Context: an optimization exercise on an open-source flow, tuned for small area. The choices shown serve that exercise and are no tape-out recipe.
Only simulation tests tie the RTL to the original design; equivalence was not proved.
Not every run is shown, and edits may drop behaviour that the tests do not exercise.
Power and IR drop assume default switching activity.

[run.sh]
#!/bin/bash
# synth_recipe.tcl (not shown) runs the flow's synth.tcl, then flattens the netlist and writes it again
# the make line also repeats each setting of config.mk as NAME=value (left out here)
make -C /OpenROAD-flow-scripts/flow DESIGN_CONFIG=/design/flow/config.mk WORK_HOME=/design/flow/orfs CLKGATE_MAP_FILE= SYNTH_SCRIPT=/design/flow/synth_recipe.tcl finish
[config.mk]
export PLATFORM = sky130hd
export DESIGN_NAME = breakout_wall
export DESIGN_NICKNAME = breakout_wall
export VERILOG_FILES = /design/flow/design.v
export SDC_FILE = /design/flow/constraint.sdc
export NUM_CORES = 4
export LEC_CHECK = 0
export CAP_MARGIN = 20
export CORE_MARGIN = 2
export CORE_UTILIZATION = 45
export SLEW_MARGIN = 20
[constraint.sdc]
create_clock -name core_clock -period 10.0 [get_ports {clk}]
set_input_delay 2.0000 -clock core_clock [delete_from_list [all_inputs] [get_ports {clk}]]
set_output_delay 2.0000 -clock core_clock [all_outputs]
set_load 0.01 [all_outputs]
[design.v]
module block #(parameter xloc=120,
	      parameter	yloc=100,
	      parameter	xsize_div_2 = 20,
	      parameter	ysize_div_2 = 10)
   (
    input	     clk,  
    input	     pixpulse,  
    input	     rst,
    input [9:0]	     hcount,  
    input [9:0]	     vcount,  
    input	     empty,  
    input	     move,  
    input	     unbreak,   
    output	     draw_block,  
    output reg	     broken  
    );
   reg [ysize_div_2*2:0]			 occupied_lft;
   reg [ysize_div_2*2:0]			 occupied_rgt;
   reg [xsize_div_2*2:0]			 occupied_bot;
   reg [xsize_div_2*2:0]			 occupied_top;
   wire				 blk_lft, blk_rgt;
   wire				 blk_up, blk_dn;
   assign draw_block = (hcount <= xloc+xsize_div_2) & (hcount >= xloc-xsize_div_2) & 
			(vcount <= yloc+ysize_div_2) & (vcount >= yloc-ysize_div_2) ?  ~broken : 0;
   always @(posedge clk or posedge rst)
     begin
	if (rst) begin
	   occupied_lft <= 0;
	   occupied_rgt <= 0;
	   occupied_bot <= 0;
	   occupied_top <= 0;
	end else if (pixpulse) begin   
	   if (vcount >= yloc-(ysize_div_2+1) && vcount <= yloc+(ysize_div_2+1)) 
	     if (hcount == xloc+(xsize_div_2+1))
	       occupied_rgt[(yloc-vcount+(ysize_div_2+1))] <= ~empty;   
	     else if (hcount == xloc-(xsize_div_2+1))
	       occupied_lft[(yloc-vcount+(ysize_div_2+1))] <= ~empty;
	   if (hcount >= xloc-(xsize_div_2+1) && hcount <= xloc+(xsize_div_2+1)) 
	     if (vcount == yloc+(ysize_div_2+1))
	       occupied_bot[(xloc-hcount+(xsize_div_2+1))] <= ~empty;   
	     else if (vcount == yloc-(ysize_div_2+1))
	       occupied_top[(xloc-hcount+(xsize_div_2+1))] <= ~empty;
	end
     end	      
   assign blk_lft = |occupied_lft;   
   assign blk_rgt = |occupied_rgt;   
   assign blk_up = |occupied_top;   
   assign blk_dn = |occupied_bot;   
   always @(posedge clk or posedge rst)
     begin
	if (rst) begin
	   broken <= 0;
	end else if (pixpulse) begin
	   if (unbreak) begin
	      broken <= 0;
	   end
	   if (move) begin
	      if (blk_lft | blk_dn | blk_up | blk_rgt) begin
		 broken <= 1;
	      end
	   end 
	end 
     end
endmodule 
module paddle #(parameter xloc_start=320,
	      parameter	yloc_start=400,
	      parameter	xsize_div_2 = 5,
	      parameter	ysize_div_2 = 2)
   (
    input	     clk,  
    input	     pixpulse,  
    input	     rst,
    input [9:0]	     hcount,  
    input [9:0]	     vcount,  
    input	     empty,  
    input	     move,  
    input [3:0]	     move_dir,  
    output	     draw_paddle,  
    output reg [9:0] xloc,  
    output reg [9:0] yloc  
    );
   reg [ysize_div_2*2:0]			 occupied_lft;
   reg [ysize_div_2*2:0]			 occupied_rgt;
   reg [xsize_div_2*2:0]			 occupied_bot;
   reg [xsize_div_2*2:0]			 occupied_top;
   wire				 blk_lft, blk_rgt;
   wire				 blk_up, blk_dn;
   assign draw_paddle = (hcount <= xloc+xsize_div_2) & (hcount >= xloc-xsize_div_2) & 
			(vcount <= yloc+ysize_div_2) & (vcount >= yloc-ysize_div_2) ?  1 : 0;
   always @(posedge clk or posedge rst)
     begin
	if (rst) begin
	   occupied_lft <= 0;
	   occupied_rgt <= 0;
	   occupied_bot <= 0;
	   occupied_top <= 0;
	end else if (pixpulse) begin   
	   if (vcount >= yloc-(ysize_div_2+1) && vcount <= yloc+(ysize_div_2+1)) 
	     if (hcount == xloc+(xsize_div_2+1))
	       occupied_rgt[(yloc-vcount+(ysize_div_2+1))] <= ~empty;   
	     else if (hcount == xloc-(xsize_div_2+1))
	       occupied_lft[(yloc-vcount+(ysize_div_2+1))] <= ~empty;
	   if (hcount >= xloc-(xsize_div_2+1) && hcount <= xloc+(xsize_div_2+1)) 
	     if (vcount == yloc+(ysize_div_2+1))
	       occupied_bot[(xloc-hcount+(xsize_div_2+1))] <= ~empty;   
	     else if (vcount == yloc-(ysize_div_2+1))
	       occupied_top[(xloc-hcount+(xsize_div_2+1))] <= ~empty;
	end
     end	      
   assign blk_lft = |occupied_lft;   
   assign blk_rgt = |occupied_rgt;   
   assign blk_up = |occupied_top;   
   assign blk_dn = |occupied_bot;   
   always @(posedge clk or posedge rst)
     begin
	if (rst) begin
	   xloc <= xloc_start;
	   yloc <= yloc_start;
	end else if (pixpulse) begin
	   if (move) begin
	      case (move_dir)
		4'b0001: begin   
		   if (~blk_lft) begin
		      xloc <= xloc - 1;
		   end
		end
		4'b0010: begin   
		   if (~blk_dn) begin
		      yloc <= yloc + 1;
		   end
		end
		4'b0100: begin   
		   if (~blk_rgt) begin
		      xloc <= xloc + 1;
		   end
		end
		4'b1000: begin   
		   if (~blk_up) begin
		      yloc <= yloc - 1;
		   end
		end
	      endcase 
	   end 
	end 
     end
endmodule  
module breakout_wall
  (
   input	 clk,  
   input	 pixpulse,  
   input	 rst,
   input [9:0]	 hcount,  
   input [9:0]	 vcount,  
   input	 empty,  
   input	 move,  
   input [3:0]	 move_dir,  
   input	 unbreak,  
   output	 draw_paddle,  
   output [9:0]	 paddle_x,  
   output [9:0]	 paddle_y,
   output	 draw_blocks,  
   output [23:0] broken  
   );
   localparam NX = 6;
   localparam NY = 4;
   localparam X0 = 200;   
   localparam Y0 = 60;    
   localparam XP = 42;    
   localparam YP = 22;    
   wire [NX*NY-1:0] draw_b;
   genvar	    r, c;
   generate
      for (r = 0; r < NY; r = r + 1) begin : row
	 for (c = 0; c < NX; c = c + 1) begin : col
	    block #(.xloc(X0 + c*XP), .yloc(Y0 + r*YP)) ublk
	      (.clk(clk), .pixpulse(pixpulse), .rst(rst),
	       .hcount(hcount), .vcount(vcount), .empty(empty),
	       .move(move), .unbreak(unbreak),
	       .draw_block(draw_b[r*NX+c]), .broken(broken[r*NX+c]));
	 end
      end
   endgenerate
   assign draw_blocks = |draw_b;
   paddle upad
     (.clk(clk), .pixpulse(pixpulse), .rst(rst),
      .hcount(hcount), .vcount(vcount), .empty(empty),
      .move(move), .move_dir(move_dir),
      .draw_paddle(draw_paddle), .xloc(paddle_x), .yloc(paddle_y));
endmodule
==> run_1/floorplan.png <==
Pins as bars on the die edge. Tap cells in gray.
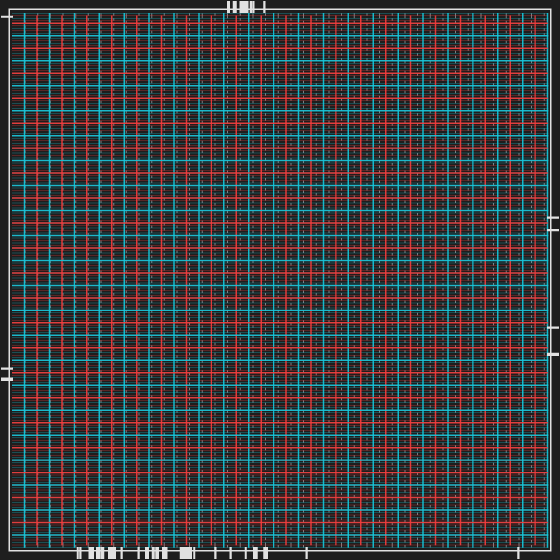
Red shows VDD. Cyan shows VSS.
43 straps on met4. 42 straps on met5. 215 met1 rails follow the rows.

==> run_1/ff_map.png <==
Scale: 1 px per µm. Other sequential cells in the stronger gray, the rest of the logic in the fainter gray.
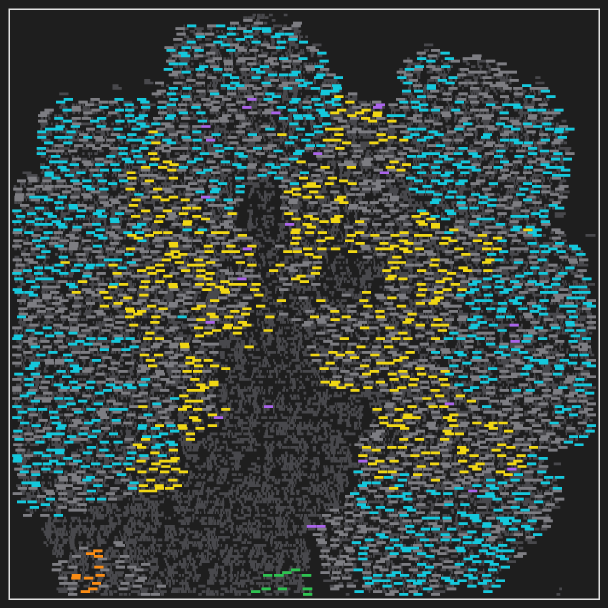
Yellow shows `row.col.ublk.occupied_lft`, sequential cells 504. Orange shows `upad.occupied_bot`, sequential cells 11, where lower left. Purple shows `row.col.ublk.broken`, sequential cells 24. Cyan shows `row.col.ublk.occupied_bot`, sequential cells 984, where spread over the die. Green shows `upad.yloc`, sequential cells 10, where bottom center.

==> run_1/m1.png <==
Scale: 1 px per µm.
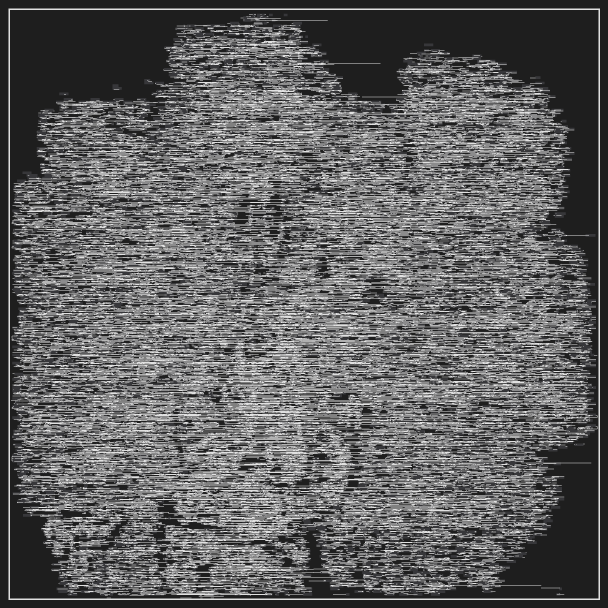
15532 nets have wire on it. The layer carries 238 mm of wire. The longest straight run is 133 µm. The layer holds 43% of the routed length.

==> summary.md, run 1 <==
| Metric | Value |
|---|---|
| CP Launch Type | `input pin` |
| CTS sink count | `3052` |
| Overall routing resource usage | `31.3%` |
| Logic inverters | `1199` |
| Critical path origin | `hcount[6]` |
| Drt wl/cell | `26.7 µm` |
| Metal-1 WL | `238 mm` |
| Clock latency on the worst-skew pair | `990 ps` |
| Run status | `complete, no violations` |
| Synth Area in XOR/XNOR | `1.87%` |
| Most common cell on crit path | `nor2_1` |
| Vias/cell | `6.15` |
| CP max stage delay | `780 ps` |
| Antenna Cells | `15` |
| Unrepaired setup endpoints after global routing | `no` |
| Number of fill cells | `31300` |
| Remaining Overflow, GRT | `0` |
| Synth Instances | `16200` |
| Starting Density | `45.2%` |
| Ys flop type | `dfrtp_1` |
| Synth Register Bits | `3052` |
| Layout cells sized above 1 | `8.35%` |
| Critical-path cell list | `clkdlybuf4s50_1, buf_4, nor2_1, buf_4, o21ai_1, nor2_1, o21ai_0, o22ai_1, nor2_1, o221ai_1, o2111ai_1, nand3_1, clkdlybuf4s50_1` |
| DR vias | `128000` |
| PortBufs | `75` |
| Final setup TNS | `0 ps` |
| Area of the multi-input gates | `0.0693 mm²` |
| Seq cells | `3052` |
| Hold buffers post-CTS | `0` |
| Area share of fa/ha/maj cells after synthesis | `1.79%` |
| Slew Limit Headroom | `12.1%` |
| Clock Path Buffers | `4` |
| Final min period | `8860 ps` |
| Synth Net Count | `16500` |
| Pre-CTS WS | `714 ps` |
| Most frequent cells in the layout | `3047 x dfrtp_1, 1787 x o21ai_0, 1555 x nand2_1, 1192 x inv_1, 1120 x mux2i_1` |
| Die ar. | `0.346 mm²` |
| Largest class | `flip-flops and latches` |
| Die extent in x | `588 µm` |
| Final Wtd Congestion | `1.02` |
| Fraction of area in multi-input gates | `40.4%` |
| Initial antenna violation count | `34` |
| WP data arrival | `6860 ps` |
| Post-synthesis simple-gate area fraction | `17.7%` |
| Buffers excl. clock | `484` |
| Final setup fails | `0` |
| Crit path kind | `input pin to output port` |
| Fmax | `113 MHz` |
| Post-synth ARST share | `100%` |
| Post-route setup slack | `1140 ps` |
| Drt total wl | `554 mm` |
| Resize count post-CTS | `0` |
| Reg-to-Reg Start | `upad.yloc[1]$_DFFE_PP0P_` |
| Leading cell type in the layout, fill and taps excluded | `dfrtp_1` |
| Number of enable flip-flop cells after synthesis | `0` |
| Multi-In Gates | `10900` |
| Met3 Use GR | `6.10%` |
| Hold path start | `row[1].col[5].ublk.occupied_top[10]$_DFFE_PP0P_` |
| Mux cell area share after synthesis | `7.43%` |
| Global-route wire length before repair | `822 mm` |
| Ports | `76` |
| Pwr Density | `162 mW/mm²` |
| Root Driver | `clkbuf_16` |
| CTS tree | `built` |
| Buffering overhead | `2.45%` |
| Gr busiest metal | `met2` |
| Register area share after synthesis | `49.7%` |
| Yosys top cell by area | `dfrtp_1` |
| WL met2 | `238 mm` |
| M1 GR Usage | `44.0%` |
| Worst-Margin Slew | `1310 ps` |
| Final Cycle Share | `88.6%` |
| Critical path peak fanout | `20` |
| Met2 GRT Util | `46.1%` |
| Crit path capture type | `output port` |
| Drt pass-1 iters | `8` |
| Syn Area/Cell | `9.48 µm²` |
| Residual DRC count | `0` |
| LEAKAGE | `77.5 nW` |
| Initial drt markers | `15400` |
| Final hold vios | `0` |
| Row count | `214` |
| DRT antenna net count | `0` |
| Worst vdd ir | `0.000140 V` |
| Number of global-route vias before repair | `121000` |
| Slew Limit Fails | `0` |
| Tap cells | `4536` |
| Synth area leaders | `dfrtp_1 50%, mux2i_1 7.3%, o21ai_0 5.8%` |
| PnR Total Power | `27.7 mW` |
| Worst hold slack | `476 ps` |
-- run 1: through the flow --
step	util, %	std cells	area, µm²
after global placement	47.1	20100	160000
after global routing	50.5	20800	172000
after CTS	50.5	20700	171000
final	50.5	20800	172000
after floorplan	-	16200	154000
after detailed placement	47.1	20100	160000
-- run 1: cells in the mapped netlist, types with 17 or more instances --
master	count
inv_1	1193
a21o_1	219
nor2b_1	50
nor3_1	311
ha_1	213
a21oi_1	362
a2111oi_0	18
a211o_1	23
mux2i_1	1120
or4_1	68
xnor2_1	231
o22ai_1	33
nand2_1	1567
and4_1	17
o2111ai_1	20
o21bai_1	23
xor2_1	86
buf_4	34
nor4_2	45
nand3_1	420
dfrtp_1	3047
clkbuf_1	917
a22oi_1	17
nor4b_1	19
and3_1	81
a211oi_1	48
a31oi_1	164
o21a_1	39
o21ai_0	1787
and2_1	55
mux2_2	19
or3_1	218
nand4_1	353
buf_2	75
nand2b_1	92
nor4_1	958
or2_2	59
nor3_2	50
nor2_1	788
o21ai_1	34
o211ai_1	34
buf_1	67
o31ai_1	898
-- run 1: sequential cells by signal, indices dropped and copies added (netlist names) --
signal and cells:
row.col.ublk.occupied_rgt 504, upad.occupied_lft 5, row.col.ublk.occupied_top 984, upad.occupied_bot 11, row.col.ublk.broken 24, upad.occupied_top 11
row.col.ublk.occupied_bot 984, upad.xloc 10, upad.occupied_rgt 5, upad.yloc 10, row.col.ublk.occupied_lft 504
-- run 1: final timing paths --
| check | to | slack (ps) | depth (start not counted) |
|---|---|---|---|
| setup / recovery | draw_blocks | 1140 | 13 |
| hold / removal | row[1].col[5].ublk.occupied_top[10]$_DFFE_PP0P_ | 480 | 1 |
| setup reg to reg | upad.occupied_lft[3]$_DFFE_PP0P_ | 2800 | 20 |
| hold reg to reg | row[1].col[5].ublk.occupied_top[10]$_DFFE_PP0P_ | 480 | 1 |
| max in group asynchronous | row[2].col[2].ublk.occupied_bot[17]$_DFFE_PP0P_ | 6140 | 4 |
| min in group asynchronous | row[2].col[4].ublk.occupied_bot[20]$_DFFE_PP0P_ | 1540 | 2 |
-- run 1: where the power goes --
group | internal, mW | switching, mW
clock network | 7.56 | 5.39
registers | 12.4 | 0.0607
logic | 0.517 | 1.84
total | 20.4 | 7.29
-- run 1: worst max-delay path, delay by kind of cell --
kind / cells / cell delay, ps
buf+inv: 4 / 1920
compound gates: 5 / 1880
simple gates: 4 / 1030
==> run 2: a larger rewrite; changed files in full <==
==> design.v <==
module block_wall
  (
   input	 clk,
   input	 pixpulse,
   input	 rst,
   input [9:0]	 hcount,
   input [9:0]	 vcount,
   input	 empty,
   input	 move,
   input	 unbreak,
   output	 draw_blocks,
   output reg [23:0] broken
   );
   wire [31:0]	 hlo, vlo, hhi, vhi;
   genvar	 k;
   generate
      for (k = 0; k < 32; k = k + 1) begin : pre
	 assign hlo[k] = (hcount[4:0] == k) | rst;
	 assign vlo[k] = (vcount[4:0] == k) | rst;
	 assign hhi[k] = (hcount[9:5] == k) | rst;
	 assign vhi[k] = (vcount[9:5] == k) | rst;
      end
   endgenerate
   wire		 go = pixpulse & ~rst;
   wire		 set = go & ~empty;
   wire [1229:0] H;
   wire [587:0]	 V;
   wire [29:0]	 orH;    
   wire [27:0]	 orV;    
   wire [5:0]	 hl_nb, hl_nc;    
   genvar	 h, c, i, r, l, j;
   generate
      for (h = 0; h < 5; h = h + 1) begin : hl
	 localparam Y = 49 + 22*h;
	 wire rs = vhi[Y/32] & vlo[Y%32];
	 assign hl_nb[h] = ~(rs & set);
	 assign hl_nc[h] = ~((rs & pixpulse) | rst);
      end
      for (c = 0; c < 6; c = c + 1) begin : hc
	 for (i = 0; i < 41; i = i + 1) begin : hb
	    localparam X = 181 + 42*c + i;
	    wire na = ~(hhi[X/32] & hlo[X%32]);
	    for (h = 0; h < 5; h = h + 1) begin : hl
	       ring_flag uf (.clk(clk), .na(na), .nb(hl_nb[h]), .nc(hl_nc[h]),
			     .q(H[(h*6+c)*41+i]));
	    end
	 end
      end
      for (h = 0; h < 5; h = h + 1) begin : ho
	 for (c = 0; c < 6; c = c + 1) begin : hc
	    assign orH[h*6+c] = |H[(h*6+c)*41 +: 41];
	 end
      end
      for (l = 0; l < 7; l = l + 1) begin : vl
	 localparam X = 179 + 42*l;
	 wire cs = hhi[X/32] & hlo[X%32];
	 wire nb = ~(cs & set);
	 wire nc = ~((cs & pixpulse) | rst);
	 for (r = 0; r < 4; r = r + 1) begin : vr
	    for (j = 0; j < 21; j = j + 1) begin : vb
	       localparam Y = 51 + 22*r + j;
	       if (l >= 1 && j == 20) begin : sh
		  assign V[(r*7+l)*21+j] = H[((r+1)*6+l-1)*41+40];
	       end else begin : st
		  wire na = ~(vhi[Y/32] & vlo[Y%32]);
		  ring_flag uf (.clk(clk), .na(na), .nb(nb), .nc(nc),
				.q(V[(r*7+l)*21+j]));
	       end
	    end
	    assign orV[r*7+l] = |V[(r*7+l)*21 +: 21];
	 end
      end
      for (r = 0; r < 4; r = r + 1) begin : br
	 for (c = 0; c < 6; c = c + 1) begin : bc
	    wire hit = orH[r*6+c] | orH[(r+1)*6+c] | orV[r*7+c] | orV[r*7+c+1];
	    always @(posedge clk or posedge rst)
	      if (rst)
		broken[r*6+c] <= 1'b0;
	      else if (pixpulse & ((move & hit) | unbreak))
		broken[r*6+c] <= move & hit;
	 end
      end
   endgenerate
   wire [5:0]	 incol;
   wire [3:0]	 inrow;
   generate
      for (c = 0; c < 6; c = c + 1) begin : dc
	 assign incol[c] = (hcount >= 180 + 42*c) & (hcount <= 220 + 42*c);
      end
      for (r = 0; r < 4; r = r + 1) begin : dr
	 assign inrow[r] = (vcount >= 50 + 22*r) & (vcount <= 70 + 22*r);
      end
   endgenerate
   wire [23:0]	 covered;
   generate
      for (r = 0; r < 4; r = r + 1) begin : cr
	 for (c = 0; c < 6; c = c + 1) begin : cc
	    assign covered[r*6+c] = inrow[r] & incol[c] & ~broken[r*6+c];
	 end
      end
   endgenerate
   assign draw_blocks = |covered;
endmodule
module ring_flag
  (
   input      clk,
   input      na,
   input      nb,
   input      nc,
   output reg q
   );
   always @(posedge clk)
     q <= ~((na | nb) & ~((na | nc) & q));
endmodule
module paddle #(parameter xloc_start=320,
		parameter yloc_start=400)
   (
    input	     clk,
    input	     pixpulse,
    input	     rst,
    input [9:0]	     hcount,
    input [9:0]	     vcount,
    input	     empty,
    input	     move,
    input [3:0]	     move_dir,  
    output	     draw_paddle,
    output reg [9:0] xloc,
    output reg [9:0] yloc
    );
   wire [4:0]	     occupied_lft;
   wire [4:0]	     occupied_rgt;
   wire [10:0]	     occupied_bot;
   wire [10:0]	     occupied_top;
   wire [10:0]	     dh = {1'b0, hcount} - {1'b0, xloc};
   wire [10:0]	     dv = {1'b0, vcount} - {1'b0, yloc};
   wire		     x_ge5 = (xloc >= 10'd5);
   wire		     x_ge6 = (xloc >= 10'd6);
   wire		     y_ge2 = (yloc >= 10'd2);
   wire		     y_ge3 = (yloc >= 10'd3);
   wire [10:0]	     dh_p5 = dh + 11'd5;
   wire [10:0]	     dv_p2 = dv + 11'd2;
   wire		     dh_in5 = (dh_p5 <= 11'd10);
   wire		     dv_in2 = (dv_p2 <= 11'd4);
   assign draw_paddle = x_ge5 & y_ge2 & dh_in5 & dv_in2;
   wire		     go = pixpulse & ~rst;
   wire		     set = go & ~empty;
   wire		     at_rgt = (dh == 11'd6);
   wire		     at_lft = (dh == 11'h7fa);   
   wire		     nb_rgt = ~(at_rgt & set);
   wire		     nc_rgt = ~((at_rgt & pixpulse) | rst);
   wire		     nb_lft = ~(at_lft & set);
   wire		     nc_lft = ~((at_lft & pixpulse) | rst);
   wire		     at_bot = (dv == 11'd3);
   wire		     at_top = (dv == 11'h7fd);   
   wire		     nb_bot = ~(at_bot & set);
   wire		     nc_bot = ~((at_bot & pixpulse) | rst);
   wire		     nb_top = ~(at_top & set);
   wire		     nc_top = ~((at_top & pixpulse) | rst);
   genvar	     n;
   generate
      for (n = 0; n < 5; n = n + 1) begin : sf
	 localparam [10:0] DV = 3 - n;
	 wire na = ~((y_ge3 & (dv == DV)) | rst);
	 ring_flag ur (.clk(clk), .na(na), .nb(nb_rgt), .nc(nc_rgt), .q(occupied_rgt[n]));
	 ring_flag ul (.clk(clk), .na(na), .nb(nb_lft), .nc(nc_lft), .q(occupied_lft[n]));
      end
      for (n = 0; n < 11; n = n + 1) begin : tf
	 localparam [10:0] DH = 6 - n;
	 wire na = ~((x_ge6 & (dh == DH)) | rst);
	 ring_flag ub (.clk(clk), .na(na), .nb(nb_bot), .nc(nc_bot), .q(occupied_bot[n]));
	 ring_flag ut (.clk(clk), .na(na), .nb(nb_top), .nc(nc_top), .q(occupied_top[n]));
      end
   endgenerate
   wire blk_lft = |occupied_lft;
   wire blk_rgt = |occupied_rgt;
   wire blk_up = |occupied_top;
   wire blk_dn = |occupied_bot;
   always @(posedge clk or posedge rst)
     begin
	if (rst) begin
	   xloc <= xloc_start;
	   yloc <= yloc_start;
	end else if (pixpulse & move) begin
	   case (move_dir)
	     4'b0001: if (~blk_lft) xloc <= xloc - 1'b1;
	     4'b0010: if (~blk_dn)  yloc <= yloc + 1'b1;
	     4'b0100: if (~blk_rgt) xloc <= xloc + 1'b1;
	     4'b1000: if (~blk_up)  yloc <= yloc - 1'b1;
	     default: ;
	   endcase
	end
     end
endmodule
module breakout_wall
  (
   input	 clk,  
   input	 pixpulse,  
   input	 rst,
   input [9:0]	 hcount,  
   input [9:0]	 vcount,  
   input	 empty,  
   input	 move,  
   input [3:0]	 move_dir,  
   input	 unbreak,  
   output	 draw_paddle,  
   output [9:0]	 paddle_x,  
   output [9:0]	 paddle_y,
   output	 draw_blocks,  
   output [23:0] broken  
   );
   block_wall uwall
     (.clk(clk), .pixpulse(pixpulse), .rst(rst),
      .hcount(hcount), .vcount(vcount), .empty(empty),
      .move(move), .unbreak(unbreak),
      .draw_blocks(draw_blocks), .broken(broken));
   paddle upad
     (.clk(clk), .pixpulse(pixpulse), .rst(rst),
      .hcount(hcount), .vcount(vcount), .empty(empty),
      .move(move), .move_dir(move_dir),
      .draw_paddle(draw_paddle), .xloc(paddle_x), .yloc(paddle_y));
endmodule
==> config.mk <==
export PLATFORM = sky130hd
export DESIGN_NAME = breakout_wall
export DESIGN_NICKNAME = breakout_wall
export VERILOG_FILES = /design/flow/design.v
export SDC_FILE = /design/flow/constraint.sdc
export NUM_CORES = 4
export LEC_CHECK = 0
export CAP_MARGIN = 20
export CORE_MARGIN = 2
export CORE_UTILIZATION = 45
export CTS_BUF_LIST = sky130_fd_sc_hd__clkbuf_4 sky130_fd_sc_hd__clkbuf_8
export CTS_CLUSTER_SIZE = 20
export SLEW_MARGIN = 20
export SYNTH_HIERARCHICAL = 1
export SYNTH_MINIMUM_KEEP_SIZE = 0
==> run 2 against run 1 <==
Cell area down 55%. Worst setup slack better by 250 ps. Clock skew down 3.8 ps. Critical path depth unchanged. Sequential power down 34%. Still clean. Wire length down 60%. Flip-flop and latch count down 1182. Critical endpoint is now draw_paddle.
==> summary.md, run 2 <==
| Metric | Value |
|---|---|
| Run status | `complete, no violations` |
| Drt total wl | `220 mm (-60%)` |
| Number of fill cells | `13500 (-57%)` |
| Register area share after synthesis | `57.1% (+7.4 points)` |
| Number of global-route vias before repair | `54400 (-55%)` |
| Post-route setup slack | `1390 ps (+254 ps)` |
| Post-synth ARST share | `2.35% (-98 points)` |
| Row count | `140 (-35%)` |
| PnR Total Power | `17.8 mW (-36%)` |
| Register with the most flip-flops | `uwall.hc.hb.hl.uf.q` |
| Remaining Overflow, GRT | `0 (unchanged)` |
| Critical-path cell list | `clkdlybuf4s50_1, inv_1, ha_1, fa_1, nand2b_1, a21oi_1, xnor2_1, or3_1, nor4_1, mux2_1, o21a_1, nor4_1, clkdlybuf4s50_1` |
| CP Launch Type | `input pin` |
| Final min period | `8610 ps (-254 ps)` |
| Unrepaired setup endpoints after global routing | `no` |
| Residual DRC count | `0 (unchanged)` |
| Final setup TNS | `0 ps (unchanged)` |
| Largest register FFs | `1230` |
| Post-synth top cells | `3689 x o21ai_1, 1826 x dfxtp_1, 419 x nand2_1` |
| Critical path origin | `hcount[0]` |
| DR vias | `59000 (-54%)` |
| Metal-1 WL | `98.6 mm (-59%)` |
| Post-layout util | `52.8% (+2.3 points)` |
| Root Driver | `clkbuf_8` |
| Ports | `76 (unchanged)` |
| Initial drt markers | `5401 (-65%)` |
| Clock Path Buffers | `4 (unchanged)` |
| PortBufs | `75 (unchanged)` |
| Area of the multi-input gates | `0.0283 mm² (-59%)` |
| Worst hold slack | `463 ps (-13.2 ps)` |
| Synth area leaders | `dfxtp_1 55%, o21ai_1 28%, nor4_1 3.9%` |
| Resize count post-CTS | `0 (unchanged)` |
| Worst-Margin Slew | `1280 ps (-28.5 ps)` |
| Vias/cell | `5.98 (-2.7%)` |
| Clock latency on the worst-skew pair | `1020 ps (+30 ps)` |
| DRT antenna net count | `0 (unchanged)` |
| CTS tree | `built` |
| Count leader, synth | `o21ai_1` |
| Critical path peak fanout | `16 (-20%)` |
| Hold buffers post-CTS | `0 (unchanged)` |
| Ys flop type | `dfxtp_1` |
| Final Cycle Share | `86.1% (-2.5 points)` |
| Worst Reg-to-Reg Cells | `12 (-40%)` |
| Worst flop-to-flop path endpoint | `upad.tf[2].ut.q$_DFF_P_` |
| Final hold vios | `0 (unchanged)` |
| Leading cell type in the layout, fill and taps excluded | `o21ai_1` |
| Syn Area/Cell | `9.05 µm² (-4.5%)` |
| Slew Limit Fails | `0 (unchanged)` |
| Yosys top cell by area | `dfxtp_1` |
| Most frequent cells in the layout | `3680 x o21ai_1, 1826 x dfxtp_1, 418 x nand2_1, 414 x nor4_1, 394 x clkbuf_8` |
| Worst vdd ir | `0.000149 V (+6.2%)` |
| LEAKAGE | `27.2 nW (-65%)` |
| Synth Net Count | `7369 (-55%)` |
| Drt pass-1 iters | `6 (-2)` |
## run 2: cell type report
cell class,count,share of cell area (%)
Clock buffer,505,8.14
Sequential cell,1870,49.0
Clock inverter,32,0.360
Timing Repair Buffer,178,2.23
Inverter,43,0.210
Multi-Input combinational cell,5307,36.9
Tap cell,1917,3.12
Antenna cell,4,0.0130
## run 2: per-stage QoR
stage	instance area [µm²]	cells
floorplan	66000	7294
global placement	70100	9308
detailed placement	70100	9308
CTS	76600	9845
global route	76800	9853
finish	76800	9856
## run 2: critical path: cells and delay by family
family	cells	cell delay, ps
AOI/OAI and AO/OA	2	340
xor gates and xnor gates	1	150
adders and majority gates	2	700
buffers and inverters	3	1640
muxes	1	360
and+or+nand+nor	4	1430
## run 2: power breakdown
part	switching (mW)	total [mW]	internal, mW
Clock	3.02	7.06	4.04
Combinational	1.74	2.56	0.823
Sequential	0.279	8.14	7.86
## run 2: kinds of logic after synthesis
family,after synthesis,synth area share (%)
simple gates,1288,10.2
buf+inv,117,0.722
mux,3,0.0569
xor+xnor,34,0.474
flops,1870,57.1
fa+ha+maj,46,0.914
compound gates,3936,30.5
## run 2: worst min path at each step
stage	from	endpoint	slack, ps	cells past startpoint
2_1_floorplan	upad.tf[5].ub.q$_DFF_P_	upad.tf[5].ub.q$_DFF_P_	430	2
3_3_place_gp	uwall.vl[2].vr[0].vb[4].st.uf.q$_DFF_P_	uwall.vl[2].vr[0].vb[4].st.uf.q$_DFF_P_	440	2
3_5_place_dp	uwall.vl[2].vr[1].vb[2].st.uf.q$_DFF_P_	uwall.vl[2].vr[1].vb[2].st.uf.q$_DFF_P_	450	2
4_1_cts	uwall.vl[2].vr[1].vb[2].st.uf.q$_DFF_P_	uwall.vl[2].vr[1].vb[2].st.uf.q$_DFF_P_	460	2
5_1_grt	uwall.hc[1].hb[39].hl[4].uf.q$_DFF_P_	uwall.hc[1].hb[39].hl[4].uf.q$_DFF_P_	480	2
6_report	uwall.vl[2].vr[1].vb[2].st.uf.q$_DFF_P_	uwall.vl[2].vr[1].vb[2].st.uf.q$_DFF_P_	460	2
## run 2: Yosys stat by module, one instance, submodules excluded, a selection
| module | cells | flops+latches |
|---|---|---|
| ring_flag | 3 | 1 |
| paddle | 445 | 20 |
| block_wall | 1371 | 24 |
==> run_2/ff_map.png <==
Scale: 1 px per µm. Other sequential cells in the stronger gray, the rest of the logic in the fainter gray.
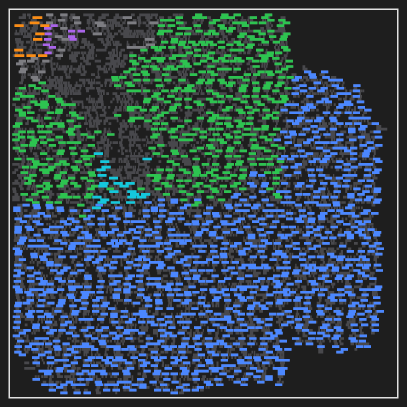
Purple shows `upad.tf.ut.q`, sequential cells 11, where upper left. Blue shows `uwall.hc.hb.hl.uf.q`, sequential cells 1230. Green shows `uwall.vl.vr.vb.st.uf.q`, sequential cells 564. Orange shows `upad.yloc`, sequential cells 10, where upper left. Cyan shows `uwall.broken`, sequential cells 24, where middle left.
Another 31 sequential cells are not colored.

==> run_2/class_map.png <==
Scale: 2 px per µm. Fill, decap, tap and diode cells in gray.
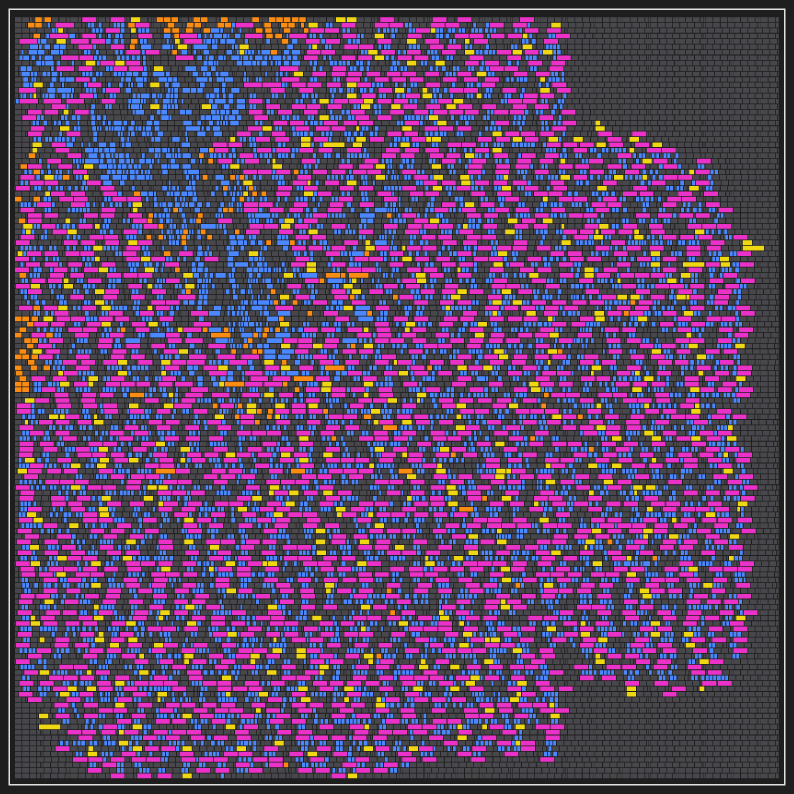
Yellow shows clock drivers and dummy loads, cells 537, share of their area 8.8%. Magenta shows registers, cells 1870, share of their area 51%. Orange shows remaining buffers and delay cells, cells 178, share of their area 2.3%. Blue shows remaining logic cells, cells 5350, share of their area 38%.

==> run_2/congestion_map.png <==
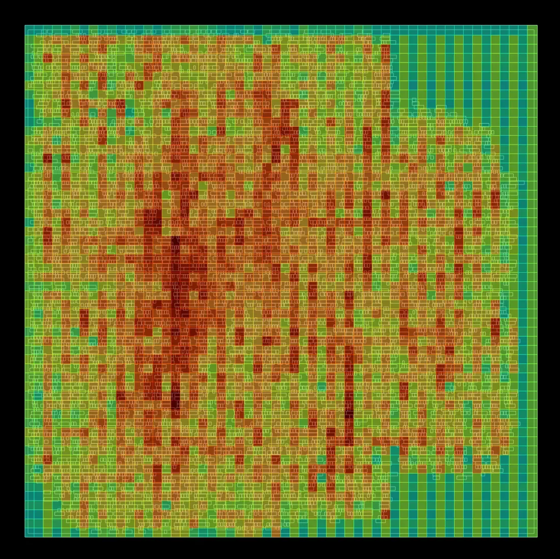
drt wl/cell: 22.3 µm
overall routing resource usage: 28.7%
gr busiest metal: met2

==> inputs of run 3 (changes only) <==
--- a/design.v
+++ b/design.v
@@ -138,19 +138,23 @@
    wire		     y_ge2 = (yloc >= 10'd2);
    wire		     y_ge3 = (yloc >= 10'd3);
-   wire [10:0]	     dh_p5 = dh + 11'd5;
-   wire [10:0]	     dv_p2 = dv + 11'd2;
-   wire		     dh_in5 = (dh_p5 <= 11'd10);
-   wire		     dv_in2 = (dv_p2 <= 11'd4);
+   wire		     hz = (dh[10:4] == 7'h00);    
+   wire		     ho = (dh[10:4] == 7'h7f);    
+   wire [3:0]	     dl = dh[3:0];
+   wire		     vz = (dv[10:2] == 9'h000);   
+   wire		     vo = (dv[10:2] == 9'h1ff);   
+   wire [1:0]	     vl = dv[1:0];
+   wire		     dh_in5 = (hz & (dl <= 4'd5)) | (ho & (dl >= 4'd11));
+   wire		     dv_in2 = (vz & (vl <= 2'd2)) | (vo & (vl >= 2'd2));
    assign draw_paddle = x_ge5 & y_ge2 & dh_in5 & dv_in2;
    wire		     go = pixpulse & ~rst;
    wire		     set = go & ~empty;
-   wire		     at_rgt = (dh == 11'd6);
-   wire		     at_lft = (dh == 11'h7fa);   
+   wire		     at_rgt = hz & (dl == 4'd6);
+   wire		     at_lft = ho & (dl == 4'd10);   
    wire		     nb_rgt = ~(at_rgt & set);
    wire		     nc_rgt = ~((at_rgt & pixpulse) | rst);
    wire		     nb_lft = ~(at_lft & set);
    wire		     nc_lft = ~((at_lft & pixpulse) | rst);
-   wire		     at_bot = (dv == 11'd3);
-   wire		     at_top = (dv == 11'h7fd);   
+   wire		     at_bot = vz & (vl == 2'd3);
+   wire		     at_top = vo & (vl == 2'd1);    
    wire		     nb_bot = ~(at_bot & set);
    wire		     nc_bot = ~((at_bot & pixpulse) | rst);
@@ -160,12 +164,12 @@
    generate
       for (n = 0; n < 5; n = n + 1) begin : sf
-	 localparam [10:0] DV = 3 - n;
-	 wire na = ~((y_ge3 & (dv == DV)) | rst);
+	 wire at = (n <= 3) ? (vz & (vl == 3 - n)) : (vo & (vl == 2'd3));
+	 wire na = ~((y_ge3 & at) | rst);
 	 ring_flag ur (.clk(clk), .na(na), .nb(nb_rgt), .nc(nc_rgt), .q(occupied_rgt[n]));
 	 ring_flag ul (.clk(clk), .na(na), .nb(nb_lft), .nc(nc_lft), .q(occupied_lft[n]));
       end
       for (n = 0; n < 11; n = n + 1) begin : tf
-	 localparam [10:0] DH = 6 - n;
-	 wire na = ~((x_ge6 & (dh == DH)) | rst);
+	 wire at = (n <= 6) ? (hz & (dl == 6 - n)) : (ho & (dl == 22 - n));
+	 wire na = ~((x_ge6 & at) | rst);
 	 ring_flag ub (.clk(clk), .na(na), .nb(nb_bot), .nc(nc_bot), .q(occupied_bot[n]));
 	 ring_flag ut (.clk(clk), .na(na), .nb(nb_top), .nc(nc_top), .q(occupied_top[n]));
@@ -176,4 +180,10 @@
    wire blk_up = |occupied_top;
    wire blk_dn = |occupied_bot;
+   wire		     go_lft = (move_dir == 4'b0001) & ~blk_lft;
+   wire		     go_dn  = (move_dir == 4'b0010) & ~blk_dn;
+   wire		     go_rgt = (move_dir == 4'b0100) & ~blk_rgt;
+   wire		     go_up  = (move_dir == 4'b1000) & ~blk_up;
+   wire [9:0]	     xnext = xloc + {{9{~move_dir[2]}}, 1'b1};
+   wire [9:0]	     ynext = yloc + {{9{move_dir[3]}}, 1'b1};
    always @(posedge clk or posedge rst)
      begin
@@ -182,11 +192,6 @@
 	   yloc <= yloc_start;
 	end else if (pixpulse & move) begin
-	   case (move_dir)
-	     4'b0001: if (~blk_lft) xloc <= xloc - 1'b1;
-	     4'b0010: if (~blk_dn)  yloc <= yloc + 1'b1;
-	     4'b0100: if (~blk_rgt) xloc <= xloc + 1'b1;
-	     4'b1000: if (~blk_up)  yloc <= yloc - 1'b1;
-	     default: ;
-	   endcase
+	   if (go_lft | go_rgt) xloc <= xnext;
+	   if (go_dn | go_up) yloc <= ynext;
 	end
      end
--- a/config.mk
+++ b/config.mk
@@ -8,5 +8,5 @@
 export CAP_MARGIN = 20
 export CORE_MARGIN = 2
-export CORE_UTILIZATION = 45
+export CORE_UTILIZATION = 65
 export CTS_BUF_LIST = sky130_fd_sc_hd__clkbuf_4 sky130_fd_sc_hd__clkbuf_8
 export CTS_CLUSTER_SIZE = 20
==> run 3 against run 2 <==
Via count rose by 2.2%. Worst hold slack about the same. Still clean on timing, DRC and antenna. Largest cell class unchanged. Register-to-register slack got worse by 190 ps. Wire length fell by 4.8%.
==> summary.md, run 3 <==
| Metric | Value |
|---|---|
| Run status | `complete, no violations` |
| Remaining Overflow, GRT | `0 (unchanged)` |
| Ports | `76 (unchanged)` |
| Worst vdd ir | `0.000166 V (+11%)` |
| Clock transition at path regs | `60 ps` |
| Post-synth cell types | `85` |
| CP required | `8000 ps` |
| Synth warnings | `9` |
| Critical path peak fanout | `18 (+2)` |
| Most frequent cells in the layout | `3662 x o21ai_1, 1826 x dfxtp_1, 418 x nor4_1, 391 x nand2_1, 363 x clkbuf_8` |
| DP Area | `0.0694 mm² (-1.1%)` |
| Unrepaired setup endpoints after global routing | `no` |
| Root Driver | `clkbuf_8` |
| Crit path kind | `input pin to output port` |
| Biggest consumer | `registers` |
| Sequential share of power | `47.0% (+1.2 points)` |
| Synth area leaders | `dfxtp_1 55%, o21ai_1 28%, nor4_1 4.0%` |
| Post-synth ARST share | `2.35% (unchanged)` |
| Design area | `0.0754 mm² (-1.8%)` |
| Yosys top cell by area | `dfxtp_1` |
| Leading cell type in the layout, fill and taps excluded | `o21ai_1` |
| Initial drt markers | `6453 (+19%)` |
| Count leader, synth | `o21ai_1` |
| Clock latency on the worst-skew pair | `980 ps (-40 ps)` |
| Number of global-route vias before repair | `55100 (+1.3%)` |
| Final Cycle Share | `83.2% (-2.8 points)` |
| Slew Limit Fails | `0 (unchanged)` |
| CP max stage delay | `980 ps` |
| Comb pwr | `2.59 mW (about the same)` |
| Final setup TNS | `0 ps (unchanged)` |
| Clock Path Buffers | `4 (unchanged)` |
| Die ar. | `0.104 mm²` |
| Register with the most flip-flops | `uwall.hc.hb.hl.uf.q` |
| PortBufs | `75 (unchanged)` |
| Synth Register Bits | `1870` |
| Syn Area/Cell | `9.06 µm² (+0.16%)` |
| WP data arrival | `6320 ps` |
| Switching power | `4.93 mW (-2.2%)` |
| Core ar. | `0.100 mm²` |
| Ys flop type | `dfxtp_1` |
| DP HPWL | `132 mm` |
| Area of the multi-input gates | `0.0283 mm² (about the same)` |
| Max-cap violations | `0` |
| Largest register FFs | `1230 (unchanged)` |
| Row count | `116 (-17%)` |
| Hold buffers post-CTS | `0 (unchanged)` |
| Resize count post-CTS | `0 (unchanged)` |
| CP Launch Type | `input pin` |
| Crit path capture type | `output port` |
| Post-synth top cells | `3666 x o21ai_1, 1826 x dfxtp_1, 420 x nor4_1` |
| Worst-Margin Slew | `1260 ps (-14.9 ps)` |
| Clock share of power | `38.0% (-1.8 points)` |
| CTS sink count | `1870` |
| Sw frac | `28.4% (+0.037 points)` |
| Largest net degree at the start of global routing | `210` |
| Clk_skew | `69.8 ps` |
| Fmax | `120 MHz` |
| Residual DRC count | `0 (unchanged)` |
| Starting Density | `65.8%` |
| CTS tree | `built` |
| Vias/cell | `6.53 (+9.1%)` |
| Critical-path cell list | `clkdlybuf4s50_1, inv_1, ha_1, fa_1, nand2b_1, a2111oi_4, a311oi_2, nor4b_2, nand3_1, or4b_1, o2bb2a_4, clkdlybuf4s50_1` |
| Area share of the largest cell type after synthesis | `55.4%` |
| Combinational share of power | `15.0% (+0.6 points)` |
| Clk pwr | `6.59 mW (-6.7%)` |
| Final setup fails | `0` |
| Post-CTS Setup Repair Bufs | `0` |
| H-tree depth | `5` |
| CTS buffer count | `298` |
| Most common cell on crit path | `clkdlybuf4s50_1` |
| Register area | `0.0377 mm²` |
| Synth Net Count | `7346 (-0.31%)` |
| P_seq | `8.16 mW (about the same)` |
| Post-route setup slack | `1680 ps (+282 ps)` |
| DRT antenna net count | `0 (unchanged)` |
| LEAKAGE | `26.7 nW (-1.6%)` |
| Die extent in x | `323 µm` |
| Final hold vios | `0 (unchanged)` |
| Internal power | `12.4 mW (-2.4%)` |
| Drt pass-1 iters | `6 (unchanged)` |
| Number of fill cells | `7483 (-44%)` |
| Register area share after synthesis | `57.1% (about the same)` |
| Final min period | `8320 ps (-282 ps)` |
==> run 3: layout make-up <==
| class | count | area share (%) |
|---|---|---|
| inverters | 44 | 0.221 |
| multi-input cells | 5285 | 37.5 |
| clock buffers | 465 | 7.64 |
| diodes | 6 | 0.0199 |
| flip-flops and latches | 1870 | 49.9 |
| well taps | 1357 | 2.25 |
| repair buffers | 166 | 2.05 |
| clock inverters | 34 | 0.358 |
==> run 3: modules after synthesis, one instance, submodules excluded, a selection <==
module / cells inside / times used / flops+latches
paddle: 414 / 1 / 20
ring_flag: 3 / 1826 / 1
block_wall: 1384 / 1 / 24
==> run 3: routing by layer <==
layer	vias up	GRT usage, %	part of all wire (%)
li1	28900	-	-
met1	28200	52.1	41
met2	2618	60.5	44
met4	2	23.1	5.7
met5	-	0	0.0086
met3	580	8.06	9.1
==> run 3: per-stage QoR <==
step	cells	hold WS (ps)	total power [mW]	util (%)
2_1_floorplan	7276	434	9.84	-
3_3_place_gp	8720	443	10.8	69.1
3_5_place_dp	8721	452	10.8	69.2
4_1_cts	9220	465	17.3	75.2
5_1_grt	9223	482	18.0	75.2
6_report	9227	463	17.3	75.2
==> run 3: worst paths after layout <==
path,start,end,cells after the start
hold reg to reg,uwall.vl[2].vr[2].vb[4].st.uf.q$_DFF_P_,uwall.vl[2].vr[2].vb[4].st.uf.q$_DFF_P_,2
setup / recovery,hcount[0],draw_paddle,12
max in group asynchronous,rst,uwall.broken[14]$_DFFE_PP0P_,3
hold / removal,uwall.vl[2].vr[2].vb[4].st.uf.q$_DFF_P_,uwall.vl[2].vr[2].vb[4].st.uf.q$_DFF_P_,2
setup reg to reg,uwall.hc[4].hb[8].hl[1].uf.q$_DFF_P_,uwall.broken[4]$_DFFE_PP0P_,6
min in group asynchronous,rst,uwall.broken[17]$_DFFE_PP0P_,2
==> run 3: logic make-up (layout without fill, tap and decap cells) <==
logic type,count (synthesis),after routing,share of synthesized area [%]
AOI/OAI and AO/OA,3927,3927,30.6
DFF,1870,1870,57.1
and+or+nand+nor,1286,1286,10.3
buffers and inverters,121,709,0.753
adders and majority gates,40,40,0.804
xor gates and xnor gates,24,24,0.319
muxes,8,8,0.139
other,0,6,0
==> run 3: worst max-delay path, delay by kind of cell <==
kind                       cells  cell delay [ps]
and+or+nand+nor                4             1230
AOI/OAI and AO/OA              3              720
buffers and inverters          3             1650
adders and majority gates      2              720
==> run_3/congestion_map.png <==
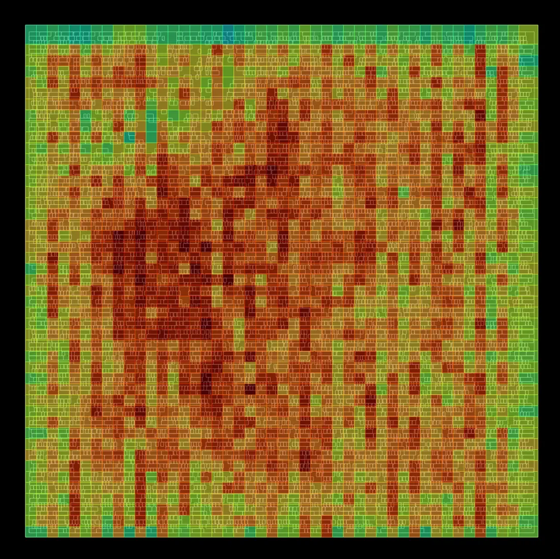
M1 GR Usage: 52.1%
drt wl/cell: 22.7 µm
overall routing resource usage: 39.5%

==> run_3/m1.png <==
Scale: 2 px per µm.
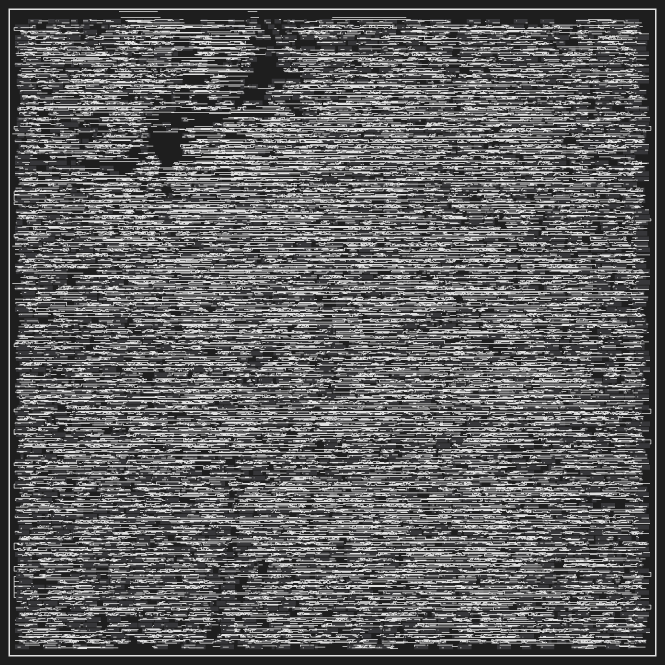
drt total wl: 209 mm
DR vias: 60300

==> run_3/class_map.png <==
Scale: 2 px per µm. Fill, decap, tap and diode cells in gray.
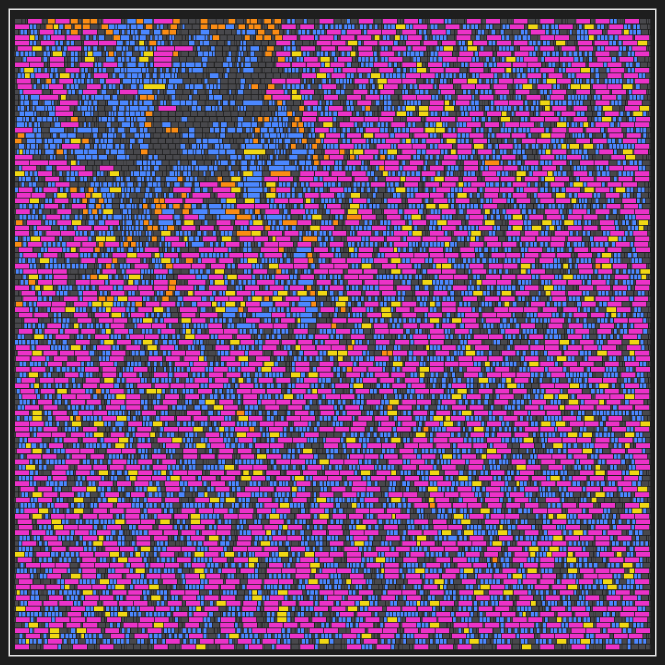
Blue shows remaining logic cells, cells 5329, share of their area 39%. Yellow shows clock drivers and dummy loads, cells 499, share of their area 8.2%. Orange shows remaining buffers and delay cells, cells 166, share of their area 2.1%. Magenta shows registers, cells 1870, share of their area 51%.

==> inputs of run 4 (changes only) <==
--- a/config.mk
+++ b/config.mk
@@ -9,5 +9,6 @@
 export CORE_MARGIN = 2
 export CORE_UTILIZATION = 65
-export CTS_BUF_LIST = sky130_fd_sc_hd__clkbuf_4 sky130_fd_sc_hd__clkbuf_8
+export CTS_BUF_LIST = sky130_fd_sc_hd__clkbuf_8
+export CTS_CLUSTER_DIAMETER = 50
 export CTS_CLUSTER_SIZE = 20
 export SLEW_MARGIN = 20
==> run 4 against run 3 <==
First-iteration DRC count shrank 3.4%. Utilization shrank 2.8 points. Critical path depth is the same. Cell area shrank 3.8%. Sequential share of layout area grew 2.0 points. Count of clock-buffer cells in the layout shrank 309. Maximum frequency shrank 0.27%. Synthesized area is the same. Die area is the same. Critical path type unchanged. Critical endpoint unchanged. Largest cell class unchanged.
==> summary.md, run 4 <==
| Metric | Value |
|---|---|
| Run status | `complete, no violations` |
| Ports | `76 (unchanged)` |
| Count leader, synth | `o21ai_1` |
| Final Cycle Share | `83.5% (+0.22 points)` |
| Post-synth top cells | `3666 x o21ai_1, 1826 x dfxtp_1, 420 x nor4_1` |
| PortBufs | `75 (unchanged)` |
| Syn Area/Cell | `9.06 µm² (unchanged)` |
| Worst Reg-to-Reg Cells | `6 (unchanged)` |
| WP data arrival | `6350 ps (+30 ps)` |
| Residual DRC count | `0 (unchanged)` |
| Final min period | `8350 ps (+22.5 ps)` |
| Register area share after synthesis | `57.1% (unchanged)` |
| Crit path kind | `input pin to output port` |
| Core ar. | `0.100 mm² (unchanged)` |
| Synth warnings | `9 (unchanged)` |
| Critical path peak fanout | `18 (unchanged)` |
| DR vias | `58900 (-2.3%)` |
| Worst-Margin Slew | `1260 ps (-0.730 ps)` |
| Post-route setup slack | `1650 ps (-22.5 ps)` |
| Drt total wl | `204 mm (-2.3%)` |
| Clk_skew | `43.0 ps (-26.7 ps)` |
| Final setup fails | `0 (unchanged)` |
| Leading cell type in the layout, fill and taps excluded | `o21ai_1` |
| Final Instance Count excl. Fillers | `8972 (-2.8%)` |
| Overall routing resource usage | `38.6% (-0.95 points)` |
| Synth Area in Compound Gates | `30.6% (unchanged)` |
| H-tree depth | `4 (-1)` |
| Slew Limit Fails | `0 (unchanged)` |
| Mux cell area share after synthesis | `0.139% (unchanged)` |
| Fmax | `120 MHz (-0.27%)` |
| PnR Total Power | `15.2 mW (-12%)` |
| Largest register FFs | `1230 (unchanged)` |
| Drt pass-1 iters | `7 (+1)` |
| Hold path start | `uwall.vl[6].vr[2].vb[10].st.uf.q$_DFF_P_` |
| Yosys top cell by area | `dfxtp_1` |
| Resize count post-CTS | `0 (unchanged)` |
| Worst flop-to-flop path endpoint | `uwall.broken[4]$_DFFE_PP0P_` |
| WHS Path Cells | `2 (unchanged)` |
| Design area | `0.0726 mm² (-3.8%)` |
| CTS tree | `built` |
| Clock latency on the worst-skew pair | `910 ps (-70 ps)` |
| CP required | `8000 ps (about the same)` |
| Number of global-route vias before repair | `53100 (-3.7%)` |
| Root Driver | `clkbuf_8` |
| Hold EP | `uwall.vl[6].vr[2].vb[10].st.uf.q$_DFF_P_` |
| Final hold vios | `0 (unchanged)` |
| CP Launch Type | `input pin` |
| Most frequent cells in the layout | `3662 x o21ai_1, 1826 x dfxtp_1, 419 x nor4_1, 391 x nand2_1, 156 x clkbuf_8` |
| Area share of the largest cell type after synthesis | `55.4% (unchanged)` |
| Post-synthesis simple-gate area fraction | `10.3% (unchanged)` |
| Hold buffers post-CTS | `0 (unchanged)` |
| Initial drt markers | `6232 (-3.4%)` |
| Clock transition at path regs | `80 ps (+20 ps)` |
| Ys flop type | `dfxtp_1` |
| Die extent in x | `323 µm (unchanged)` |
| Gr busiest metal | `met2` |
| DP HPWL | `132 mm (unchanged)` |
| Reg-to-Reg Start | `uwall.hc[4].hb[8].hl[1].uf.q$_DFF_P_` |
| Synth Area in XOR/XNOR | `0.319% (unchanged)` |
| Area share of fa/ha/maj cells after synthesis | `0.804% (unchanged)` |
| CTS sink count | `1870 (unchanged)` |
| Starting Density | `65.8% (unchanged)` |
| M1 GR Usage | `51.6% (-0.48 points)` |
| Remaining Overflow, GRT | `0 (unchanged)` |
| Largest family of logic cells by synthesized area | `compound AO/OA/AOI/OAI gates` |
| Synth Register Bits | `1870 (unchanged)` |
| Crit path capture type | `output port` |
| Synth area leaders | `dfxtp_1 55%, o21ai_1 28%, nor4_1 4.0%` |
| Die ar. | `0.104 mm² (unchanged)` |
| Synth Net Count | `7346 (unchanged)` |
| CTS buffer count | `139 (-53%)` |
| Post-synth cell types | `85 (unchanged)` |
| DRT antenna net count | `0 (unchanged)` |
| Unrepaired setup endpoints after global routing | `no` |
==> run 4: through the flow <==
stage	util [%]	hold slack (ps)
after floorplan	-	434
after global placement	69.1	443
after detailed placement	69.2	452
after CTS	72.3	475
after global routing	72.4	491
final	72.4	473
==> run 4: kinds of logic after synthesis <==
| logic type | after synthesis |
|---|---|
| compound gates | 3927 |
| xor+xnor | 24 |
| fa+ha+maj | 40 |
| buf+inv | 121 |
| flops | 1870 |
| mux | 8 |
| simple gates | 1286 |
==> run 4: where the power goes <==
part | internal, mW | switching [mW]
logic | 0.849 | 1.74
clock network | 1.90 | 2.62
registers | 7.86 | 0.283
==> run 4: how the worst max path moves through the flow <==
| stage | slack [ps] | endpoint | from | depth (start not counted) |
|---|---|---|---|---|
| 5_1_grt | 1440 | draw_paddle | hcount[0] | 12 |
| 3_3_place_gp | 1680 | draw_paddle | hcount[0] | 12 |
| 4_1_cts | 1700 | draw_paddle | hcount[0] | 12 |
| 3_5_place_dp | 1710 | draw_paddle | hcount[0] | 12 |
| 2_1_floorplan | 1120 | uwall.hc[0].hb[0].hl[4].uf.q$_DFF_P_ | rst | 7 |
| 6_report | 1650 | draw_paddle | hcount[0] | 12 |
==> run 4: critical path, stage by stage <==
cell and delay, ps:
clkdlybuf4s50_1 970, inv_1 160, ha_1 270, fa_1 450, nand2b_1 270, a2111oi_4 370
a311oi_2 140, nor4b_2 300, nand3_1 100, or4b_1 550, o2bb2a_4 230, clkdlybuf4s50_1 520
==> run 4: cell type report <==
class | instances | area [µm²] | area share (%)
antenna | 4 | 10.0 | 0.0138
tap | 1357 | 1700 | 2.34
sequential | 1870 | 37700 | 51.9
clock buffer | 156 | 2150 | 2.96
clock inverter | 90 | 1030 | 1.43
timing repair buffer | 166 | 1560 | 2.15
multi-input combinational | 5285 | 28300 | 39.0
inverter | 44 | 166 | 0.229
==> run 4: per-layer routing <==
metal | up-vias | part of all wire [%]
li1 | 28500 | -
met1 | 27500 | 41
met2 | 2400 | 44
met3 | 528 | 9.1
met4 | 6 | 5.7
met5 | - | 0.015
==> run 4: per-module statistics from Yosys, one instance, submodules excluded, a selection <==
module	times used	cells
block_wall	1	1384
paddle	1	414
ring_flag	1826	3
==> run_4/ff_map.png <==
Scale: 1.5 px per µm. Other sequential cells in the stronger gray, the rest of the logic in the fainter gray.
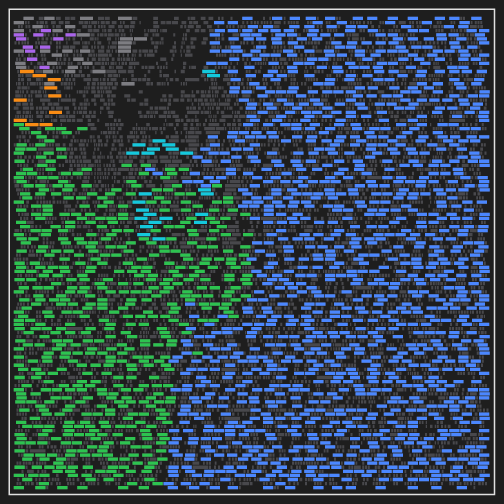
Purple shows `upad.tf.ut.q`, sequential cells 11, where upper left. Cyan shows `uwall.broken`, sequential cells 24. Blue shows `uwall.hc.hb.hl.uf.q`, sequential cells 1230. Orange shows `upad.yloc`, sequential cells 10, where upper left. Green shows `uwall.vl.vr.vb.st.uf.q`, sequential cells 564.
Another 31 sequential cells are not colored.

==> run_4/class_map.png <==
Scale: 2 px per µm. Fill, decap, tap and diode cells in gray.
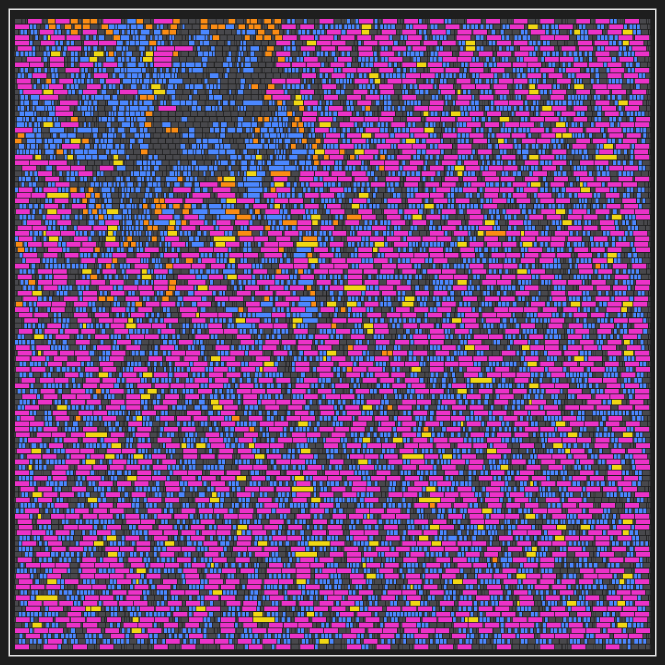
Blue shows remaining logic cells, cells 5329, share of their area 40%. Orange shows remaining buffers and delay cells, cells 166, share of their area 2.2%. Yellow shows clock drivers and dummy loads, cells 246, share of their area 4.5%. Magenta shows registers, cells 1870, share of their area 53%.

==> run_4/congestion_map.png <==
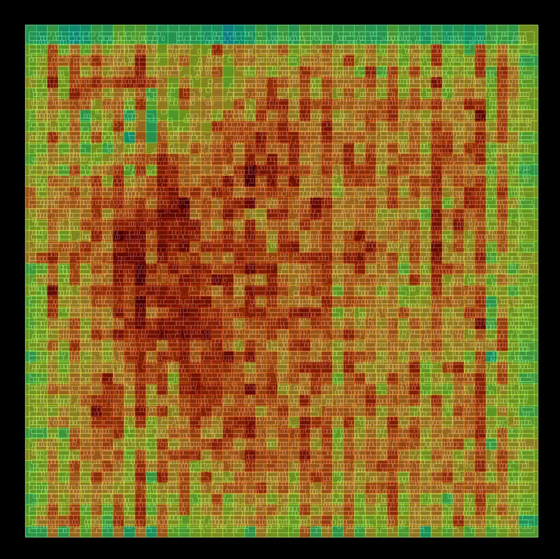
met3 Use GR: 7.18%
met2 GRT Util: 59.4%

==> inputs of run 5 (changes only) <==
==> flow/run.sh (new file) <==
#!/bin/bash
# The standard layout (standard.sh), with two changes passed to ORFS:
# the clock tree is built from clkbuf_4 leaf clusters without dummy loads,
# and the ports are buffered with the smallest buffer, buf_1.
set -e
export CTS_ARGS="-sink_clustering_enable -repair_clock_nets -sink_clustering_size 10 -sink_clustering_max_diameter 35 -buf_list sky130_fd_sc_hd__clkbuf_4 -dont_use_dummy_load"
export BUFFER_PORTS_ARGS="-buffer_cell sky130_fd_sc_hd__buf_1"
bash standard.sh > standard.log 2>&1
==> standard.sh (new file) <==
#!/bin/bash
# synth_recipe.tcl (not shown) runs the flow's synth.tcl, then flattens the netlist and writes it again
# the make line also repeats each setting of config.mk as NAME=value (left out here)
make -C /OpenROAD-flow-scripts/flow DESIGN_CONFIG=/design/flow/config.mk WORK_HOME=/design/flow/orfs CLKGATE_MAP_FILE= SYNTH_SCRIPT=/design/flow/synth_recipe.tcl "${@:-finish}"
--- a/config.mk
+++ b/config.mk
@@ -9,7 +9,7 @@
 export CORE_MARGIN = 2
 export CORE_UTILIZATION = 65
-export CTS_BUF_LIST = sky130_fd_sc_hd__clkbuf_8
-export CTS_CLUSTER_DIAMETER = 50
-export CTS_CLUSTER_SIZE = 20
+export CTS_BUF_LIST = sky130_fd_sc_hd__clkbuf_4
+export CTS_CLUSTER_DIAMETER = 35
+export CTS_CLUSTER_SIZE = 10
 export SLEW_MARGIN = 20
 export SYNTH_HIERARCHICAL = 1
removed: run.sh
==> run 5 against run 4 <==
Worst setup slack improved by 790 ps. Critical path type unchanged. Synthesized cell count did not move. Count of clock-buffer cells in the layout rose by 80. Clock power fell by 25%.
==> summary.md, run 5 <==
| Metric | Value |
|---|---|
| Run status | `complete, no violations` |
| DR vias | `59000 (+0.23%)` |
| Reg-to-Reg Start | `uwall.hc[4].hb[40].hl[3].uf.q$_DFF_P_` |
| Initial drt markers | `6262 (+0.48%)` |
| Worst-Margin Slew | `1300 ps (+41.7 ps)` |
| Die ar. | `0.104 mm² (unchanged)` |
| Ys flop type | `dfxtp_1` |
| Clock transition at path regs | `90 ps (about the same)` |
| Final setup fails | `0 (unchanged)` |
| CTS tree | `built` |
| WP data arrival | `5560 ps (-790 ps)` |
| Post-route setup slack | `2440 ps (+789 ps)` |
| Worst hold slack | `471 ps (-2.19 ps)` |
| H-tree depth | `4 (unchanged)` |
| Post-synth cell types | `85 (unchanged)` |
| PnR Total Power | `14.1 mW (-7.8%)` |
| Final Cycle Share | `75.6% (-7.9 points)` |
| Post-synth top cells | `3666 x o21ai_1, 1826 x dfxtp_1, 420 x nor4_1` |
| Synth Register Bits | `1870 (unchanged)` |
| Slew Limit Fails | `0 (unchanged)` |
| Yosys top cell by area | `dfxtp_1` |
| Crit path capture type | `output port` |
| Critical path peak fanout | `18 (unchanged)` |
| DP HPWL | `132 mm (about the same)` |
| Clock latency on the worst-skew pair | `1250 ps (+340 ps)` |
| Hold buffers post-CTS | `0 (unchanged)` |
| Synth Net Count | `7346 (unchanged)` |
| CP Launch Type | `input pin` |
| Area share of the largest cell type after synthesis | `55.4% (unchanged)` |
| Hold EP | `uwall.vl[6].vr[2].vb[9].st.uf.q$_DFF_P_` |
| Hold path start | `uwall.vl[6].vr[2].vb[9].st.uf.q$_DFF_P_` |
| Final Instance Count excl. Fillers | `8977 (+0.056%)` |
| Worst flop-to-flop path endpoint | `uwall.broken[22]$_DFFE_PP0P_` |
| Final hold vios | `0 (unchanged)` |
| Remaining Overflow, GRT | `0 (unchanged)` |
| Synth warnings | `9 (unchanged)` |
| Residual DRC count | `0 (unchanged)` |
| Fmax | `132 MHz (+10%)` |
| Unrepaired setup endpoints after global routing | `no` |
| Worst Reg-to-Reg Cells | `6 (unchanged)` |
| CTS buffer count | `236 (+70%)` |
| Register area share after synthesis | `57.1% (unchanged)` |
| Crit path kind | `input pin to output port` |
| Number of global-route vias before repair | `52900 (-0.28%)` |
| DRT antenna net count | `0 (unchanged)` |
| Critical path origin | `hcount[0]` |
| Ports | `76 (unchanged)` |
| PortBufs | `75 (unchanged)` |
## run 5: cell counts after synthesis
Identical to the previous run, type by type.
## run 5: final cells by class
class | count | area, µm²
Inverter | 44 | 166
Clock buffer | 236 | 1770
Sequential cell | 1870 | 37700
Multi-Input combinational cell | 5285 | 28300
Fill cell | 8228 | 29500
Antenna cell | 13 | 32.5
Tap cell | 1357 | 1700
Timing Repair Buffer | 172 | 1120
## run 5: report_power, final
part	switching, mW	internal, mW
Combinational	1.74	0.780
Sequential	0.276	7.86
Clock	2.34	1.07
Total	4.35	9.72
## run 5: kinds of logic after synthesis
family	share of synthesized area, %
compound gates	30.6
fa+ha+maj	0.804
xor+xnor	0.319
buf+inv	0.753
mux	0.139
simple gates	10.3
flops	57.1
## run 5: worst max-delay path, stage by stage
cell       delay, ps
buf_1            720
inv_1            130
ha_1             270
fa_1             450
nand2b_1         250
a2111oi_4        330
a311oi_2         120
nor4b_2          310
nand3_1          100
or4b_1           500
o2bb2a_4         220
buf_1            150
## run 5: layer usage
layer | vias to the layer above | wire length, µm | GRT usage, %
li1 | 28600 | - | -
met1 | 27400 | 84600 | 50.9
met2 | 2416 | 90000 | 59.3
met3 | 532 | 18600 | 8.44
met4 | 4 | 11000 | 20.5
met5 | - | 22 | 0
## run 5: worst max-delay path by stage
stage               cells after the start                              endpoint
global placement                       12                           draw_paddle
detailed placement                     12                           draw_paddle
finish                                 12                           draw_paddle
global route                           12                           draw_paddle
CTS                                    12                           draw_paddle
floorplan                               7  uwall.hc[0].hb[0].hl[4].uf.q$_DFF_P_
## run 5: modules after synthesis (local to each module, per instance), a selection
module	area (µm²)	flops+latches
block_wall	7910	24
paddle	3200	20
ring_flag	30.0	1
## run 5: stage by stage
stage                     area, µm²  util (%)
after floorplan               66000         -
after global placement        68900      68.7
after detailed placement      68900      68.7
after CTS                     70700      70.5
after global routing          70800      70.6
final                         70800      70.6
==> run_5/congestion_map.png <==
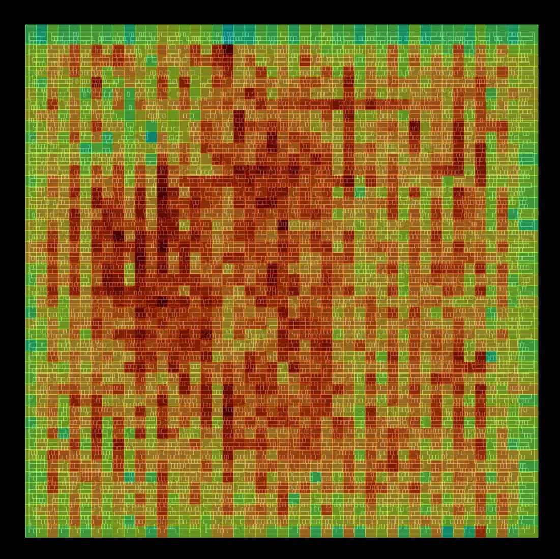
M1 GR Usage: 50.9%
met3 Use GR: 8.44%

==> run_5/ff_map.png <==
Scale: 1.5 px per µm. Other sequential cells in the stronger gray, the rest of the logic in the fainter gray.
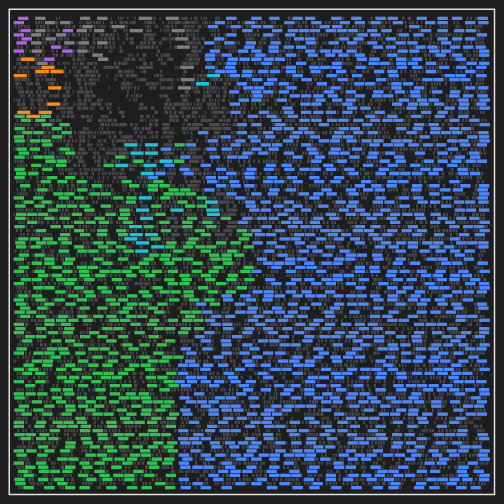
Purple shows `upad.tf.ut.q`, sequential cells 11, where upper left. Green shows `uwall.vl.vr.vb.st.uf.q`, sequential cells 564. Blue shows `uwall.hc.hb.hl.uf.q`, sequential cells 1230. Orange shows `upad.yloc`, sequential cells 10, where upper left. Cyan shows `uwall.broken`, sequential cells 24.
Another 31 sequential cells are not colored.

==> run_5/m1.png <==
Scale: 2 px per µm.
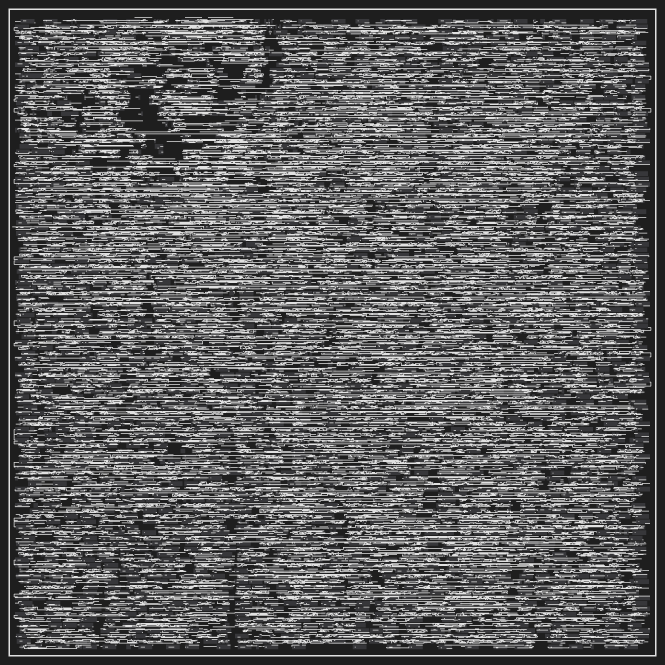
7502 nets have wire on it. The wires run mostly horizontal. The layer carries 84.6 mm of wire. The longest straight run is 132 µm.

==> inputs of run 6 (changes only) <==
--- a/config.mk
+++ b/config.mk
@@ -8,8 +8,10 @@
 export CAP_MARGIN = 20
 export CORE_MARGIN = 2
-export CORE_UTILIZATION = 65
+export CORE_UTILIZATION = 70
 export CTS_BUF_LIST = sky130_fd_sc_hd__clkbuf_4
 export CTS_CLUSTER_DIAMETER = 35
 export CTS_CLUSTER_SIZE = 10
+export GPL_TIMING_DRIVEN = 0
+export PLACE_DENSITY = 0.75
 export SLEW_MARGIN = 20
 export SYNTH_HIERARCHICAL = 1
==> run 6 against run 5 <==
Still clean. Count of clock-buffer cells in the layout fell by 7. Flip-flop and latch count stayed put. Combinational power up 6%. Sequential power about the same. Worst setup slack improved by 390 ps. Largest power group unchanged. Highest routed layer unchanged.
==> summary.md, run 6 <==
| Metric | Value |
|---|---|
| Residual DRC count | `0 (unchanged)` |
| Worst hold slack | `470 ps (-1.11 ps)` |
| Global-route wire length before repair | `319 mm` |
| LEAKAGE | `25.5 nW` |
| Most frequent cells in the layout | `3660 x o21ai_1, 1826 x dfxtp_1, 412 x nor4_1, 389 x nand2_1, 230 x clkbuf_4` |
| Run status | `complete, no violations` |
| Vias/cell | `6.80` |
| Largest register FFs | `1230` |
| Final setup fails | `0 (unchanged)` |
| CTS buffer count | `229 (-3.0%)` |
| Area share of the largest cell type after synthesis | `55.4% (unchanged)` |
| CP required | `8000 ps` |
| Post-synth ARST share | `2.35%` |
| Ports | `76 (unchanged)` |
| Max-cap violations | `0` |
| DRT antenna net count | `0 (unchanged)` |
| Unrepaired setup endpoints after global routing | `no` |
| Final hold vios | `0 (unchanged)` |
| Hold WC Path Type | `flop to flop` |
| Hold path start | `uwall.vl[2].vr[2].vb[7].st.uf.q$_DFF_P_` |
| Synth Area in XOR/XNOR | `0.319% (unchanged)` |
| Synth area leaders | `dfxtp_1 55%, o21ai_1 28%, nor4_1 4.0%` |
| Crit path capture type | `output port` |
| Final Cycle Share | `71.7% (-3.9 points)` |
| Largest net degree at the start of global routing | `64` |
| Reg-to-Reg Start | `uwall.hc[3].hb[33].hl[3].uf.q$_DFF_P_` |
| Worst-Margin Slew | `1280 ps (-26.4 ps)` |
| Clock latency on the worst-skew pair | `1250 ps (about the same)` |
| Yosys top cell by area | `dfxtp_1` |
| Syn Area/Cell | `9.06 µm²` |
| Largest family of logic cells by synthesized area | `compound AO/OA/AOI/OAI gates` |
| Critical path peak fanout | `9 (-9)` |
| Clk_skew | `115 ps` |
| Mux cell area share after synthesis | `0.139% (unchanged)` |
| PnR Total Power | `14.1 mW (+0.59%)` |
| CP Launch Type | `input pin` |
| Count leader, synth | `o21ai_1` |
| Post-synthesis simple-gate area fraction | `10.3% (unchanged)` |
| Hold buffers post-CTS | `0 (unchanged)` |
| Initial drt markers | `7072 (+13%)` |
| DR vias | `61000 (+3.4%)` |
| PortBufs | `75 (unchanged)` |
| P&R area growth vs syn | `11.1%` |
| Initial antenna violation count | `7` |
| Clock transition at path regs | `60 ps (-30 ps)` |
| Post-synth top cells | `3666 x o21ai_1, 1826 x dfxtp_1, 420 x nor4_1` |
| Area share of fa/ha/maj cells after synthesis | `0.804% (unchanged)` |
| DP HPWL | `146 mm (+11%)` |
| WP data arrival | `5170 ps (-390 ps)` |
| CTS tree | `built` |
| Remaining Overflow, GRT | `0 (unchanged)` |
| Fmax | `140 MHz (+5.5%)` |
| Leading cell type in the layout, fill and taps excluded | `o21ai_1` |
| Synth Area in Compound Gates | `30.6% (unchanged)` |
| Synth Register Bits | `1870 (unchanged)` |
| Slew Limit Headroom | `14.1%` |
| Register area share after synthesis | `57.1% (unchanged)` |
| H-tree depth | `4 (unchanged)` |
| Synth Net Count | `7346 (unchanged)` |
| Slew Limit Fails | `0 (unchanged)` |
| Number of global-route vias before repair | `56700 (+7.1%)` |
| Row count | `112` |
| Post-synth cell types | `85 (unchanged)` |
| Register with the most flip-flops | `uwall.hc.hb.hl.uf.q` |
| Crit path kind | `input pin to output port` |
| Root Driver | `clkbuf_4` |
| Ys flop type | `dfxtp_1` |
| Synth warnings | `9 (unchanged)` |
| Synth Cell Area | `0.0659 mm²` |
| Die ar. | `0.0967 mm² (-7.1%)` |
| Critical path origin | `vcount[0]` |
-- run 6: path summary, 6_finish.rpt --
path                                                            to  slack (ps)  cells past startpoint
min reg2reg                uwall.vl[2].vr[2].vb[7].st.uf.q$_DFF_P_         470                      2
max reg2reg                           uwall.broken[21]$_DFFE_PP0P_        6120                      6
max in group asynchronous              uwall.broken[3]$_DFFE_PP0P_        7110                      5
max                                                    draw_paddle        2830                     12
min in group asynchronous                 upad.xloc[4]$_DFFE_PP0P_        1640                      3
min                        uwall.vl[2].vr[2].vb[7].st.uf.q$_DFF_P_         470                      2
-- run 6: report_power, final --
part	switching, mW	total (mW)	internal, mW
registers	0.273	8.14	7.86
logic	1.79	2.67	0.882
clock network	2.30	3.34	1.04
-- run 6: kinds of logic (layout without fill, tap and decap cells) --
group,after synthesis,in the layout
other,0,12
XOR/XNOR,24,24
adder cells (fa/ha/maj),40,40
AND/OR/NAND/NOR,1286,1286
buffers and inverters,121,554
AO/OA/AOI/OAI,3927,3927
flip-flops,1870,1870
multiplexers,8,8
-- run 6: layout make-up --
cell class,count,area (µm²)
Buffer,77,337
Sequential cell,1870,37700
Antenna cell,12,30.0
Multi-Input combinational cell,5285,28500
Clock buffer,229,1720
Tap cell,1254,1570
Fill cell,6662,20100
Inverter,44,165
Timing Repair Buffer,204,3320
-- run 6: per-module statistics from Yosys (local to each module, per instance), excerpt --
module / flops+latches / area (µm²) / copies in the design
block_wall: 24 / 7910 / 1
ring_flag: 1 / 30.0 / 1826
paddle: 20 / 3200 / 1
-- run 6: stage by stage --
stage	area [µm²]	util (%)	setup WS [ps]	setup TNS, ps	cells
after detailed placement	71400	76.5	2930	0	8733
after global placement	67800	72.7	-3860	-4291560	8605
final	73300	78.5	2830	0	8975
after CTS	73200	78.4	2920	0	8962
after floorplan	66000	-	1120	0	7276
after global routing	73300	78.5	2550	0	8972
-- run 6: metal layers --
metal / global-route usage (%) / share of wire [%] / vias up
met5: 0 / 0.039 / -
met4: 26.3 / 7.0 / 12
met3: 11.5 / 11 / 788
met2: 63.0 / 43 / 2960
met1: 53.1 / 39 / 28400
li1: - / - / 28900
-- run 6: worst max-delay path, cell delays in order --
cell and delay [ps]:
buf_1 370, inv_1 100, ha_1 240, fa_1 430, nand2b_1 210, a21o_1 170, a211oi_1 370, o2111ai_1 230
a211oi_1 260, nor4b_1 440, o2bb2a_4 190, buf_1 160
==> run_6/ff_map.png <==
Scale: 1.5 px per µm. Other sequential cells in the stronger gray, the rest of the logic in the fainter gray.
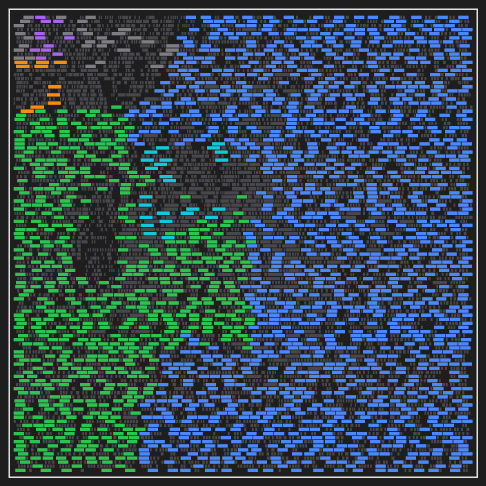
Cyan shows `uwall.broken`, sequential cells 24. Green shows `uwall.vl.vr.vb.st.uf.q`, sequential cells 564. Orange shows `upad.yloc`, sequential cells 10, where upper left. Purple shows `upad.tf.ut.q`, sequential cells 11, where upper left. Blue shows `uwall.hc.hb.hl.uf.q`, sequential cells 1230.

==> run_6/floorplan.png <==
Scale: 1.5 px per µm. Pins as bars on the die edge. Tap cells in gray.
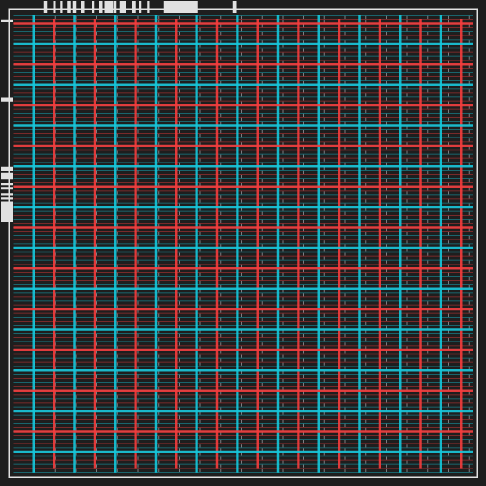
die height: 311 µm
Core ar.: 0.0933 mm²

==> run_6/congestion_map.png <==
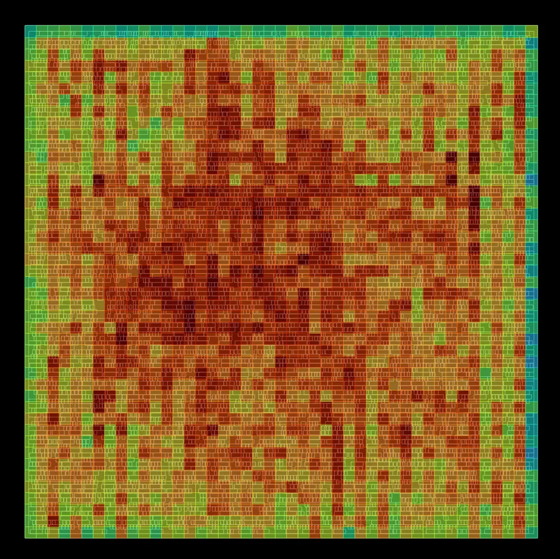
met3 Use GR: 11.5%
drt wl/cell: 23.1 µm
M1 GR Usage: 53.1%

==> inputs of run 7 (changes only) <==
--- a/design.v
+++ b/design.v
@@ -28,5 +28,6 @@
    wire [29:0]	 orH;    
    wire [27:0]	 orV;    
-   wire [5:0]	 hl_nb, hl_nc;    
+   wire [79:0]	 hnb, hnc;    
+   wire [55:0]	 vnb, vnc;    
    genvar	 h, c, i, r, l, j;
    generate
@@ -34,13 +35,15 @@
 	 localparam Y = 49 + 22*h;
 	 wire rs = vhi[Y/32] & vlo[Y%32];
-	 assign hl_nb[h] = ~(rs & set);
-	 assign hl_nc[h] = ~((rs & pixpulse) | rst);
+	 for (k = 5; k <= 13; k = k + 1) begin : hk
+	    assign hnb[h*16+k] = ~(rs & hhi[k] & set);
+	    assign hnc[h*16+k] = ~((rs & hhi[k] & pixpulse) | rst);
+	 end
       end
       for (c = 0; c < 6; c = c + 1) begin : hc
 	 for (i = 0; i < 41; i = i + 1) begin : hb
 	    localparam X = 181 + 42*c + i;
-	    wire na = ~(hhi[X/32] & hlo[X%32]);
+	    wire na = ~hlo[X%32];
 	    for (h = 0; h < 5; h = h + 1) begin : hl
-	       ring_flag uf (.clk(clk), .na(na), .nb(hl_nb[h]), .nc(hl_nc[h]),
+	       ring_flag uf (.clk(clk), .na(na), .nb(hnb[h*16+X/32]), .nc(hnc[h*16+X/32]),
 			     .q(H[(h*6+c)*41+i]));
 	    end
@@ -55,6 +58,8 @@
 	 localparam X = 179 + 42*l;
 	 wire cs = hhi[X/32] & hlo[X%32];
-	 wire nb = ~(cs & set);
-	 wire nc = ~((cs & pixpulse) | rst);
+	 for (k = 1; k <= 4; k = k + 1) begin : vk
+	    assign vnb[l*8+k] = ~(cs & vhi[k] & set);
+	    assign vnc[l*8+k] = ~((cs & vhi[k] & pixpulse) | rst);
+	 end
 	 for (r = 0; r < 4; r = r + 1) begin : vr
 	    for (j = 0; j < 21; j = j + 1) begin : vb
@@ -63,6 +68,6 @@
 		  assign V[(r*7+l)*21+j] = H[((r+1)*6+l-1)*41+40];
 	       end else begin : st
-		  wire na = ~(vhi[Y/32] & vlo[Y%32]);
-		  ring_flag uf (.clk(clk), .na(na), .nb(nb), .nc(nc),
+		  wire na = ~vlo[Y%32];
+		  ring_flag uf (.clk(clk), .na(na), .nb(vnb[l*8+Y/32]), .nc(vnc[l*8+Y/32]),
 				.q(V[(r*7+l)*21+j]));
 	       end
--- a/config.mk
+++ b/config.mk
@@ -12,5 +12,4 @@
 export CTS_CLUSTER_DIAMETER = 35
 export CTS_CLUSTER_SIZE = 10
-export GPL_TIMING_DRIVEN = 0
 export PLACE_DENSITY = 0.75
 export SLEW_MARGIN = 20
==> run 7 against run 6 <==
Still clean on timing, DRC and antenna. Non-clock buffer count down 32. Critical path depth unchanged. Combinational power down 35%. Largest power group unchanged. Highest routed layer unchanged.
==> summary.md, run 7 <==
| Metric | Value |
|---|---|
| Area share of the largest cell type after synthesis | `56.2% (+0.75 points)` |
| Run status | `complete, no violations` |
| Unrepaired setup endpoints after global routing | `no` |
| Clock Path Buffers | `3` |
| Critical path peak fanout | `11 (+2)` |
| Area of the multi-input gates | `0.0279 mm² (-2.0%)` |
| Register area | `0.0377 mm² (unchanged)` |
| Most frequent cells in the layout | `3667 x o21ai_1, 1826 x dfxtp_1, 419 x nor4_1, 224 x clkbuf_4, 170 x buf_4` |
| P&R area growth vs syn | `8.52%` |
| CP Launch Type | `input pin` |
| CTS buffer count | `223 (-2.6%)` |
| Hold path start | `upad.sf[0].ur.q$_DFF_P_` |
| Worst-Margin Slew | `1270 ps (-3.34 ps)` |
| Hold WC Path Type | `flop to flop` |
| Slew Limit Headroom | `14.8% (+0.69 points)` |
| Internal power | `9.02 mW (-7.9%)` |
| Initial antenna violation count | `6 (-1)` |
| Crit path capture type | `output port` |
| Core ar. | `0.0919 mm² (-1.5%)` |
| Synth warnings | `9 (unchanged)` |
| Final setup fails | `0 (unchanged)` |
| Worst Reg-to-Reg Cells | `11 (+5)` |
| Sw frac | `29.3% (-1.5 points)` |
| H-tree depth | `4 (unchanged)` |
| CP required | `8000 ps (about the same)` |
| Clock transition at path regs | `80 ps (+20 ps)` |
| Crit path kind | `input pin to output port` |
| Hold EP | `upad.sf[0].ur.q$_DFF_P_` |
| LEAKAGE | `25.2 nW (-1.2%)` |
| Sequential share of power | `60.2% (+2.7 points)` |
| Synth Register Bits | `1870 (unchanged)` |
| Root Driver | `clkbuf_4` |
| Register with the most flip-flops | `uwall.hc.hb.hl.uf.q` |
| WP data arrival | `5380 ps (+210 ps)` |
| PortBufs | `75 (unchanged)` |
| Count leader, synth | `o21ai_1` |
| Combinational share of power | `13.7% (-5.2 points)` |
| WHS Path Cells | `2 (unchanged)` |
| Critical path origin | `hcount[0]` |
| Leading cell type in the layout, fill and taps excluded | `o21ai_1` |
| Ports | `76 (unchanged)` |
| Largest net degree at the start of global routing | `73 (+14%)` |
| Clock share of power | `26.1% (+2.5 points)` |
| Post-synth top cells | `3666 x o21ai_1, 1826 x dfxtp_1, 419 x nor4_1` |
| Synth area leaders | `dfxtp_1 56%, o21ai_1 28%, nor4_1 4.0%` |
| Yosys top cell by area | `dfxtp_1` |
| Remaining Overflow, GRT | `0 (unchanged)` |
| Worst flop-to-flop path endpoint | `upad.sf[4].ul.q$_DFF_P_` |
| Final Cycle Share | `73.8% (+2.1 points)` |
| Max-cap violations | `0 (unchanged)` |
| CTS tree | `built` |
| Post-synth ARST share | `2.35% (unchanged)` |
| Final setup TNS | `0 ps (unchanged)` |
| Final hold vios | `0 (unchanged)` |
| Fmax | `136 MHz (-2.9%)` |
| Design area | `0.0706 mm² (-3.6%)` |
| Die ar. | `0.0954 mm² (-1.3%)` |
| Vias/cell | `6.88 (+1.3%)` |
| Clock latency on the worst-skew pair | `1280 ps (+30 ps)` |
| Residual DRC count | `0 (unchanged)` |
| Global-route wire length before repair | `318 mm (-0.54%)` |
| Reg-to-Reg Start | `upad.xloc[0]$_DFFE_PP0P_` |
| Register area share after synthesis | `57.9% (+0.77 points)` |
| DRT antenna net count | `0 (unchanged)` |
| Clk_skew | `166 ps (+51.0 ps)` |
| Post-synth cell types | `91 (+7.1%)` |
| DP Area | `0.0688 mm² (-3.7%)` |
| Flop-to-flop setup slack | `6170 ps (+50 ps)` |
| Worst hold slack | `469 ps (-1.05 ps)` |
| Syn Area/Cell | `9.26 µm² (+2.2%)` |
| Slew Limit Fails | `0 (unchanged)` |
| Switching power | `3.75 mW (-14%)` |
| DP HPWL | `130 mm (-11%)` |
## run 7: changes by cell type in the layout (fill, tap and decap cells not counted), sizes merged, moves of 11 or more
| cell | change |
|---|---|
| o31ai | -13 |
| a211oi | -11 |
| buf | +26 |
| clkbuf | -64 |
| nand2 | -283 |
| a21oi | +110 |
| o22ai | +11 |
| nand3 | -28 |
| a31oi | -16 |
## run 7: how the worst max path moves through the flow
stage,to,slack [ps],cells after the start
floorplan,uwall.vl[6].vr[3].vb[1].st.uf.q$_DFF_P_,2330,8
detailed placement,draw_paddle,2670,12
CTS,draw_paddle,2660,12
finish,draw_paddle,2620,12
global placement,draw_paddle,2690,12
global route,draw_paddle,2440,12
## run 7: cells by family after synthesis
logic type	Yosys count	share of synthesized area (%)
adders and majority gates	40	0.815
buffers and inverters	108	0.750
DFF	1870	57.9
AOI/OAI and AO/OA	4009	31.5
and+or+nand+nor	963	8.60
xor gates and xnor gates	29	0.390
muxes	7	0.110
## run 7: metal layers
metal	vias to the layer above	track usage, %	part of all wire, %
li1	28000	-	-
met4	4	23.7	5.7
met2	3351	65.3	43
met5	-	0	0.011
met3	686	9.95	12
met1	27700	58.6	39
## run 7: power by group through the flow
stage / combinational [mW] / sequential (mW) / clock, mW
final: 1.74 / 7.69 / 3.33
after global routing: 1.85 / 7.69 / 3.61
after CTS: 1.69 / 7.67 / 3.32
after detailed placement: 1.68 / 7.84 / 0
after global placement: 1.66 / 7.84 / 0
after floorplan: 1.02 / 7.80 / 0
## run 7: critical path: stages
cell and delay [ps]:
buf_1 440, inv_1 100, ha_1 250, fa_1 420, and2b_4 310, or4b_1 460, a211oi_2 190, a31oi_1 110
nor4_4 500, o211a_1 220, o221a_1 210, buf_1 160
## run 7: final cells by class
type / instances / share of cell area (%)
flip-flops and latches: 1870 / 53.3
multi-input cells: 5048 / 39.5
clock buffers: 223 / 2.37
repair buffers: 249 / 2.33
well taps: 1243 / 2.20
inverters: 44 / 0.234
diodes: 13 / 0.0461
## run 7: metrics by stage
step | cells | power, mW | utilization, % | setup slack (ps)
floorplan | 7026 | 8.82 | - | 2330
global placement | 8448 | 9.50 | 74.7 | 2690
detailed placement | 8451 | 9.53 | 74.8 | 2670
CTS | 8674 | 12.7 | 76.6 | 2660
global route | 8685 | 13.2 | 76.8 | 2440
finish | 8690 | 12.8 | 76.8 | 2620
==> run_7/congestion_map.png <==
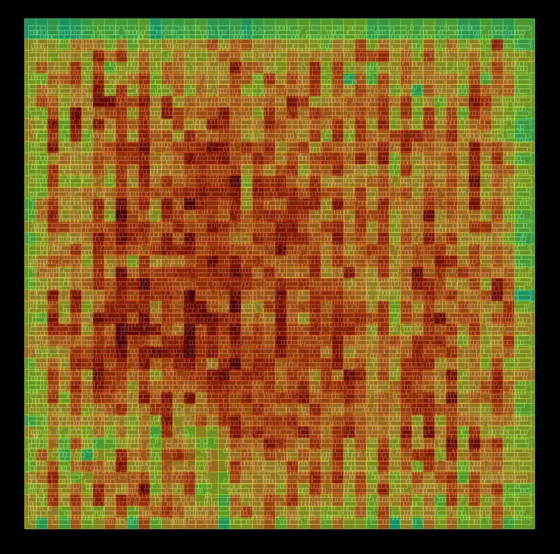
post-layout util: 76.8%
M1 GR Usage: 58.6%
drt wl/cell: 24.4 µm
met3 Use GR: 9.95%
met2 GRT Util: 65.3%

==> run_7/floorplan.png <==
Scale: 1.5 px per µm. Pins as bars on the die edge. Tap cells in gray.
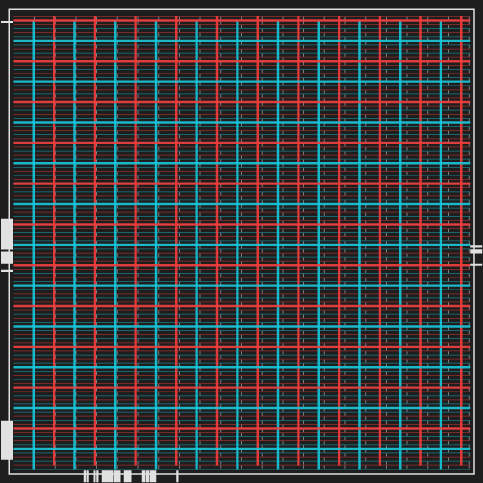
die extent in x: 309 µm
die height: 309 µm

==> run_7/m1.png <==
Scale: 2 px per µm.
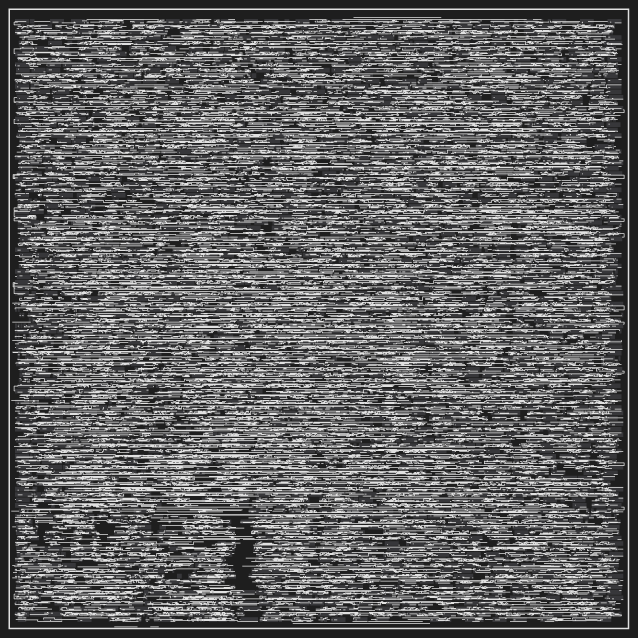
DR vias: 59800
drt total wl: 212 mm

==> inputs of run 8 (changes only) <==
--- a/config.mk
+++ b/config.mk
@@ -8,9 +8,8 @@
 export CAP_MARGIN = 20
 export CORE_MARGIN = 2
-export CORE_UTILIZATION = 70
+export CORE_UTILIZATION = 65
 export CTS_BUF_LIST = sky130_fd_sc_hd__clkbuf_4
 export CTS_CLUSTER_DIAMETER = 35
 export CTS_CLUSTER_SIZE = 10
-export PLACE_DENSITY = 0.75
 export SLEW_MARGIN = 20
 export SYNTH_HIERARCHICAL = 1
==> run 8 against run 7 <==
Still clean on timing, DRC and antenna. Cell area up 0.21%. Die area grew 7.6%. Largest cell class unchanged. Clock power grew 2%. Combinational power about the same.
==> summary.md, run 8 <==
| Metric | Value |
|---|---|
| Crit path capture type | `output port` |
| CTS buffer count | `234 (+4.9%)` |
| Final setup TNS | `0 ps (unchanged)` |
| Die ar. | `0.103 mm² (+7.6%)` |
| Clock transition at path regs | `80 ps (about the same)` |
| Leading cell type in the layout, fill and taps excluded | `o21ai_1` |
| CP required | `8000 ps (about the same)` |
| Die height | `320 µm (+3.7%)` |
| Drt total wl | `211 mm (-0.15%)` |
| Worst flop-to-flop path endpoint | `upad.sf[2].ul.q$_DFF_P_` |
| Worst Reg-to-Reg Cells | `11 (unchanged)` |
| CP Launch Type | `input pin` |
| Slew Limit Headroom | `14.0% (-0.85 points)` |
| P&R area growth vs syn | `8.75%` |
| Slew Limit Fails | `0 (unchanged)` |
| Post-synth cell types | `91 (unchanged)` |
| WHS Path Cells | `2 (unchanged)` |
| Initial antenna violation count | `8 (+2)` |
| Remaining Overflow, GRT | `0 (unchanged)` |
| Reg-to-Reg Start | `upad.xloc[0]$_DFFE_PP0P_` |
| Post-route setup slack | `2670 ps (+53.0 ps)` |
| Ports | `76 (unchanged)` |
| Area share of the largest cell type after synthesis | `56.2% (unchanged)` |
| Critical-path cell list | `buf_1, inv_1, fa_1, and2b_4, or4b_1, a211oi_2, a31oi_1, nor4_4, o211a_1, o221a_1, buf_1` |
| DRT antenna net count | `0 (unchanged)` |
| Most frequent cells in the layout | `3663 x o21ai_1, 1826 x dfxtp_1, 419 x nor4_1, 235 x clkbuf_4, 159 x buf_4` |
| Count leader, synth | `o21ai_1` |
| Clock Path Buffers | `3 (unchanged)` |
| DP Area | `0.0688 mm² (about the same)` |
| CP max stage delay | `520 ps (+20 ps)` |
| Post-synth top cells | `3666 x o21ai_1, 1826 x dfxtp_1, 419 x nor4_1` |
| Register with the most flip-flops | `uwall.hc.hb.hl.uf.q` |
| Die extent in x | `320 µm (+3.7%)` |
| Design area | `0.0708 mm² (+0.21%)` |
| Register area share after synthesis | `57.9% (unchanged)` |
| Run status | `complete, no violations` |
| Syn Area/Cell | `9.26 µm² (unchanged)` |
| Yosys top cell by area | `dfxtp_1` |
| Post-synth ARST share | `2.35% (unchanged)` |
| Worst-Margin Slew | `1280 ps (+8.65 ps)` |
| Area of the multi-input gates | `0.0279 mm² (+0.12%)` |
| WP depth | `11 (-1)` |
| Synth Register Bits | `1870 (unchanged)` |
| PortBufs | `75 (unchanged)` |
| CP top delay family | `simple AND/OR/NAND/NOR gates` |
| Fmax | `137 MHz (+0.72%)` |
| H-tree depth | `4 (unchanged)` |
| WP data arrival | `5330 ps (-50 ps)` |
| LEAKAGE | `25.2 nW (+0.15%)` |
| Hold WC Path Type | `flop to flop` |
| Largest net degree at the start of global routing | `77 (+5.5%)` |
| Register area | `0.0377 mm² (unchanged)` |
| Max-cap violations | `0 (unchanged)` |
| Clk_skew | `82.6 ps (-83.0 ps)` |
| Buffers & Inverters on Critical Path | `3 (unchanged)` |
| Residual DRC count | `0 (unchanged)` |
| Pre-CTS WS | `2700 ps (+28.9 ps)` |
| DR vias | `58800 (-1.7%)` |
| Core ar. | `0.0997 mm² (+8.5%)` |
| Final setup fails | `0 (unchanged)` |
| Hold path start | `upad.sf[2].ur.q$_DFF_P_` |
| Root Driver | `clkbuf_4` |
| Synth area leaders | `dfxtp_1 56%, o21ai_1 28%, nor4_1 4.0%` |
| Critical-path top delay cell | `buf_1` |
| Post-layout util | `71.0% (-5.8 points)` |
| DP HPWL | `127 mm (-2.3%)` |
| Final hold vios | `0 (unchanged)` |
| Global-route wire length before repair | `319 mm (+0.41%)` |
| Most common cell on crit path | `buf_1` |
| Unrepaired setup endpoints after global routing | `no` |
## run 8: worst max-delay path by stage
stage | from | slack (ps) | end
after global placement | hcount[0] | 2750 | draw_paddle
after floorplan | hcount[0] | 2330 | uwall.vl[6].vr[3].vb[1].st.uf.q$_DFF_P_
after global routing | hcount[1] | 2500 | draw_paddle
after CTS | hcount[0] | 2700 | draw_paddle
after detailed placement | hcount[0] | 2700 | draw_paddle
final | hcount[1] | 2670 | draw_paddle
## run 8: final cells by class
| class | instances | share of cell area [%] |
|---|---|---|
| Antenna cell | 6 | 0.0212 |
| Clock buffer | 234 | 2.48 |
| Inverter | 44 | 0.233 |
| Multi-Input combinational cell | 5048 | 39.4 |
| Sequential cell | 1870 | 53.2 |
| Tap cell | 1298 | 2.29 |
| Timing Repair Buffer | 241 | 2.30 |
## run 8: per-layer routing
metal,global-route usage (%),part of all wire [%]
met5,0,0.021
met4,18.6,4.5
met3,7.76,9.7
met2,61.4,44
met1,55.6,42
## run 8: where the power goes
group          internal (mW)  total (mW)  switching, mW
logic                  0.466        1.73           1.27
clock network           1.06        3.39           2.33
registers               7.53        7.67          0.137
## run 8: cells by family after synthesis
family / synth area share, %
flops: 57.9
mux: 0.110
compound gates: 31.5
fa+ha+maj: 0.815
xor+xnor: 0.390
buf+inv: 0.750
simple gates: 8.60
## run 8: per-module statistics from Yosys, one instance, submodules excluded, excerpt
module,cells inside,area (µm²)
ring_flag,3,30.0
block_wall,1162,7210
paddle,386,3030
## run 8: worst reg2reg max path, cell delays in order, from the launching register on
cell and delay [ps]:
dfrtp_1 500, ha_1 270, fa_1 430, and2b_4 300, o221ai_1 200, a22oi_1 360, xor2_1 230, o21ai_0 140
nor3b_1 580, a41oi_1 400, o21ai_1 230, o21ai_1 90
## run 8: stage by stage
step | std cells | hold WS (ps) | power (mW)
after global placement | 8494 | 444 | 9.49
after floorplan | 7026 | 434 | 8.82
after CTS | 8729 | 471 | 12.8
after detailed placement | 8495 | 454 | 9.51
after global routing | 8737 | 493 | 13.3
final | 8741 | 471 | 12.8
==> run_8/congestion_map.png <==
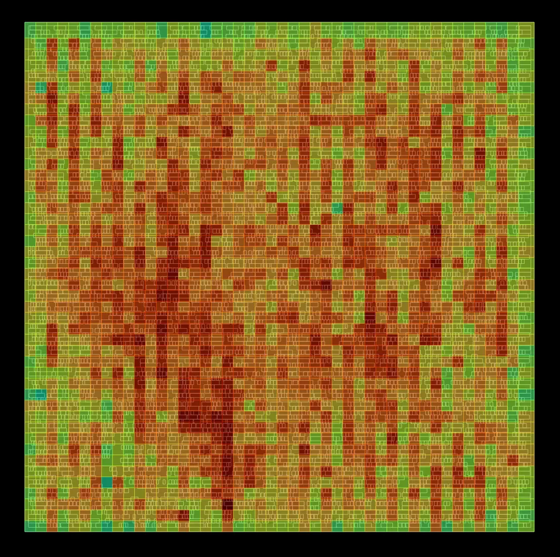
met3 Use GR: 7.76%
drt wl/cell: 24.2 µm

==> run_8/floorplan.png <==
Scale: 1.5 px per µm. Pins as bars on the die edge. Tap cells in gray.
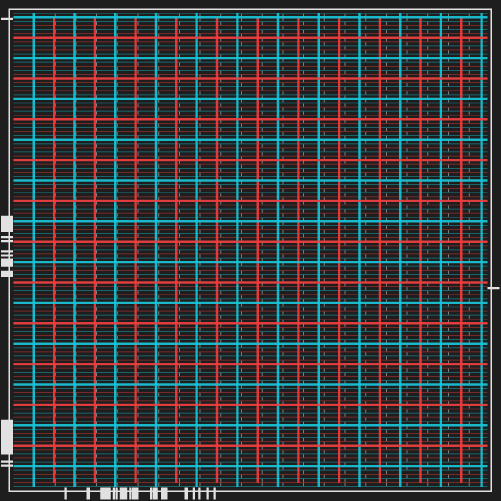
Cyan shows VSS. Red shows VDD.
1298 tap cells. 76 signal pins sit on the boundary. 23 straps on met5. The core has 116 rows. 23 straps on met4.

==> run_8/m1.png <==
Scale: 2 px per µm.
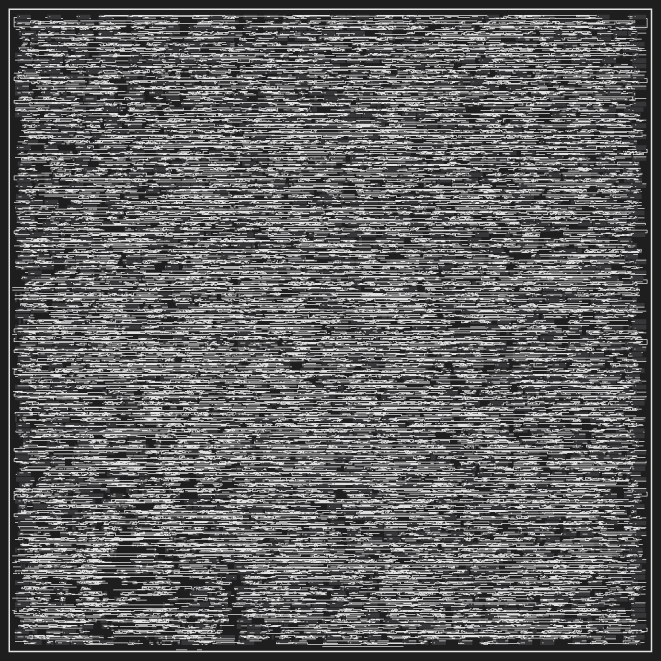
The layer carries 88.3 mm of wire. The wires run mostly horizontal. 7334 nets have wire on it. The longest straight run is 76.8 µm. The layer holds 42% of the routed length.

==> inputs of run 9 (changes only) <==
==> flow/run.sh (replaced) <==
#!/bin/bash
# The standard layout (standard.sh), with two changes passed to ORFS:
# the clock tree is built from clkbuf_4 leaf clusters without dummy loads,
# and the ports are buffered with the smallest buffer, buf_1.
set -e
export CTS_ARGS="-sink_clustering_enable -repair_clock_nets -sink_clustering_size 6 -sink_clustering_max_diameter 28 -buf_list sky130_fd_sc_hd__clkbuf_2 -dont_use_dummy_load"
export BUFFER_PORTS_ARGS="-buffer_cell sky130_fd_sc_hd__buf_1"
bash standard.sh > standard.log 2>&1
--- a/config.mk
+++ b/config.mk
@@ -9,7 +9,7 @@
 export CORE_MARGIN = 2
 export CORE_UTILIZATION = 65
-export CTS_BUF_LIST = sky130_fd_sc_hd__clkbuf_4
-export CTS_CLUSTER_DIAMETER = 35
-export CTS_CLUSTER_SIZE = 10
+export CTS_BUF_LIST = sky130_fd_sc_hd__clkbuf_2
+export CTS_CLUSTER_DIAMETER = 28
+export CTS_CLUSTER_SIZE = 6
 export SLEW_MARGIN = 20
 export SYNTH_HIERARCHICAL = 1
==> run 9 against run 8 <==
Largest cell class unchanged. Worst setup slack worse by 12 ps. Final cell count up 2.1%. Clock power up 6.8%.
==> summary.md, run 9 <==
| Metric | Value |
|---|---|
| Global-route wire length before repair | `322 mm (+0.96%)` |
| WHS Path Cells | `2 (unchanged)` |
| Clock Path Buffers | `4 (+1)` |
| Residual DRC count | `0 (unchanged)` |
| Synth Register Bits | `1870 (unchanged)` |
| Drt total wl | `213 mm (+0.98%)` |
| Unrepaired setup endpoints after global routing | `no` |
| Core ar. | `0.0997 mm² (unchanged)` |
| Combinational share of power | `13.3% (-0.2 points)` |
| Drt wl/cell | `23.9 µm (-1.1%)` |
| DP HPWL | `127 mm (unchanged)` |
| Post-synth ARST share | `2.35% (unchanged)` |
| Area share of the largest cell type after synthesis | `56.2% (unchanged)` |
| Worst flop-to-flop path endpoint | `upad.sf[2].ul.q$_DFF_P_` |
| Largest net degree at the start of global routing | `77 (unchanged)` |
| Final setup TNS | `0 ps (unchanged)` |
| Reg-to-Reg Start | `upad.xloc[0]$_DFFE_PP0P_` |
| Clk_skew | `198 ps (+115 ps)` |
| Root Driver | `clkbuf_2` |
| Dpl cells | `8495 (unchanged)` |
| Worst hold slack | `471 ps (+0.667 ps)` |
| PnR Total Power | `13.0 mW (+1.8%)` |
| Clock transition at path regs | `50 ps (-30 ps)` |
| CTS buffer count | `406 (+74%)` |
| Final setup fails | `0 (unchanged)` |
| Post-route setup slack | `2660 ps (-12.4 ps)` |
| Most frequent cells in the layout | `3663 x o21ai_1, 1826 x dfxtp_1, 419 x nor4_1, 406 x clkbuf_2, 159 x buf_4` |
| Max-cap violations | `0 (unchanged)` |
| Worst-Margin Slew | `1210 ps (-73.4 ps)` |
| Die height | `320 µm (unchanged)` |
| DRT antenna net count | `0 (unchanged)` |
| PortBufs | `75 (unchanged)` |
| Hold WC Path Type | `flop to flop` |
| Synth area leaders | `dfxtp_1 56%, o21ai_1 28%, nor4_1 4.0%` |
| DR vias | `59900 (+1.9%)` |
| Die extent in x | `320 µm (unchanged)` |
| Sw frac | `30.5% (+1.3 points)` |
| Final Instance Count excl. Fillers | `8923 (+2.1%)` |
| Sequential share of power | `58.9% (-1.0 points)` |
| Fmax | `136 MHz (-0.17%)` |
| Crit path capture type | `output port` |
| Run status | `complete, no violations` |
| Post-synth cell types | `91 (unchanged)` |
| Design area | `0.0711 mm² (+0.46%)` |
| Pre-CTS WS | `2700 ps (unchanged)` |
| Ports | `76 (unchanged)` |
| Clock share of power | `27.8% (+1.3 points)` |
| H-tree depth | `5 (+1)` |
| WP data arrival | `5340 ps (about the same)` |
| Worst Reg-to-Reg Cells | `11 (unchanged)` |
| CP Launch Type | `input pin` |
| Hold path start | `uwall.vl[2].vr[0].vb[17].st.uf.q$_DFF_P_` |
| Syn Area/Cell | `9.26 µm² (unchanged)` |
| LEAKAGE | `25.8 nW (+2.5%)` |
| Count leader, synth | `o21ai_1` |
| Remaining Overflow, GRT | `0 (unchanged)` |
| CP required | `8000 ps (about the same)` |
| Yosys top cell by area | `dfxtp_1` |
| Slew Limit Fails | `0 (unchanged)` |
| Slew Limit Headroom | `19.3% (+5.4 points)` |
| DP Area | `0.0688 mm² (unchanged)` |
| Internal power | `9.05 mW (-0.11%)` |
| Switching power | `3.97 mW (+6.5%)` |
| Leading cell type in the layout, fill and taps excluded | `o21ai_1` |
| P&R area growth vs syn | `9.25%` |
| Initial antenna violation count | `9 (+1)` |
[run 9: cell counts after synthesis]
Identical to the previous run, type by type.
[run 9: per-layer routing]
metal / vias up / GRT usage, % / part of all wire, %
li1: 28500 / - / -
met1: 28000 / 55.1 / 41
met2: 2869 / 62.1 / 44
met3: 565 / 8.54 / 10
met4: 2 / 19.7 / 4.6
met5: - / 0 / 0.0033
[run 9: area by class of cell]
type / count / area [µm²] / area share [%]
timing repair buffer: 241 / 1630 / 2.30
multi-input combinational: 5048 / 27900 / 39.3
clock buffer: 406 / 2030 / 2.86
tap: 1298 / 1620 / 2.28
antenna: 16 / 40.0 / 0.0563
inverter: 44 / 165 / 0.232
sequential: 1870 / 37700 / 53.0
[run 9: worst max-delay path, stage by stage]
cell and delay, ps:
buf_1 530, inv_1 150, fa_1 510, and2b_4 300
or4b_1 460, a211oi_2 190, a31oi_1 110, nor4_4 460
o211a_1 220, o221a_1 230, buf_1 170
[run 9: how the worst max path moves through the flow]
| stage | to | start | slack (ps) | cells after the start |
|---|---|---|---|---|
| floorplan | uwall.vl[6].vr[3].vb[1].st.uf.q$_DFF_P_ | hcount[0] | 2330 | 8 |
| global placement | draw_paddle | hcount[0] | 2750 | 12 |
| detailed placement | draw_paddle | hcount[0] | 2700 | 12 |
| CTS | draw_paddle | hcount[0] | 2700 | 12 |
| global route | draw_paddle | hcount[1] | 2500 | 11 |
| finish | draw_paddle | hcount[1] | 2660 | 11 |
[run 9: power by group through the flow]
stage / registers (mW) / logic (mW) / clock network (mW)
global route: 7.68 / 1.85 / 4.01
detailed placement: 7.83 / 1.68 / 0
finish: 7.67 / 1.74 / 3.62
floorplan: 7.80 / 1.02 / 0
CTS: 7.66 / 1.69 / 3.65
global placement: 7.83 / 1.66 / 0
[run 9: kinds of logic (layout without fill, tap and decap cells)]
kind of cell / count (synthesis) / in the layout / synth area share (%)
AOI/OAI and AO/OA: 4009 / 4009 / 31.5
xor gates and xnor gates: 29 / 29 / 0.390
adders and majority gates: 40 / 40 / 0.815
buffers and inverters: 108 / 691 / 0.750
DFF: 1870 / 1870 / 57.9
muxes: 7 / 7 / 0.110
other: 0 / 16 / 0
and+or+nand+nor: 963 / 963 / 8.60
==> run_9/ff_map.png <==
Scale: 1.5 px per µm. Other sequential cells in the stronger gray, the rest of the logic in the fainter gray.
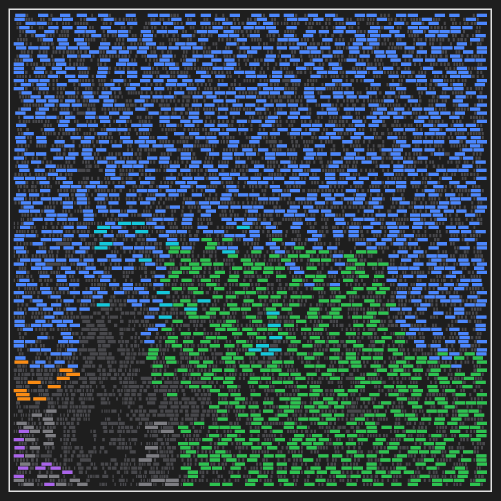
Orange shows `upad.yloc`, sequential cells 10, where lower left. Cyan shows `uwall.broken`, sequential cells 24. Blue shows `uwall.hc.hb.hl.uf.q`, sequential cells 1230. Purple shows `upad.tf.ut.q`, sequential cells 11, where lower left. Green shows `uwall.vl.vr.vb.st.uf.q`, sequential cells 564.
Another 31 sequential cells are not colored.

==> run_9/congestion_map.png <==
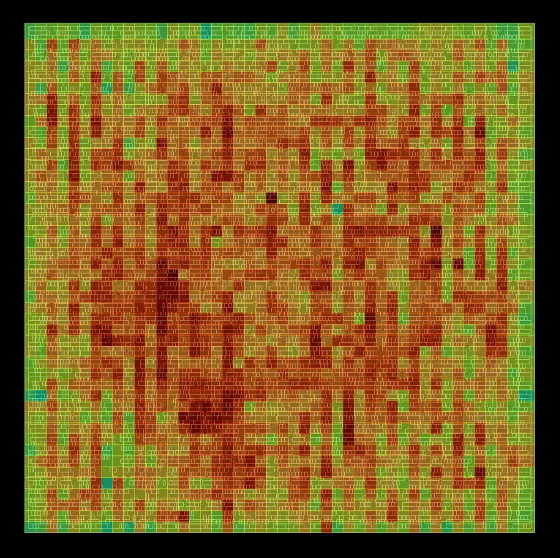
met2 GRT Util: 62.1%
post-layout util: 71.3%
met3 Use GR: 8.54%
overall routing resource usage: 40.6%
M1 GR Usage: 55.1%

==> run_9/m1.png <==
Scale: 2 px per µm.
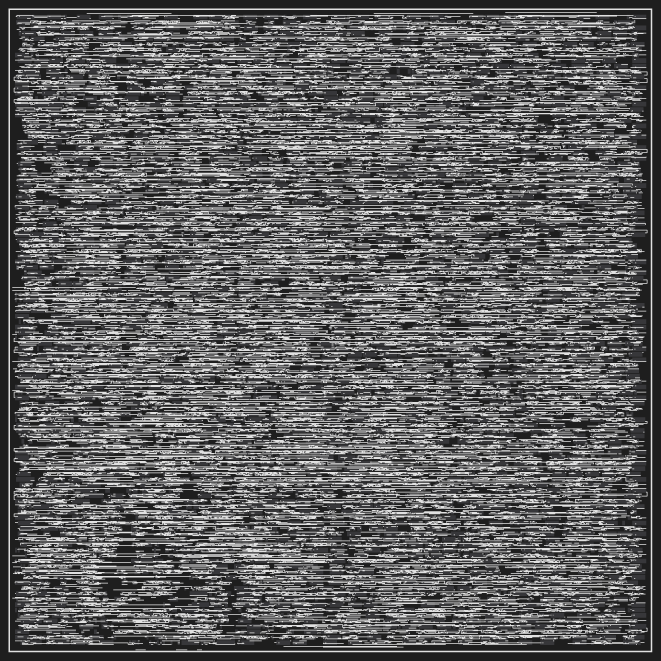
7519 nets have wire on it. The longest straight run is 92.5 µm. The layer carries 87.9 mm of wire. The layer holds 41% of the routed length. The wires run mostly horizontal.

--- run 10: outline of the changes from run 9 ---
design.v: 231 -> 251 lines; modules unchanged: 1
  block_wall: edited, 108 -> 116 lines
  ring_next: new, 10 lines
  paddle: edited, 84 -> 97 lines
  removed: ring_flag
==> module ring_next as of run 10 <==
module ring_next
  (
   input  na,
   input  nb,
   input  nc,
   input  q,
   output d
   );
   assign d = ~((na | nb) & ~((na | nc) & q));
endmodule
==> flow/run.sh (replaced) <==
#!/bin/bash
# The standard layout (standard.sh), with two changes passed to ORFS:
# the clock tree is built from clkbuf_4 leaf clusters without dummy loads,
# and the ports are buffered with the smallest buffer, buf_1.
set -e
export CTS_ARGS="-sink_clustering_enable -repair_clock_nets -sink_clustering_size 10 -sink_clustering_max_diameter 35 -buf_list sky130_fd_sc_hd__clkbuf_4 -dont_use_dummy_load"
export BUFFER_PORTS_ARGS="-buffer_cell sky130_fd_sc_hd__buf_1"
bash standard.sh > standard.log 2>&1
--- a/config.mk
+++ b/config.mk
@@ -9,7 +9,7 @@
 export CORE_MARGIN = 2
 export CORE_UTILIZATION = 65
-export CTS_BUF_LIST = sky130_fd_sc_hd__clkbuf_2
-export CTS_CLUSTER_DIAMETER = 28
-export CTS_CLUSTER_SIZE = 6
+export CTS_BUF_LIST = sky130_fd_sc_hd__clkbuf_4
+export CTS_CLUSTER_DIAMETER = 35
+export CTS_CLUSTER_SIZE = 10
 export SLEW_MARGIN = 20
 export SYNTH_HIERARCHICAL = 1
==> run 10 against run 9 <==
Worst hold slack better by 27 ps. Final cell count up 2.1%. Sequential share of layout area up 5.5 points. Global-route usage down 0.32 points. Combinational power down 39%. Synthesized area up 15%. Non-clock buffer count down 71. Count of clock-buffer cells in the layout down 122. Cell area up 13%. Sequential power about the same. Critical path type unchanged. Largest cell class unchanged.
==> summary.md, run 10 <==
| Metric | Value |
|---|---|
| Clk_skew | `124 ps (-73.7 ps)` |
| Crit path capture type | `output port` |
| Hold WC Path Type | `flop to flop` |
| Area share of the largest cell type after synthesis | `62.6% (+6.4 points)` |
| Hold path start | `uwall.V[23]$_DFF_PP0_` |
| Final Cycle Share | `74.6%` |
| Initial antenna violation count | `13 (+4)` |
| Drt total wl | `233 mm (+9.2%)` |
| Root Driver | `clkbuf_4` |
| Leading cell type in the layout, fill and taps excluded | `o21ai_1` |
| Synth area leaders | `dfrtp_1 63%, o21ai_1 25%, nor4_1 3.5%` |
| P&R area growth vs syn | `7.37%` |
| Flop-to-flop setup slack | `6220 ps` |
| CP Launch Type | `input pin` |
| DR vias | `62200 (+3.8%)` |
| Unrepaired setup endpoints after global routing | `no` |
| Area of the multi-input gates | `0.0278 mm² (-0.56%)` |
| Post-synth top cells | `3654 x o21ai_1, 1865 x dfrtp_1, 422 x nor4_1` |
| Setup crit end | `draw_paddle` |
| Final setup TNS | `0 ps (unchanged)` |
| Reg-to-Reg Start | `uwall.H[901]$_DFF_PP0_` |
| Vias/cell | `6.82` |
| Clock Path Buffers | `4 (unchanged)` |
| Final setup fails | `0 (unchanged)` |
| Worst-Margin Slew | `1270 ps (+60.7 ps)` |
| Residual DRC count | `0 (unchanged)` |
| Post-layout util | `70.2% (-1.1 points)` |
| Ports | `76 (unchanged)` |
| Fmax | `134 MHz (-1.7%)` |
| DRT antenna net count | `0 (unchanged)` |
| Post-synth ARST share | `100% (+98 points)` |
| CTS buffer count | `284 (-30%)` |
| WHS Path Cells | `2 (unchanged)` |
| Critical path peak fanout | `15` |
| Remaining Overflow, GRT | `0 (unchanged)` |
| Syn Area/Cell | `10.3 µm² (+12%)` |
| PortBufs | `75 (unchanged)` |
| Worst flop-to-flop path endpoint | `uwall.broken[21]$_DFFE_PP0P_` |
| Synth Register Bits | `1870 (unchanged)` |
| Slew Limit Fails | `0 (unchanged)` |
| Largest net degree at the start of global routing | `202 (+160%)` |
| Most frequent cells in the layout | `3654 x o21ai_1, 1865 x dfrtp_1, 417 x nor4_1, 363 x nand2_1, 284 x clkbuf_4` |
| Ys flop type | `dfrtp_1` |
| Initial drt markers | `7098` |
| Global-route wire length before repair | `359 mm (+12%)` |
| Clock transition at path regs | `70 ps (+20 ps)` |
| Resize count post-CTS | `0` |
| CP required | `8000 ps (about the same)` |
| Max-cap violations | `0 (unchanged)` |
| CTS tree | `built` |
| Run status | `complete, no violations` |
| Post-CTS Setup Repair Bufs | `0` |
| Number of enable flip-flop cells after synthesis | `0` |
| LEAKAGE | `34.0 nW (+32%)` |
| Critical path origin | `hcount[0]` |
| Count leader, synth | `o21ai_1` |
| Number of fill cells | `8927` |
| Synth warnings | `8` |
| Overall routing resource usage | `40.3% (-0.32 points)` |
| H-tree depth | `5 (unchanged)` |
| Register area | `0.0468 mm² (+24%)` |
| Worst Reg-to-Reg Cells | `6 (-5)` |
| Drt wl/cell | `25.6 µm (+6.9%)` |
| Slew Limit Headroom | `14.6% (-4.7 points)` |
| DP HPWL | `147 mm (+16%)` |
| Post-synth cell types | `82 (-9.9%)` |
| Nets | `7662` |
| Layout cells sized above 1 | `6.19%` |
| Yosys top cell by area | `dfrtp_1` |
| WP data arrival | `5460 ps (+120 ps)` |
==> run 10: cell types whose count changed in the layout (fill, tap and decap cells not counted), moves of 59 or more <==
cell / change
clkbuf_2: -404
a21oi_2: -59
dfxtp_1: -1826
dfrtp_1: +1826
clkbuf_4: +283
nand2_1: +256
buf_4: -83
==> run 10: through the flow <==
stage	power [mW]	instance area [µm²]	worst slack, ps	cells	hold WS (ps)
CTS	12.6	79800	2540	9094	496
finish	12.5	80100	2540	9112	498
floorplan	8.61	74600	-17220	7208	458
global placement	8.87	77700	2610	8809	472
global route	13.0	80100	2310	9108	520
detailed placement	8.89	77700	2550	8810	480
==> run 10: power breakdown <==
part / leakage [nW] / internal, mW / total (mW) / switching (mW)
Sequential: 26.1 / 7.61 / 7.68 / 0.0733
Clock: 1.31 / 1.31 / 3.75 / 2.44
Combinational: 6.62 / 0.347 / 1.07 / 0.726
==> run 10: Yosys stat by module (local to each module, per instance), excerpt <==
module	cells inside	flops+latches	copies in the design	area, µm²
ring_next	2	0	1826	10.0
paddle	418	52	1	3760
block_wall	3138	1818	1	52500
==> run 10: layout make-up <==
class,instances,share of cell area [%]
clock buffers,284,2.66
well taps,1512,2.36
multi-input cells,5218,34.7
repair buffers,170,1.57
inverters,48,0.230
diodes,10,0.0313
flip-flops and latches,1870,58.4
==> run 10: cell families (layout without fill, tap and decap cells) <==
logic type               after synthesis  count (layout)  share of synthesized area, %
AO/OA/AOI/OAI                       3829            3829                          26.2
flip-flops                          1870            1870                          62.8
AND/OR/NAND/NOR                     1314            1314                          9.30
buffers and inverters                120             502                         0.636
adder cells (fa/ha/maj)               40              40                         0.711
XOR/XNOR                              30              30                         0.352
multiplexers                           5               5                        0.0688
other                                  0              10                             0
==> run 10: layer usage <==
metal  global-route usage [%]  wire length [µm]  up-vias  share of wire (%)
li1                         -                 -    28400                  -
met2                     57.9            101000     2980                 44
met5                        0                54        -              0.023
met4                     20.6             12900        8                5.5
met1                     57.3             94800    30100                 41
met3                     10.4             23800      615                 10
==> run 10: critical path, cell delays in order <==
cell and delay, ps:
buf_1 650, inv_1 130, ha_1 270, fa_1 430, nand2b_1 180, a211oi_1 280, o22ai_1 170, mux2i_1 190
nand4_1 140, or4_1 560, a221oi_2 280, buf_1 180
==> run_10/class_map.png <==
Scale: 2 px per µm. Fill, decap, tap and diode cells in gray.
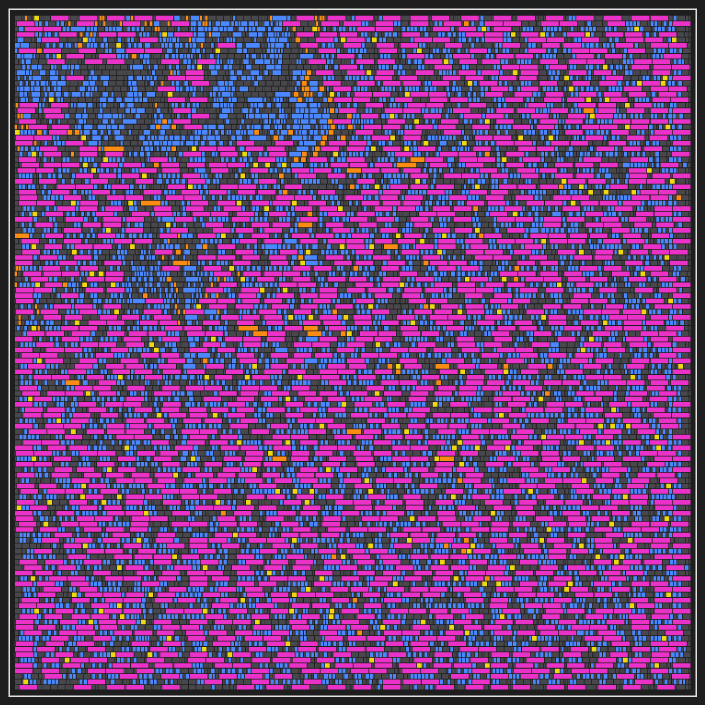
Orange shows remaining buffers and delay cells, cells 170, share of their area 1.6%. Blue shows remaining logic cells, cells 5266, share of their area 36%. Magenta shows registers, cells 1870, share of their area 60%. Yellow shows clock-net drivers, cells 284, share of their area 2.7%.

==> run_10/ff_map.png <==
Scale: 1.5 px per µm. Other sequential cells in the stronger gray, the rest of the logic in the fainter gray.
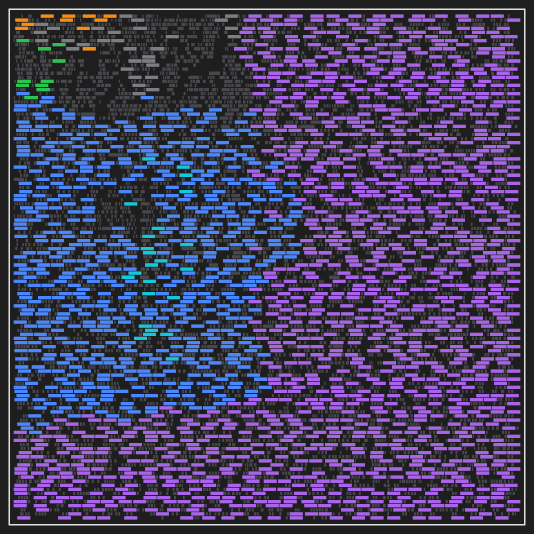
Orange shows `upad.occupied_bot`, sequential cells 11, where upper left. Purple shows `uwall.H`, sequential cells 1230, where spread over the die. Green shows `upad.yloc`, sequential cells 10, where upper left. Cyan shows `uwall.broken`, sequential cells 24, where middle left. Blue shows `uwall.V`, sequential cells 564.

==> run_10/floorplan.png <==
Scale: 1.5 px per µm. Pins as bars on the die edge. Tap cells in gray.
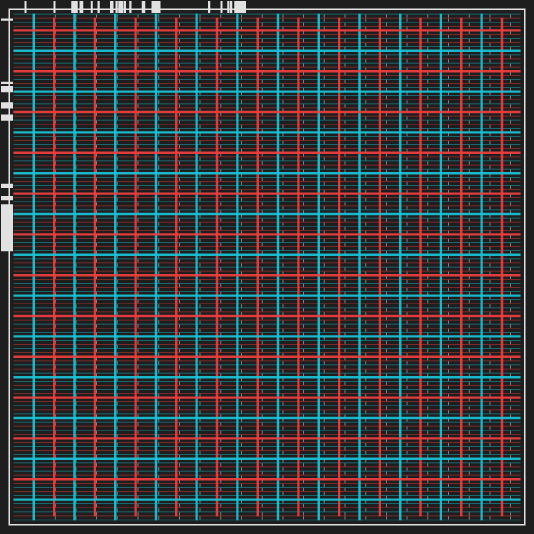
worst vdd ir: 0.000157 V
die extent in x: 343 µm
Core ar.: 0.114 mm²
die height: 343 µm


## Gallery

Sequential cells colored by netlist name.
Scale: 1.5 px per µm. Other sequential cells in the stronger gray, the rest of the logic in the fainter gray.
panel A
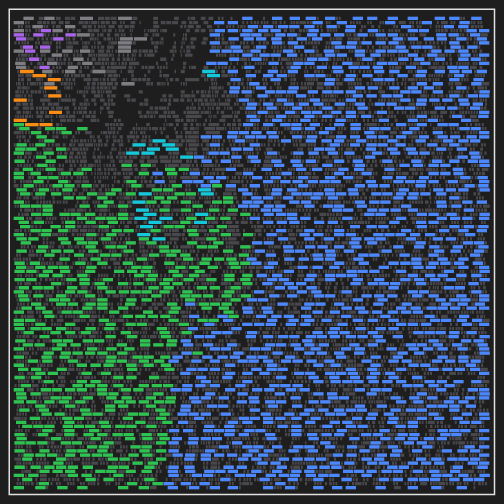
panel B
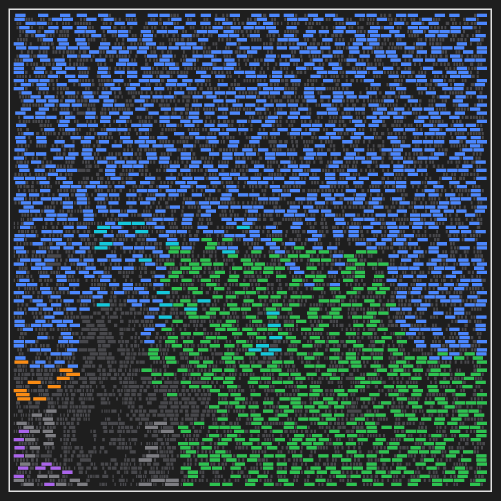
panel B -> run 8
panel A -> run 3

Key to panel A:
Purple shows `upad.tf.ut.q`, sequential cells 11, where upper left. Orange shows `upad.yloc`, sequential cells 10, where upper left. Blue shows `uwall.hc.hb.hl.uf.q`, sequential cells 1230. Green shows `uwall.vl.vr.vb.st.uf.q`, sequential cells 564. Cyan shows `uwall.broken`, sequential cells 24.
Another 31 sequential cells are not colored.

==> separate check: timing with driven ports <==
How much do the figures lean on ideal ports? The routed layouts below were timed once more, with nothing changed but the port constraints.
Step 1, drivers: a clkbuf_16 drives clk and a buf_2 each remaining input, both assumed.
Step 2 adds t to the input delays and takes it off the output delays; t is the mean of the earliest and latest rising clock arrival at the registers after step 1. Input paths then give back, and output paths get back, about the clock's delay inside the block.
a / b / c = ideal / step 1 / step 2; a / b = the first two.
run	t (ns)	slack for setup (ns)	clock arrival spread, ns	worst slew at a driven data input, ns
run 1	1.062	1.140 / 1.115 / 0.407	0.076 / 0.076	0.12
run 2	1.061	1.394 / 1.313 / 1.313	0.080 / 0.080	0.08
run 3	1.020	1.676 / 1.635 / 1.635	0.074 / 0.073	0.09
run 4	0.957	1.653 / 1.617 / 1.617	0.054 / 0.054	0.09
run 5	1.291	2.442 / 2.408 / 2.408	0.108 / 0.108	0.07
run 6	1.261	2.834 / 2.784 / 2.784	0.118 / 0.118	0.05
run 7	1.262	2.621 / 2.592 / 2.592	0.174 / 0.174	0.07
run 8	1.242	2.674 / 2.650 / 2.650	0.101 / 0.101	0.06
run 9	1.705	2.662 / 2.638 / 2.638	0.230 / 0.230	0.07
run 10	1.317	2.539 / 2.513 / 2.513	0.126 / 0.125	0.06
After both steps setup and hold are still met in every run listed. For run 1, which loses most, drivers alone change the setup slack by -0.025 ns; drivers and shift together by -0.733 ns.
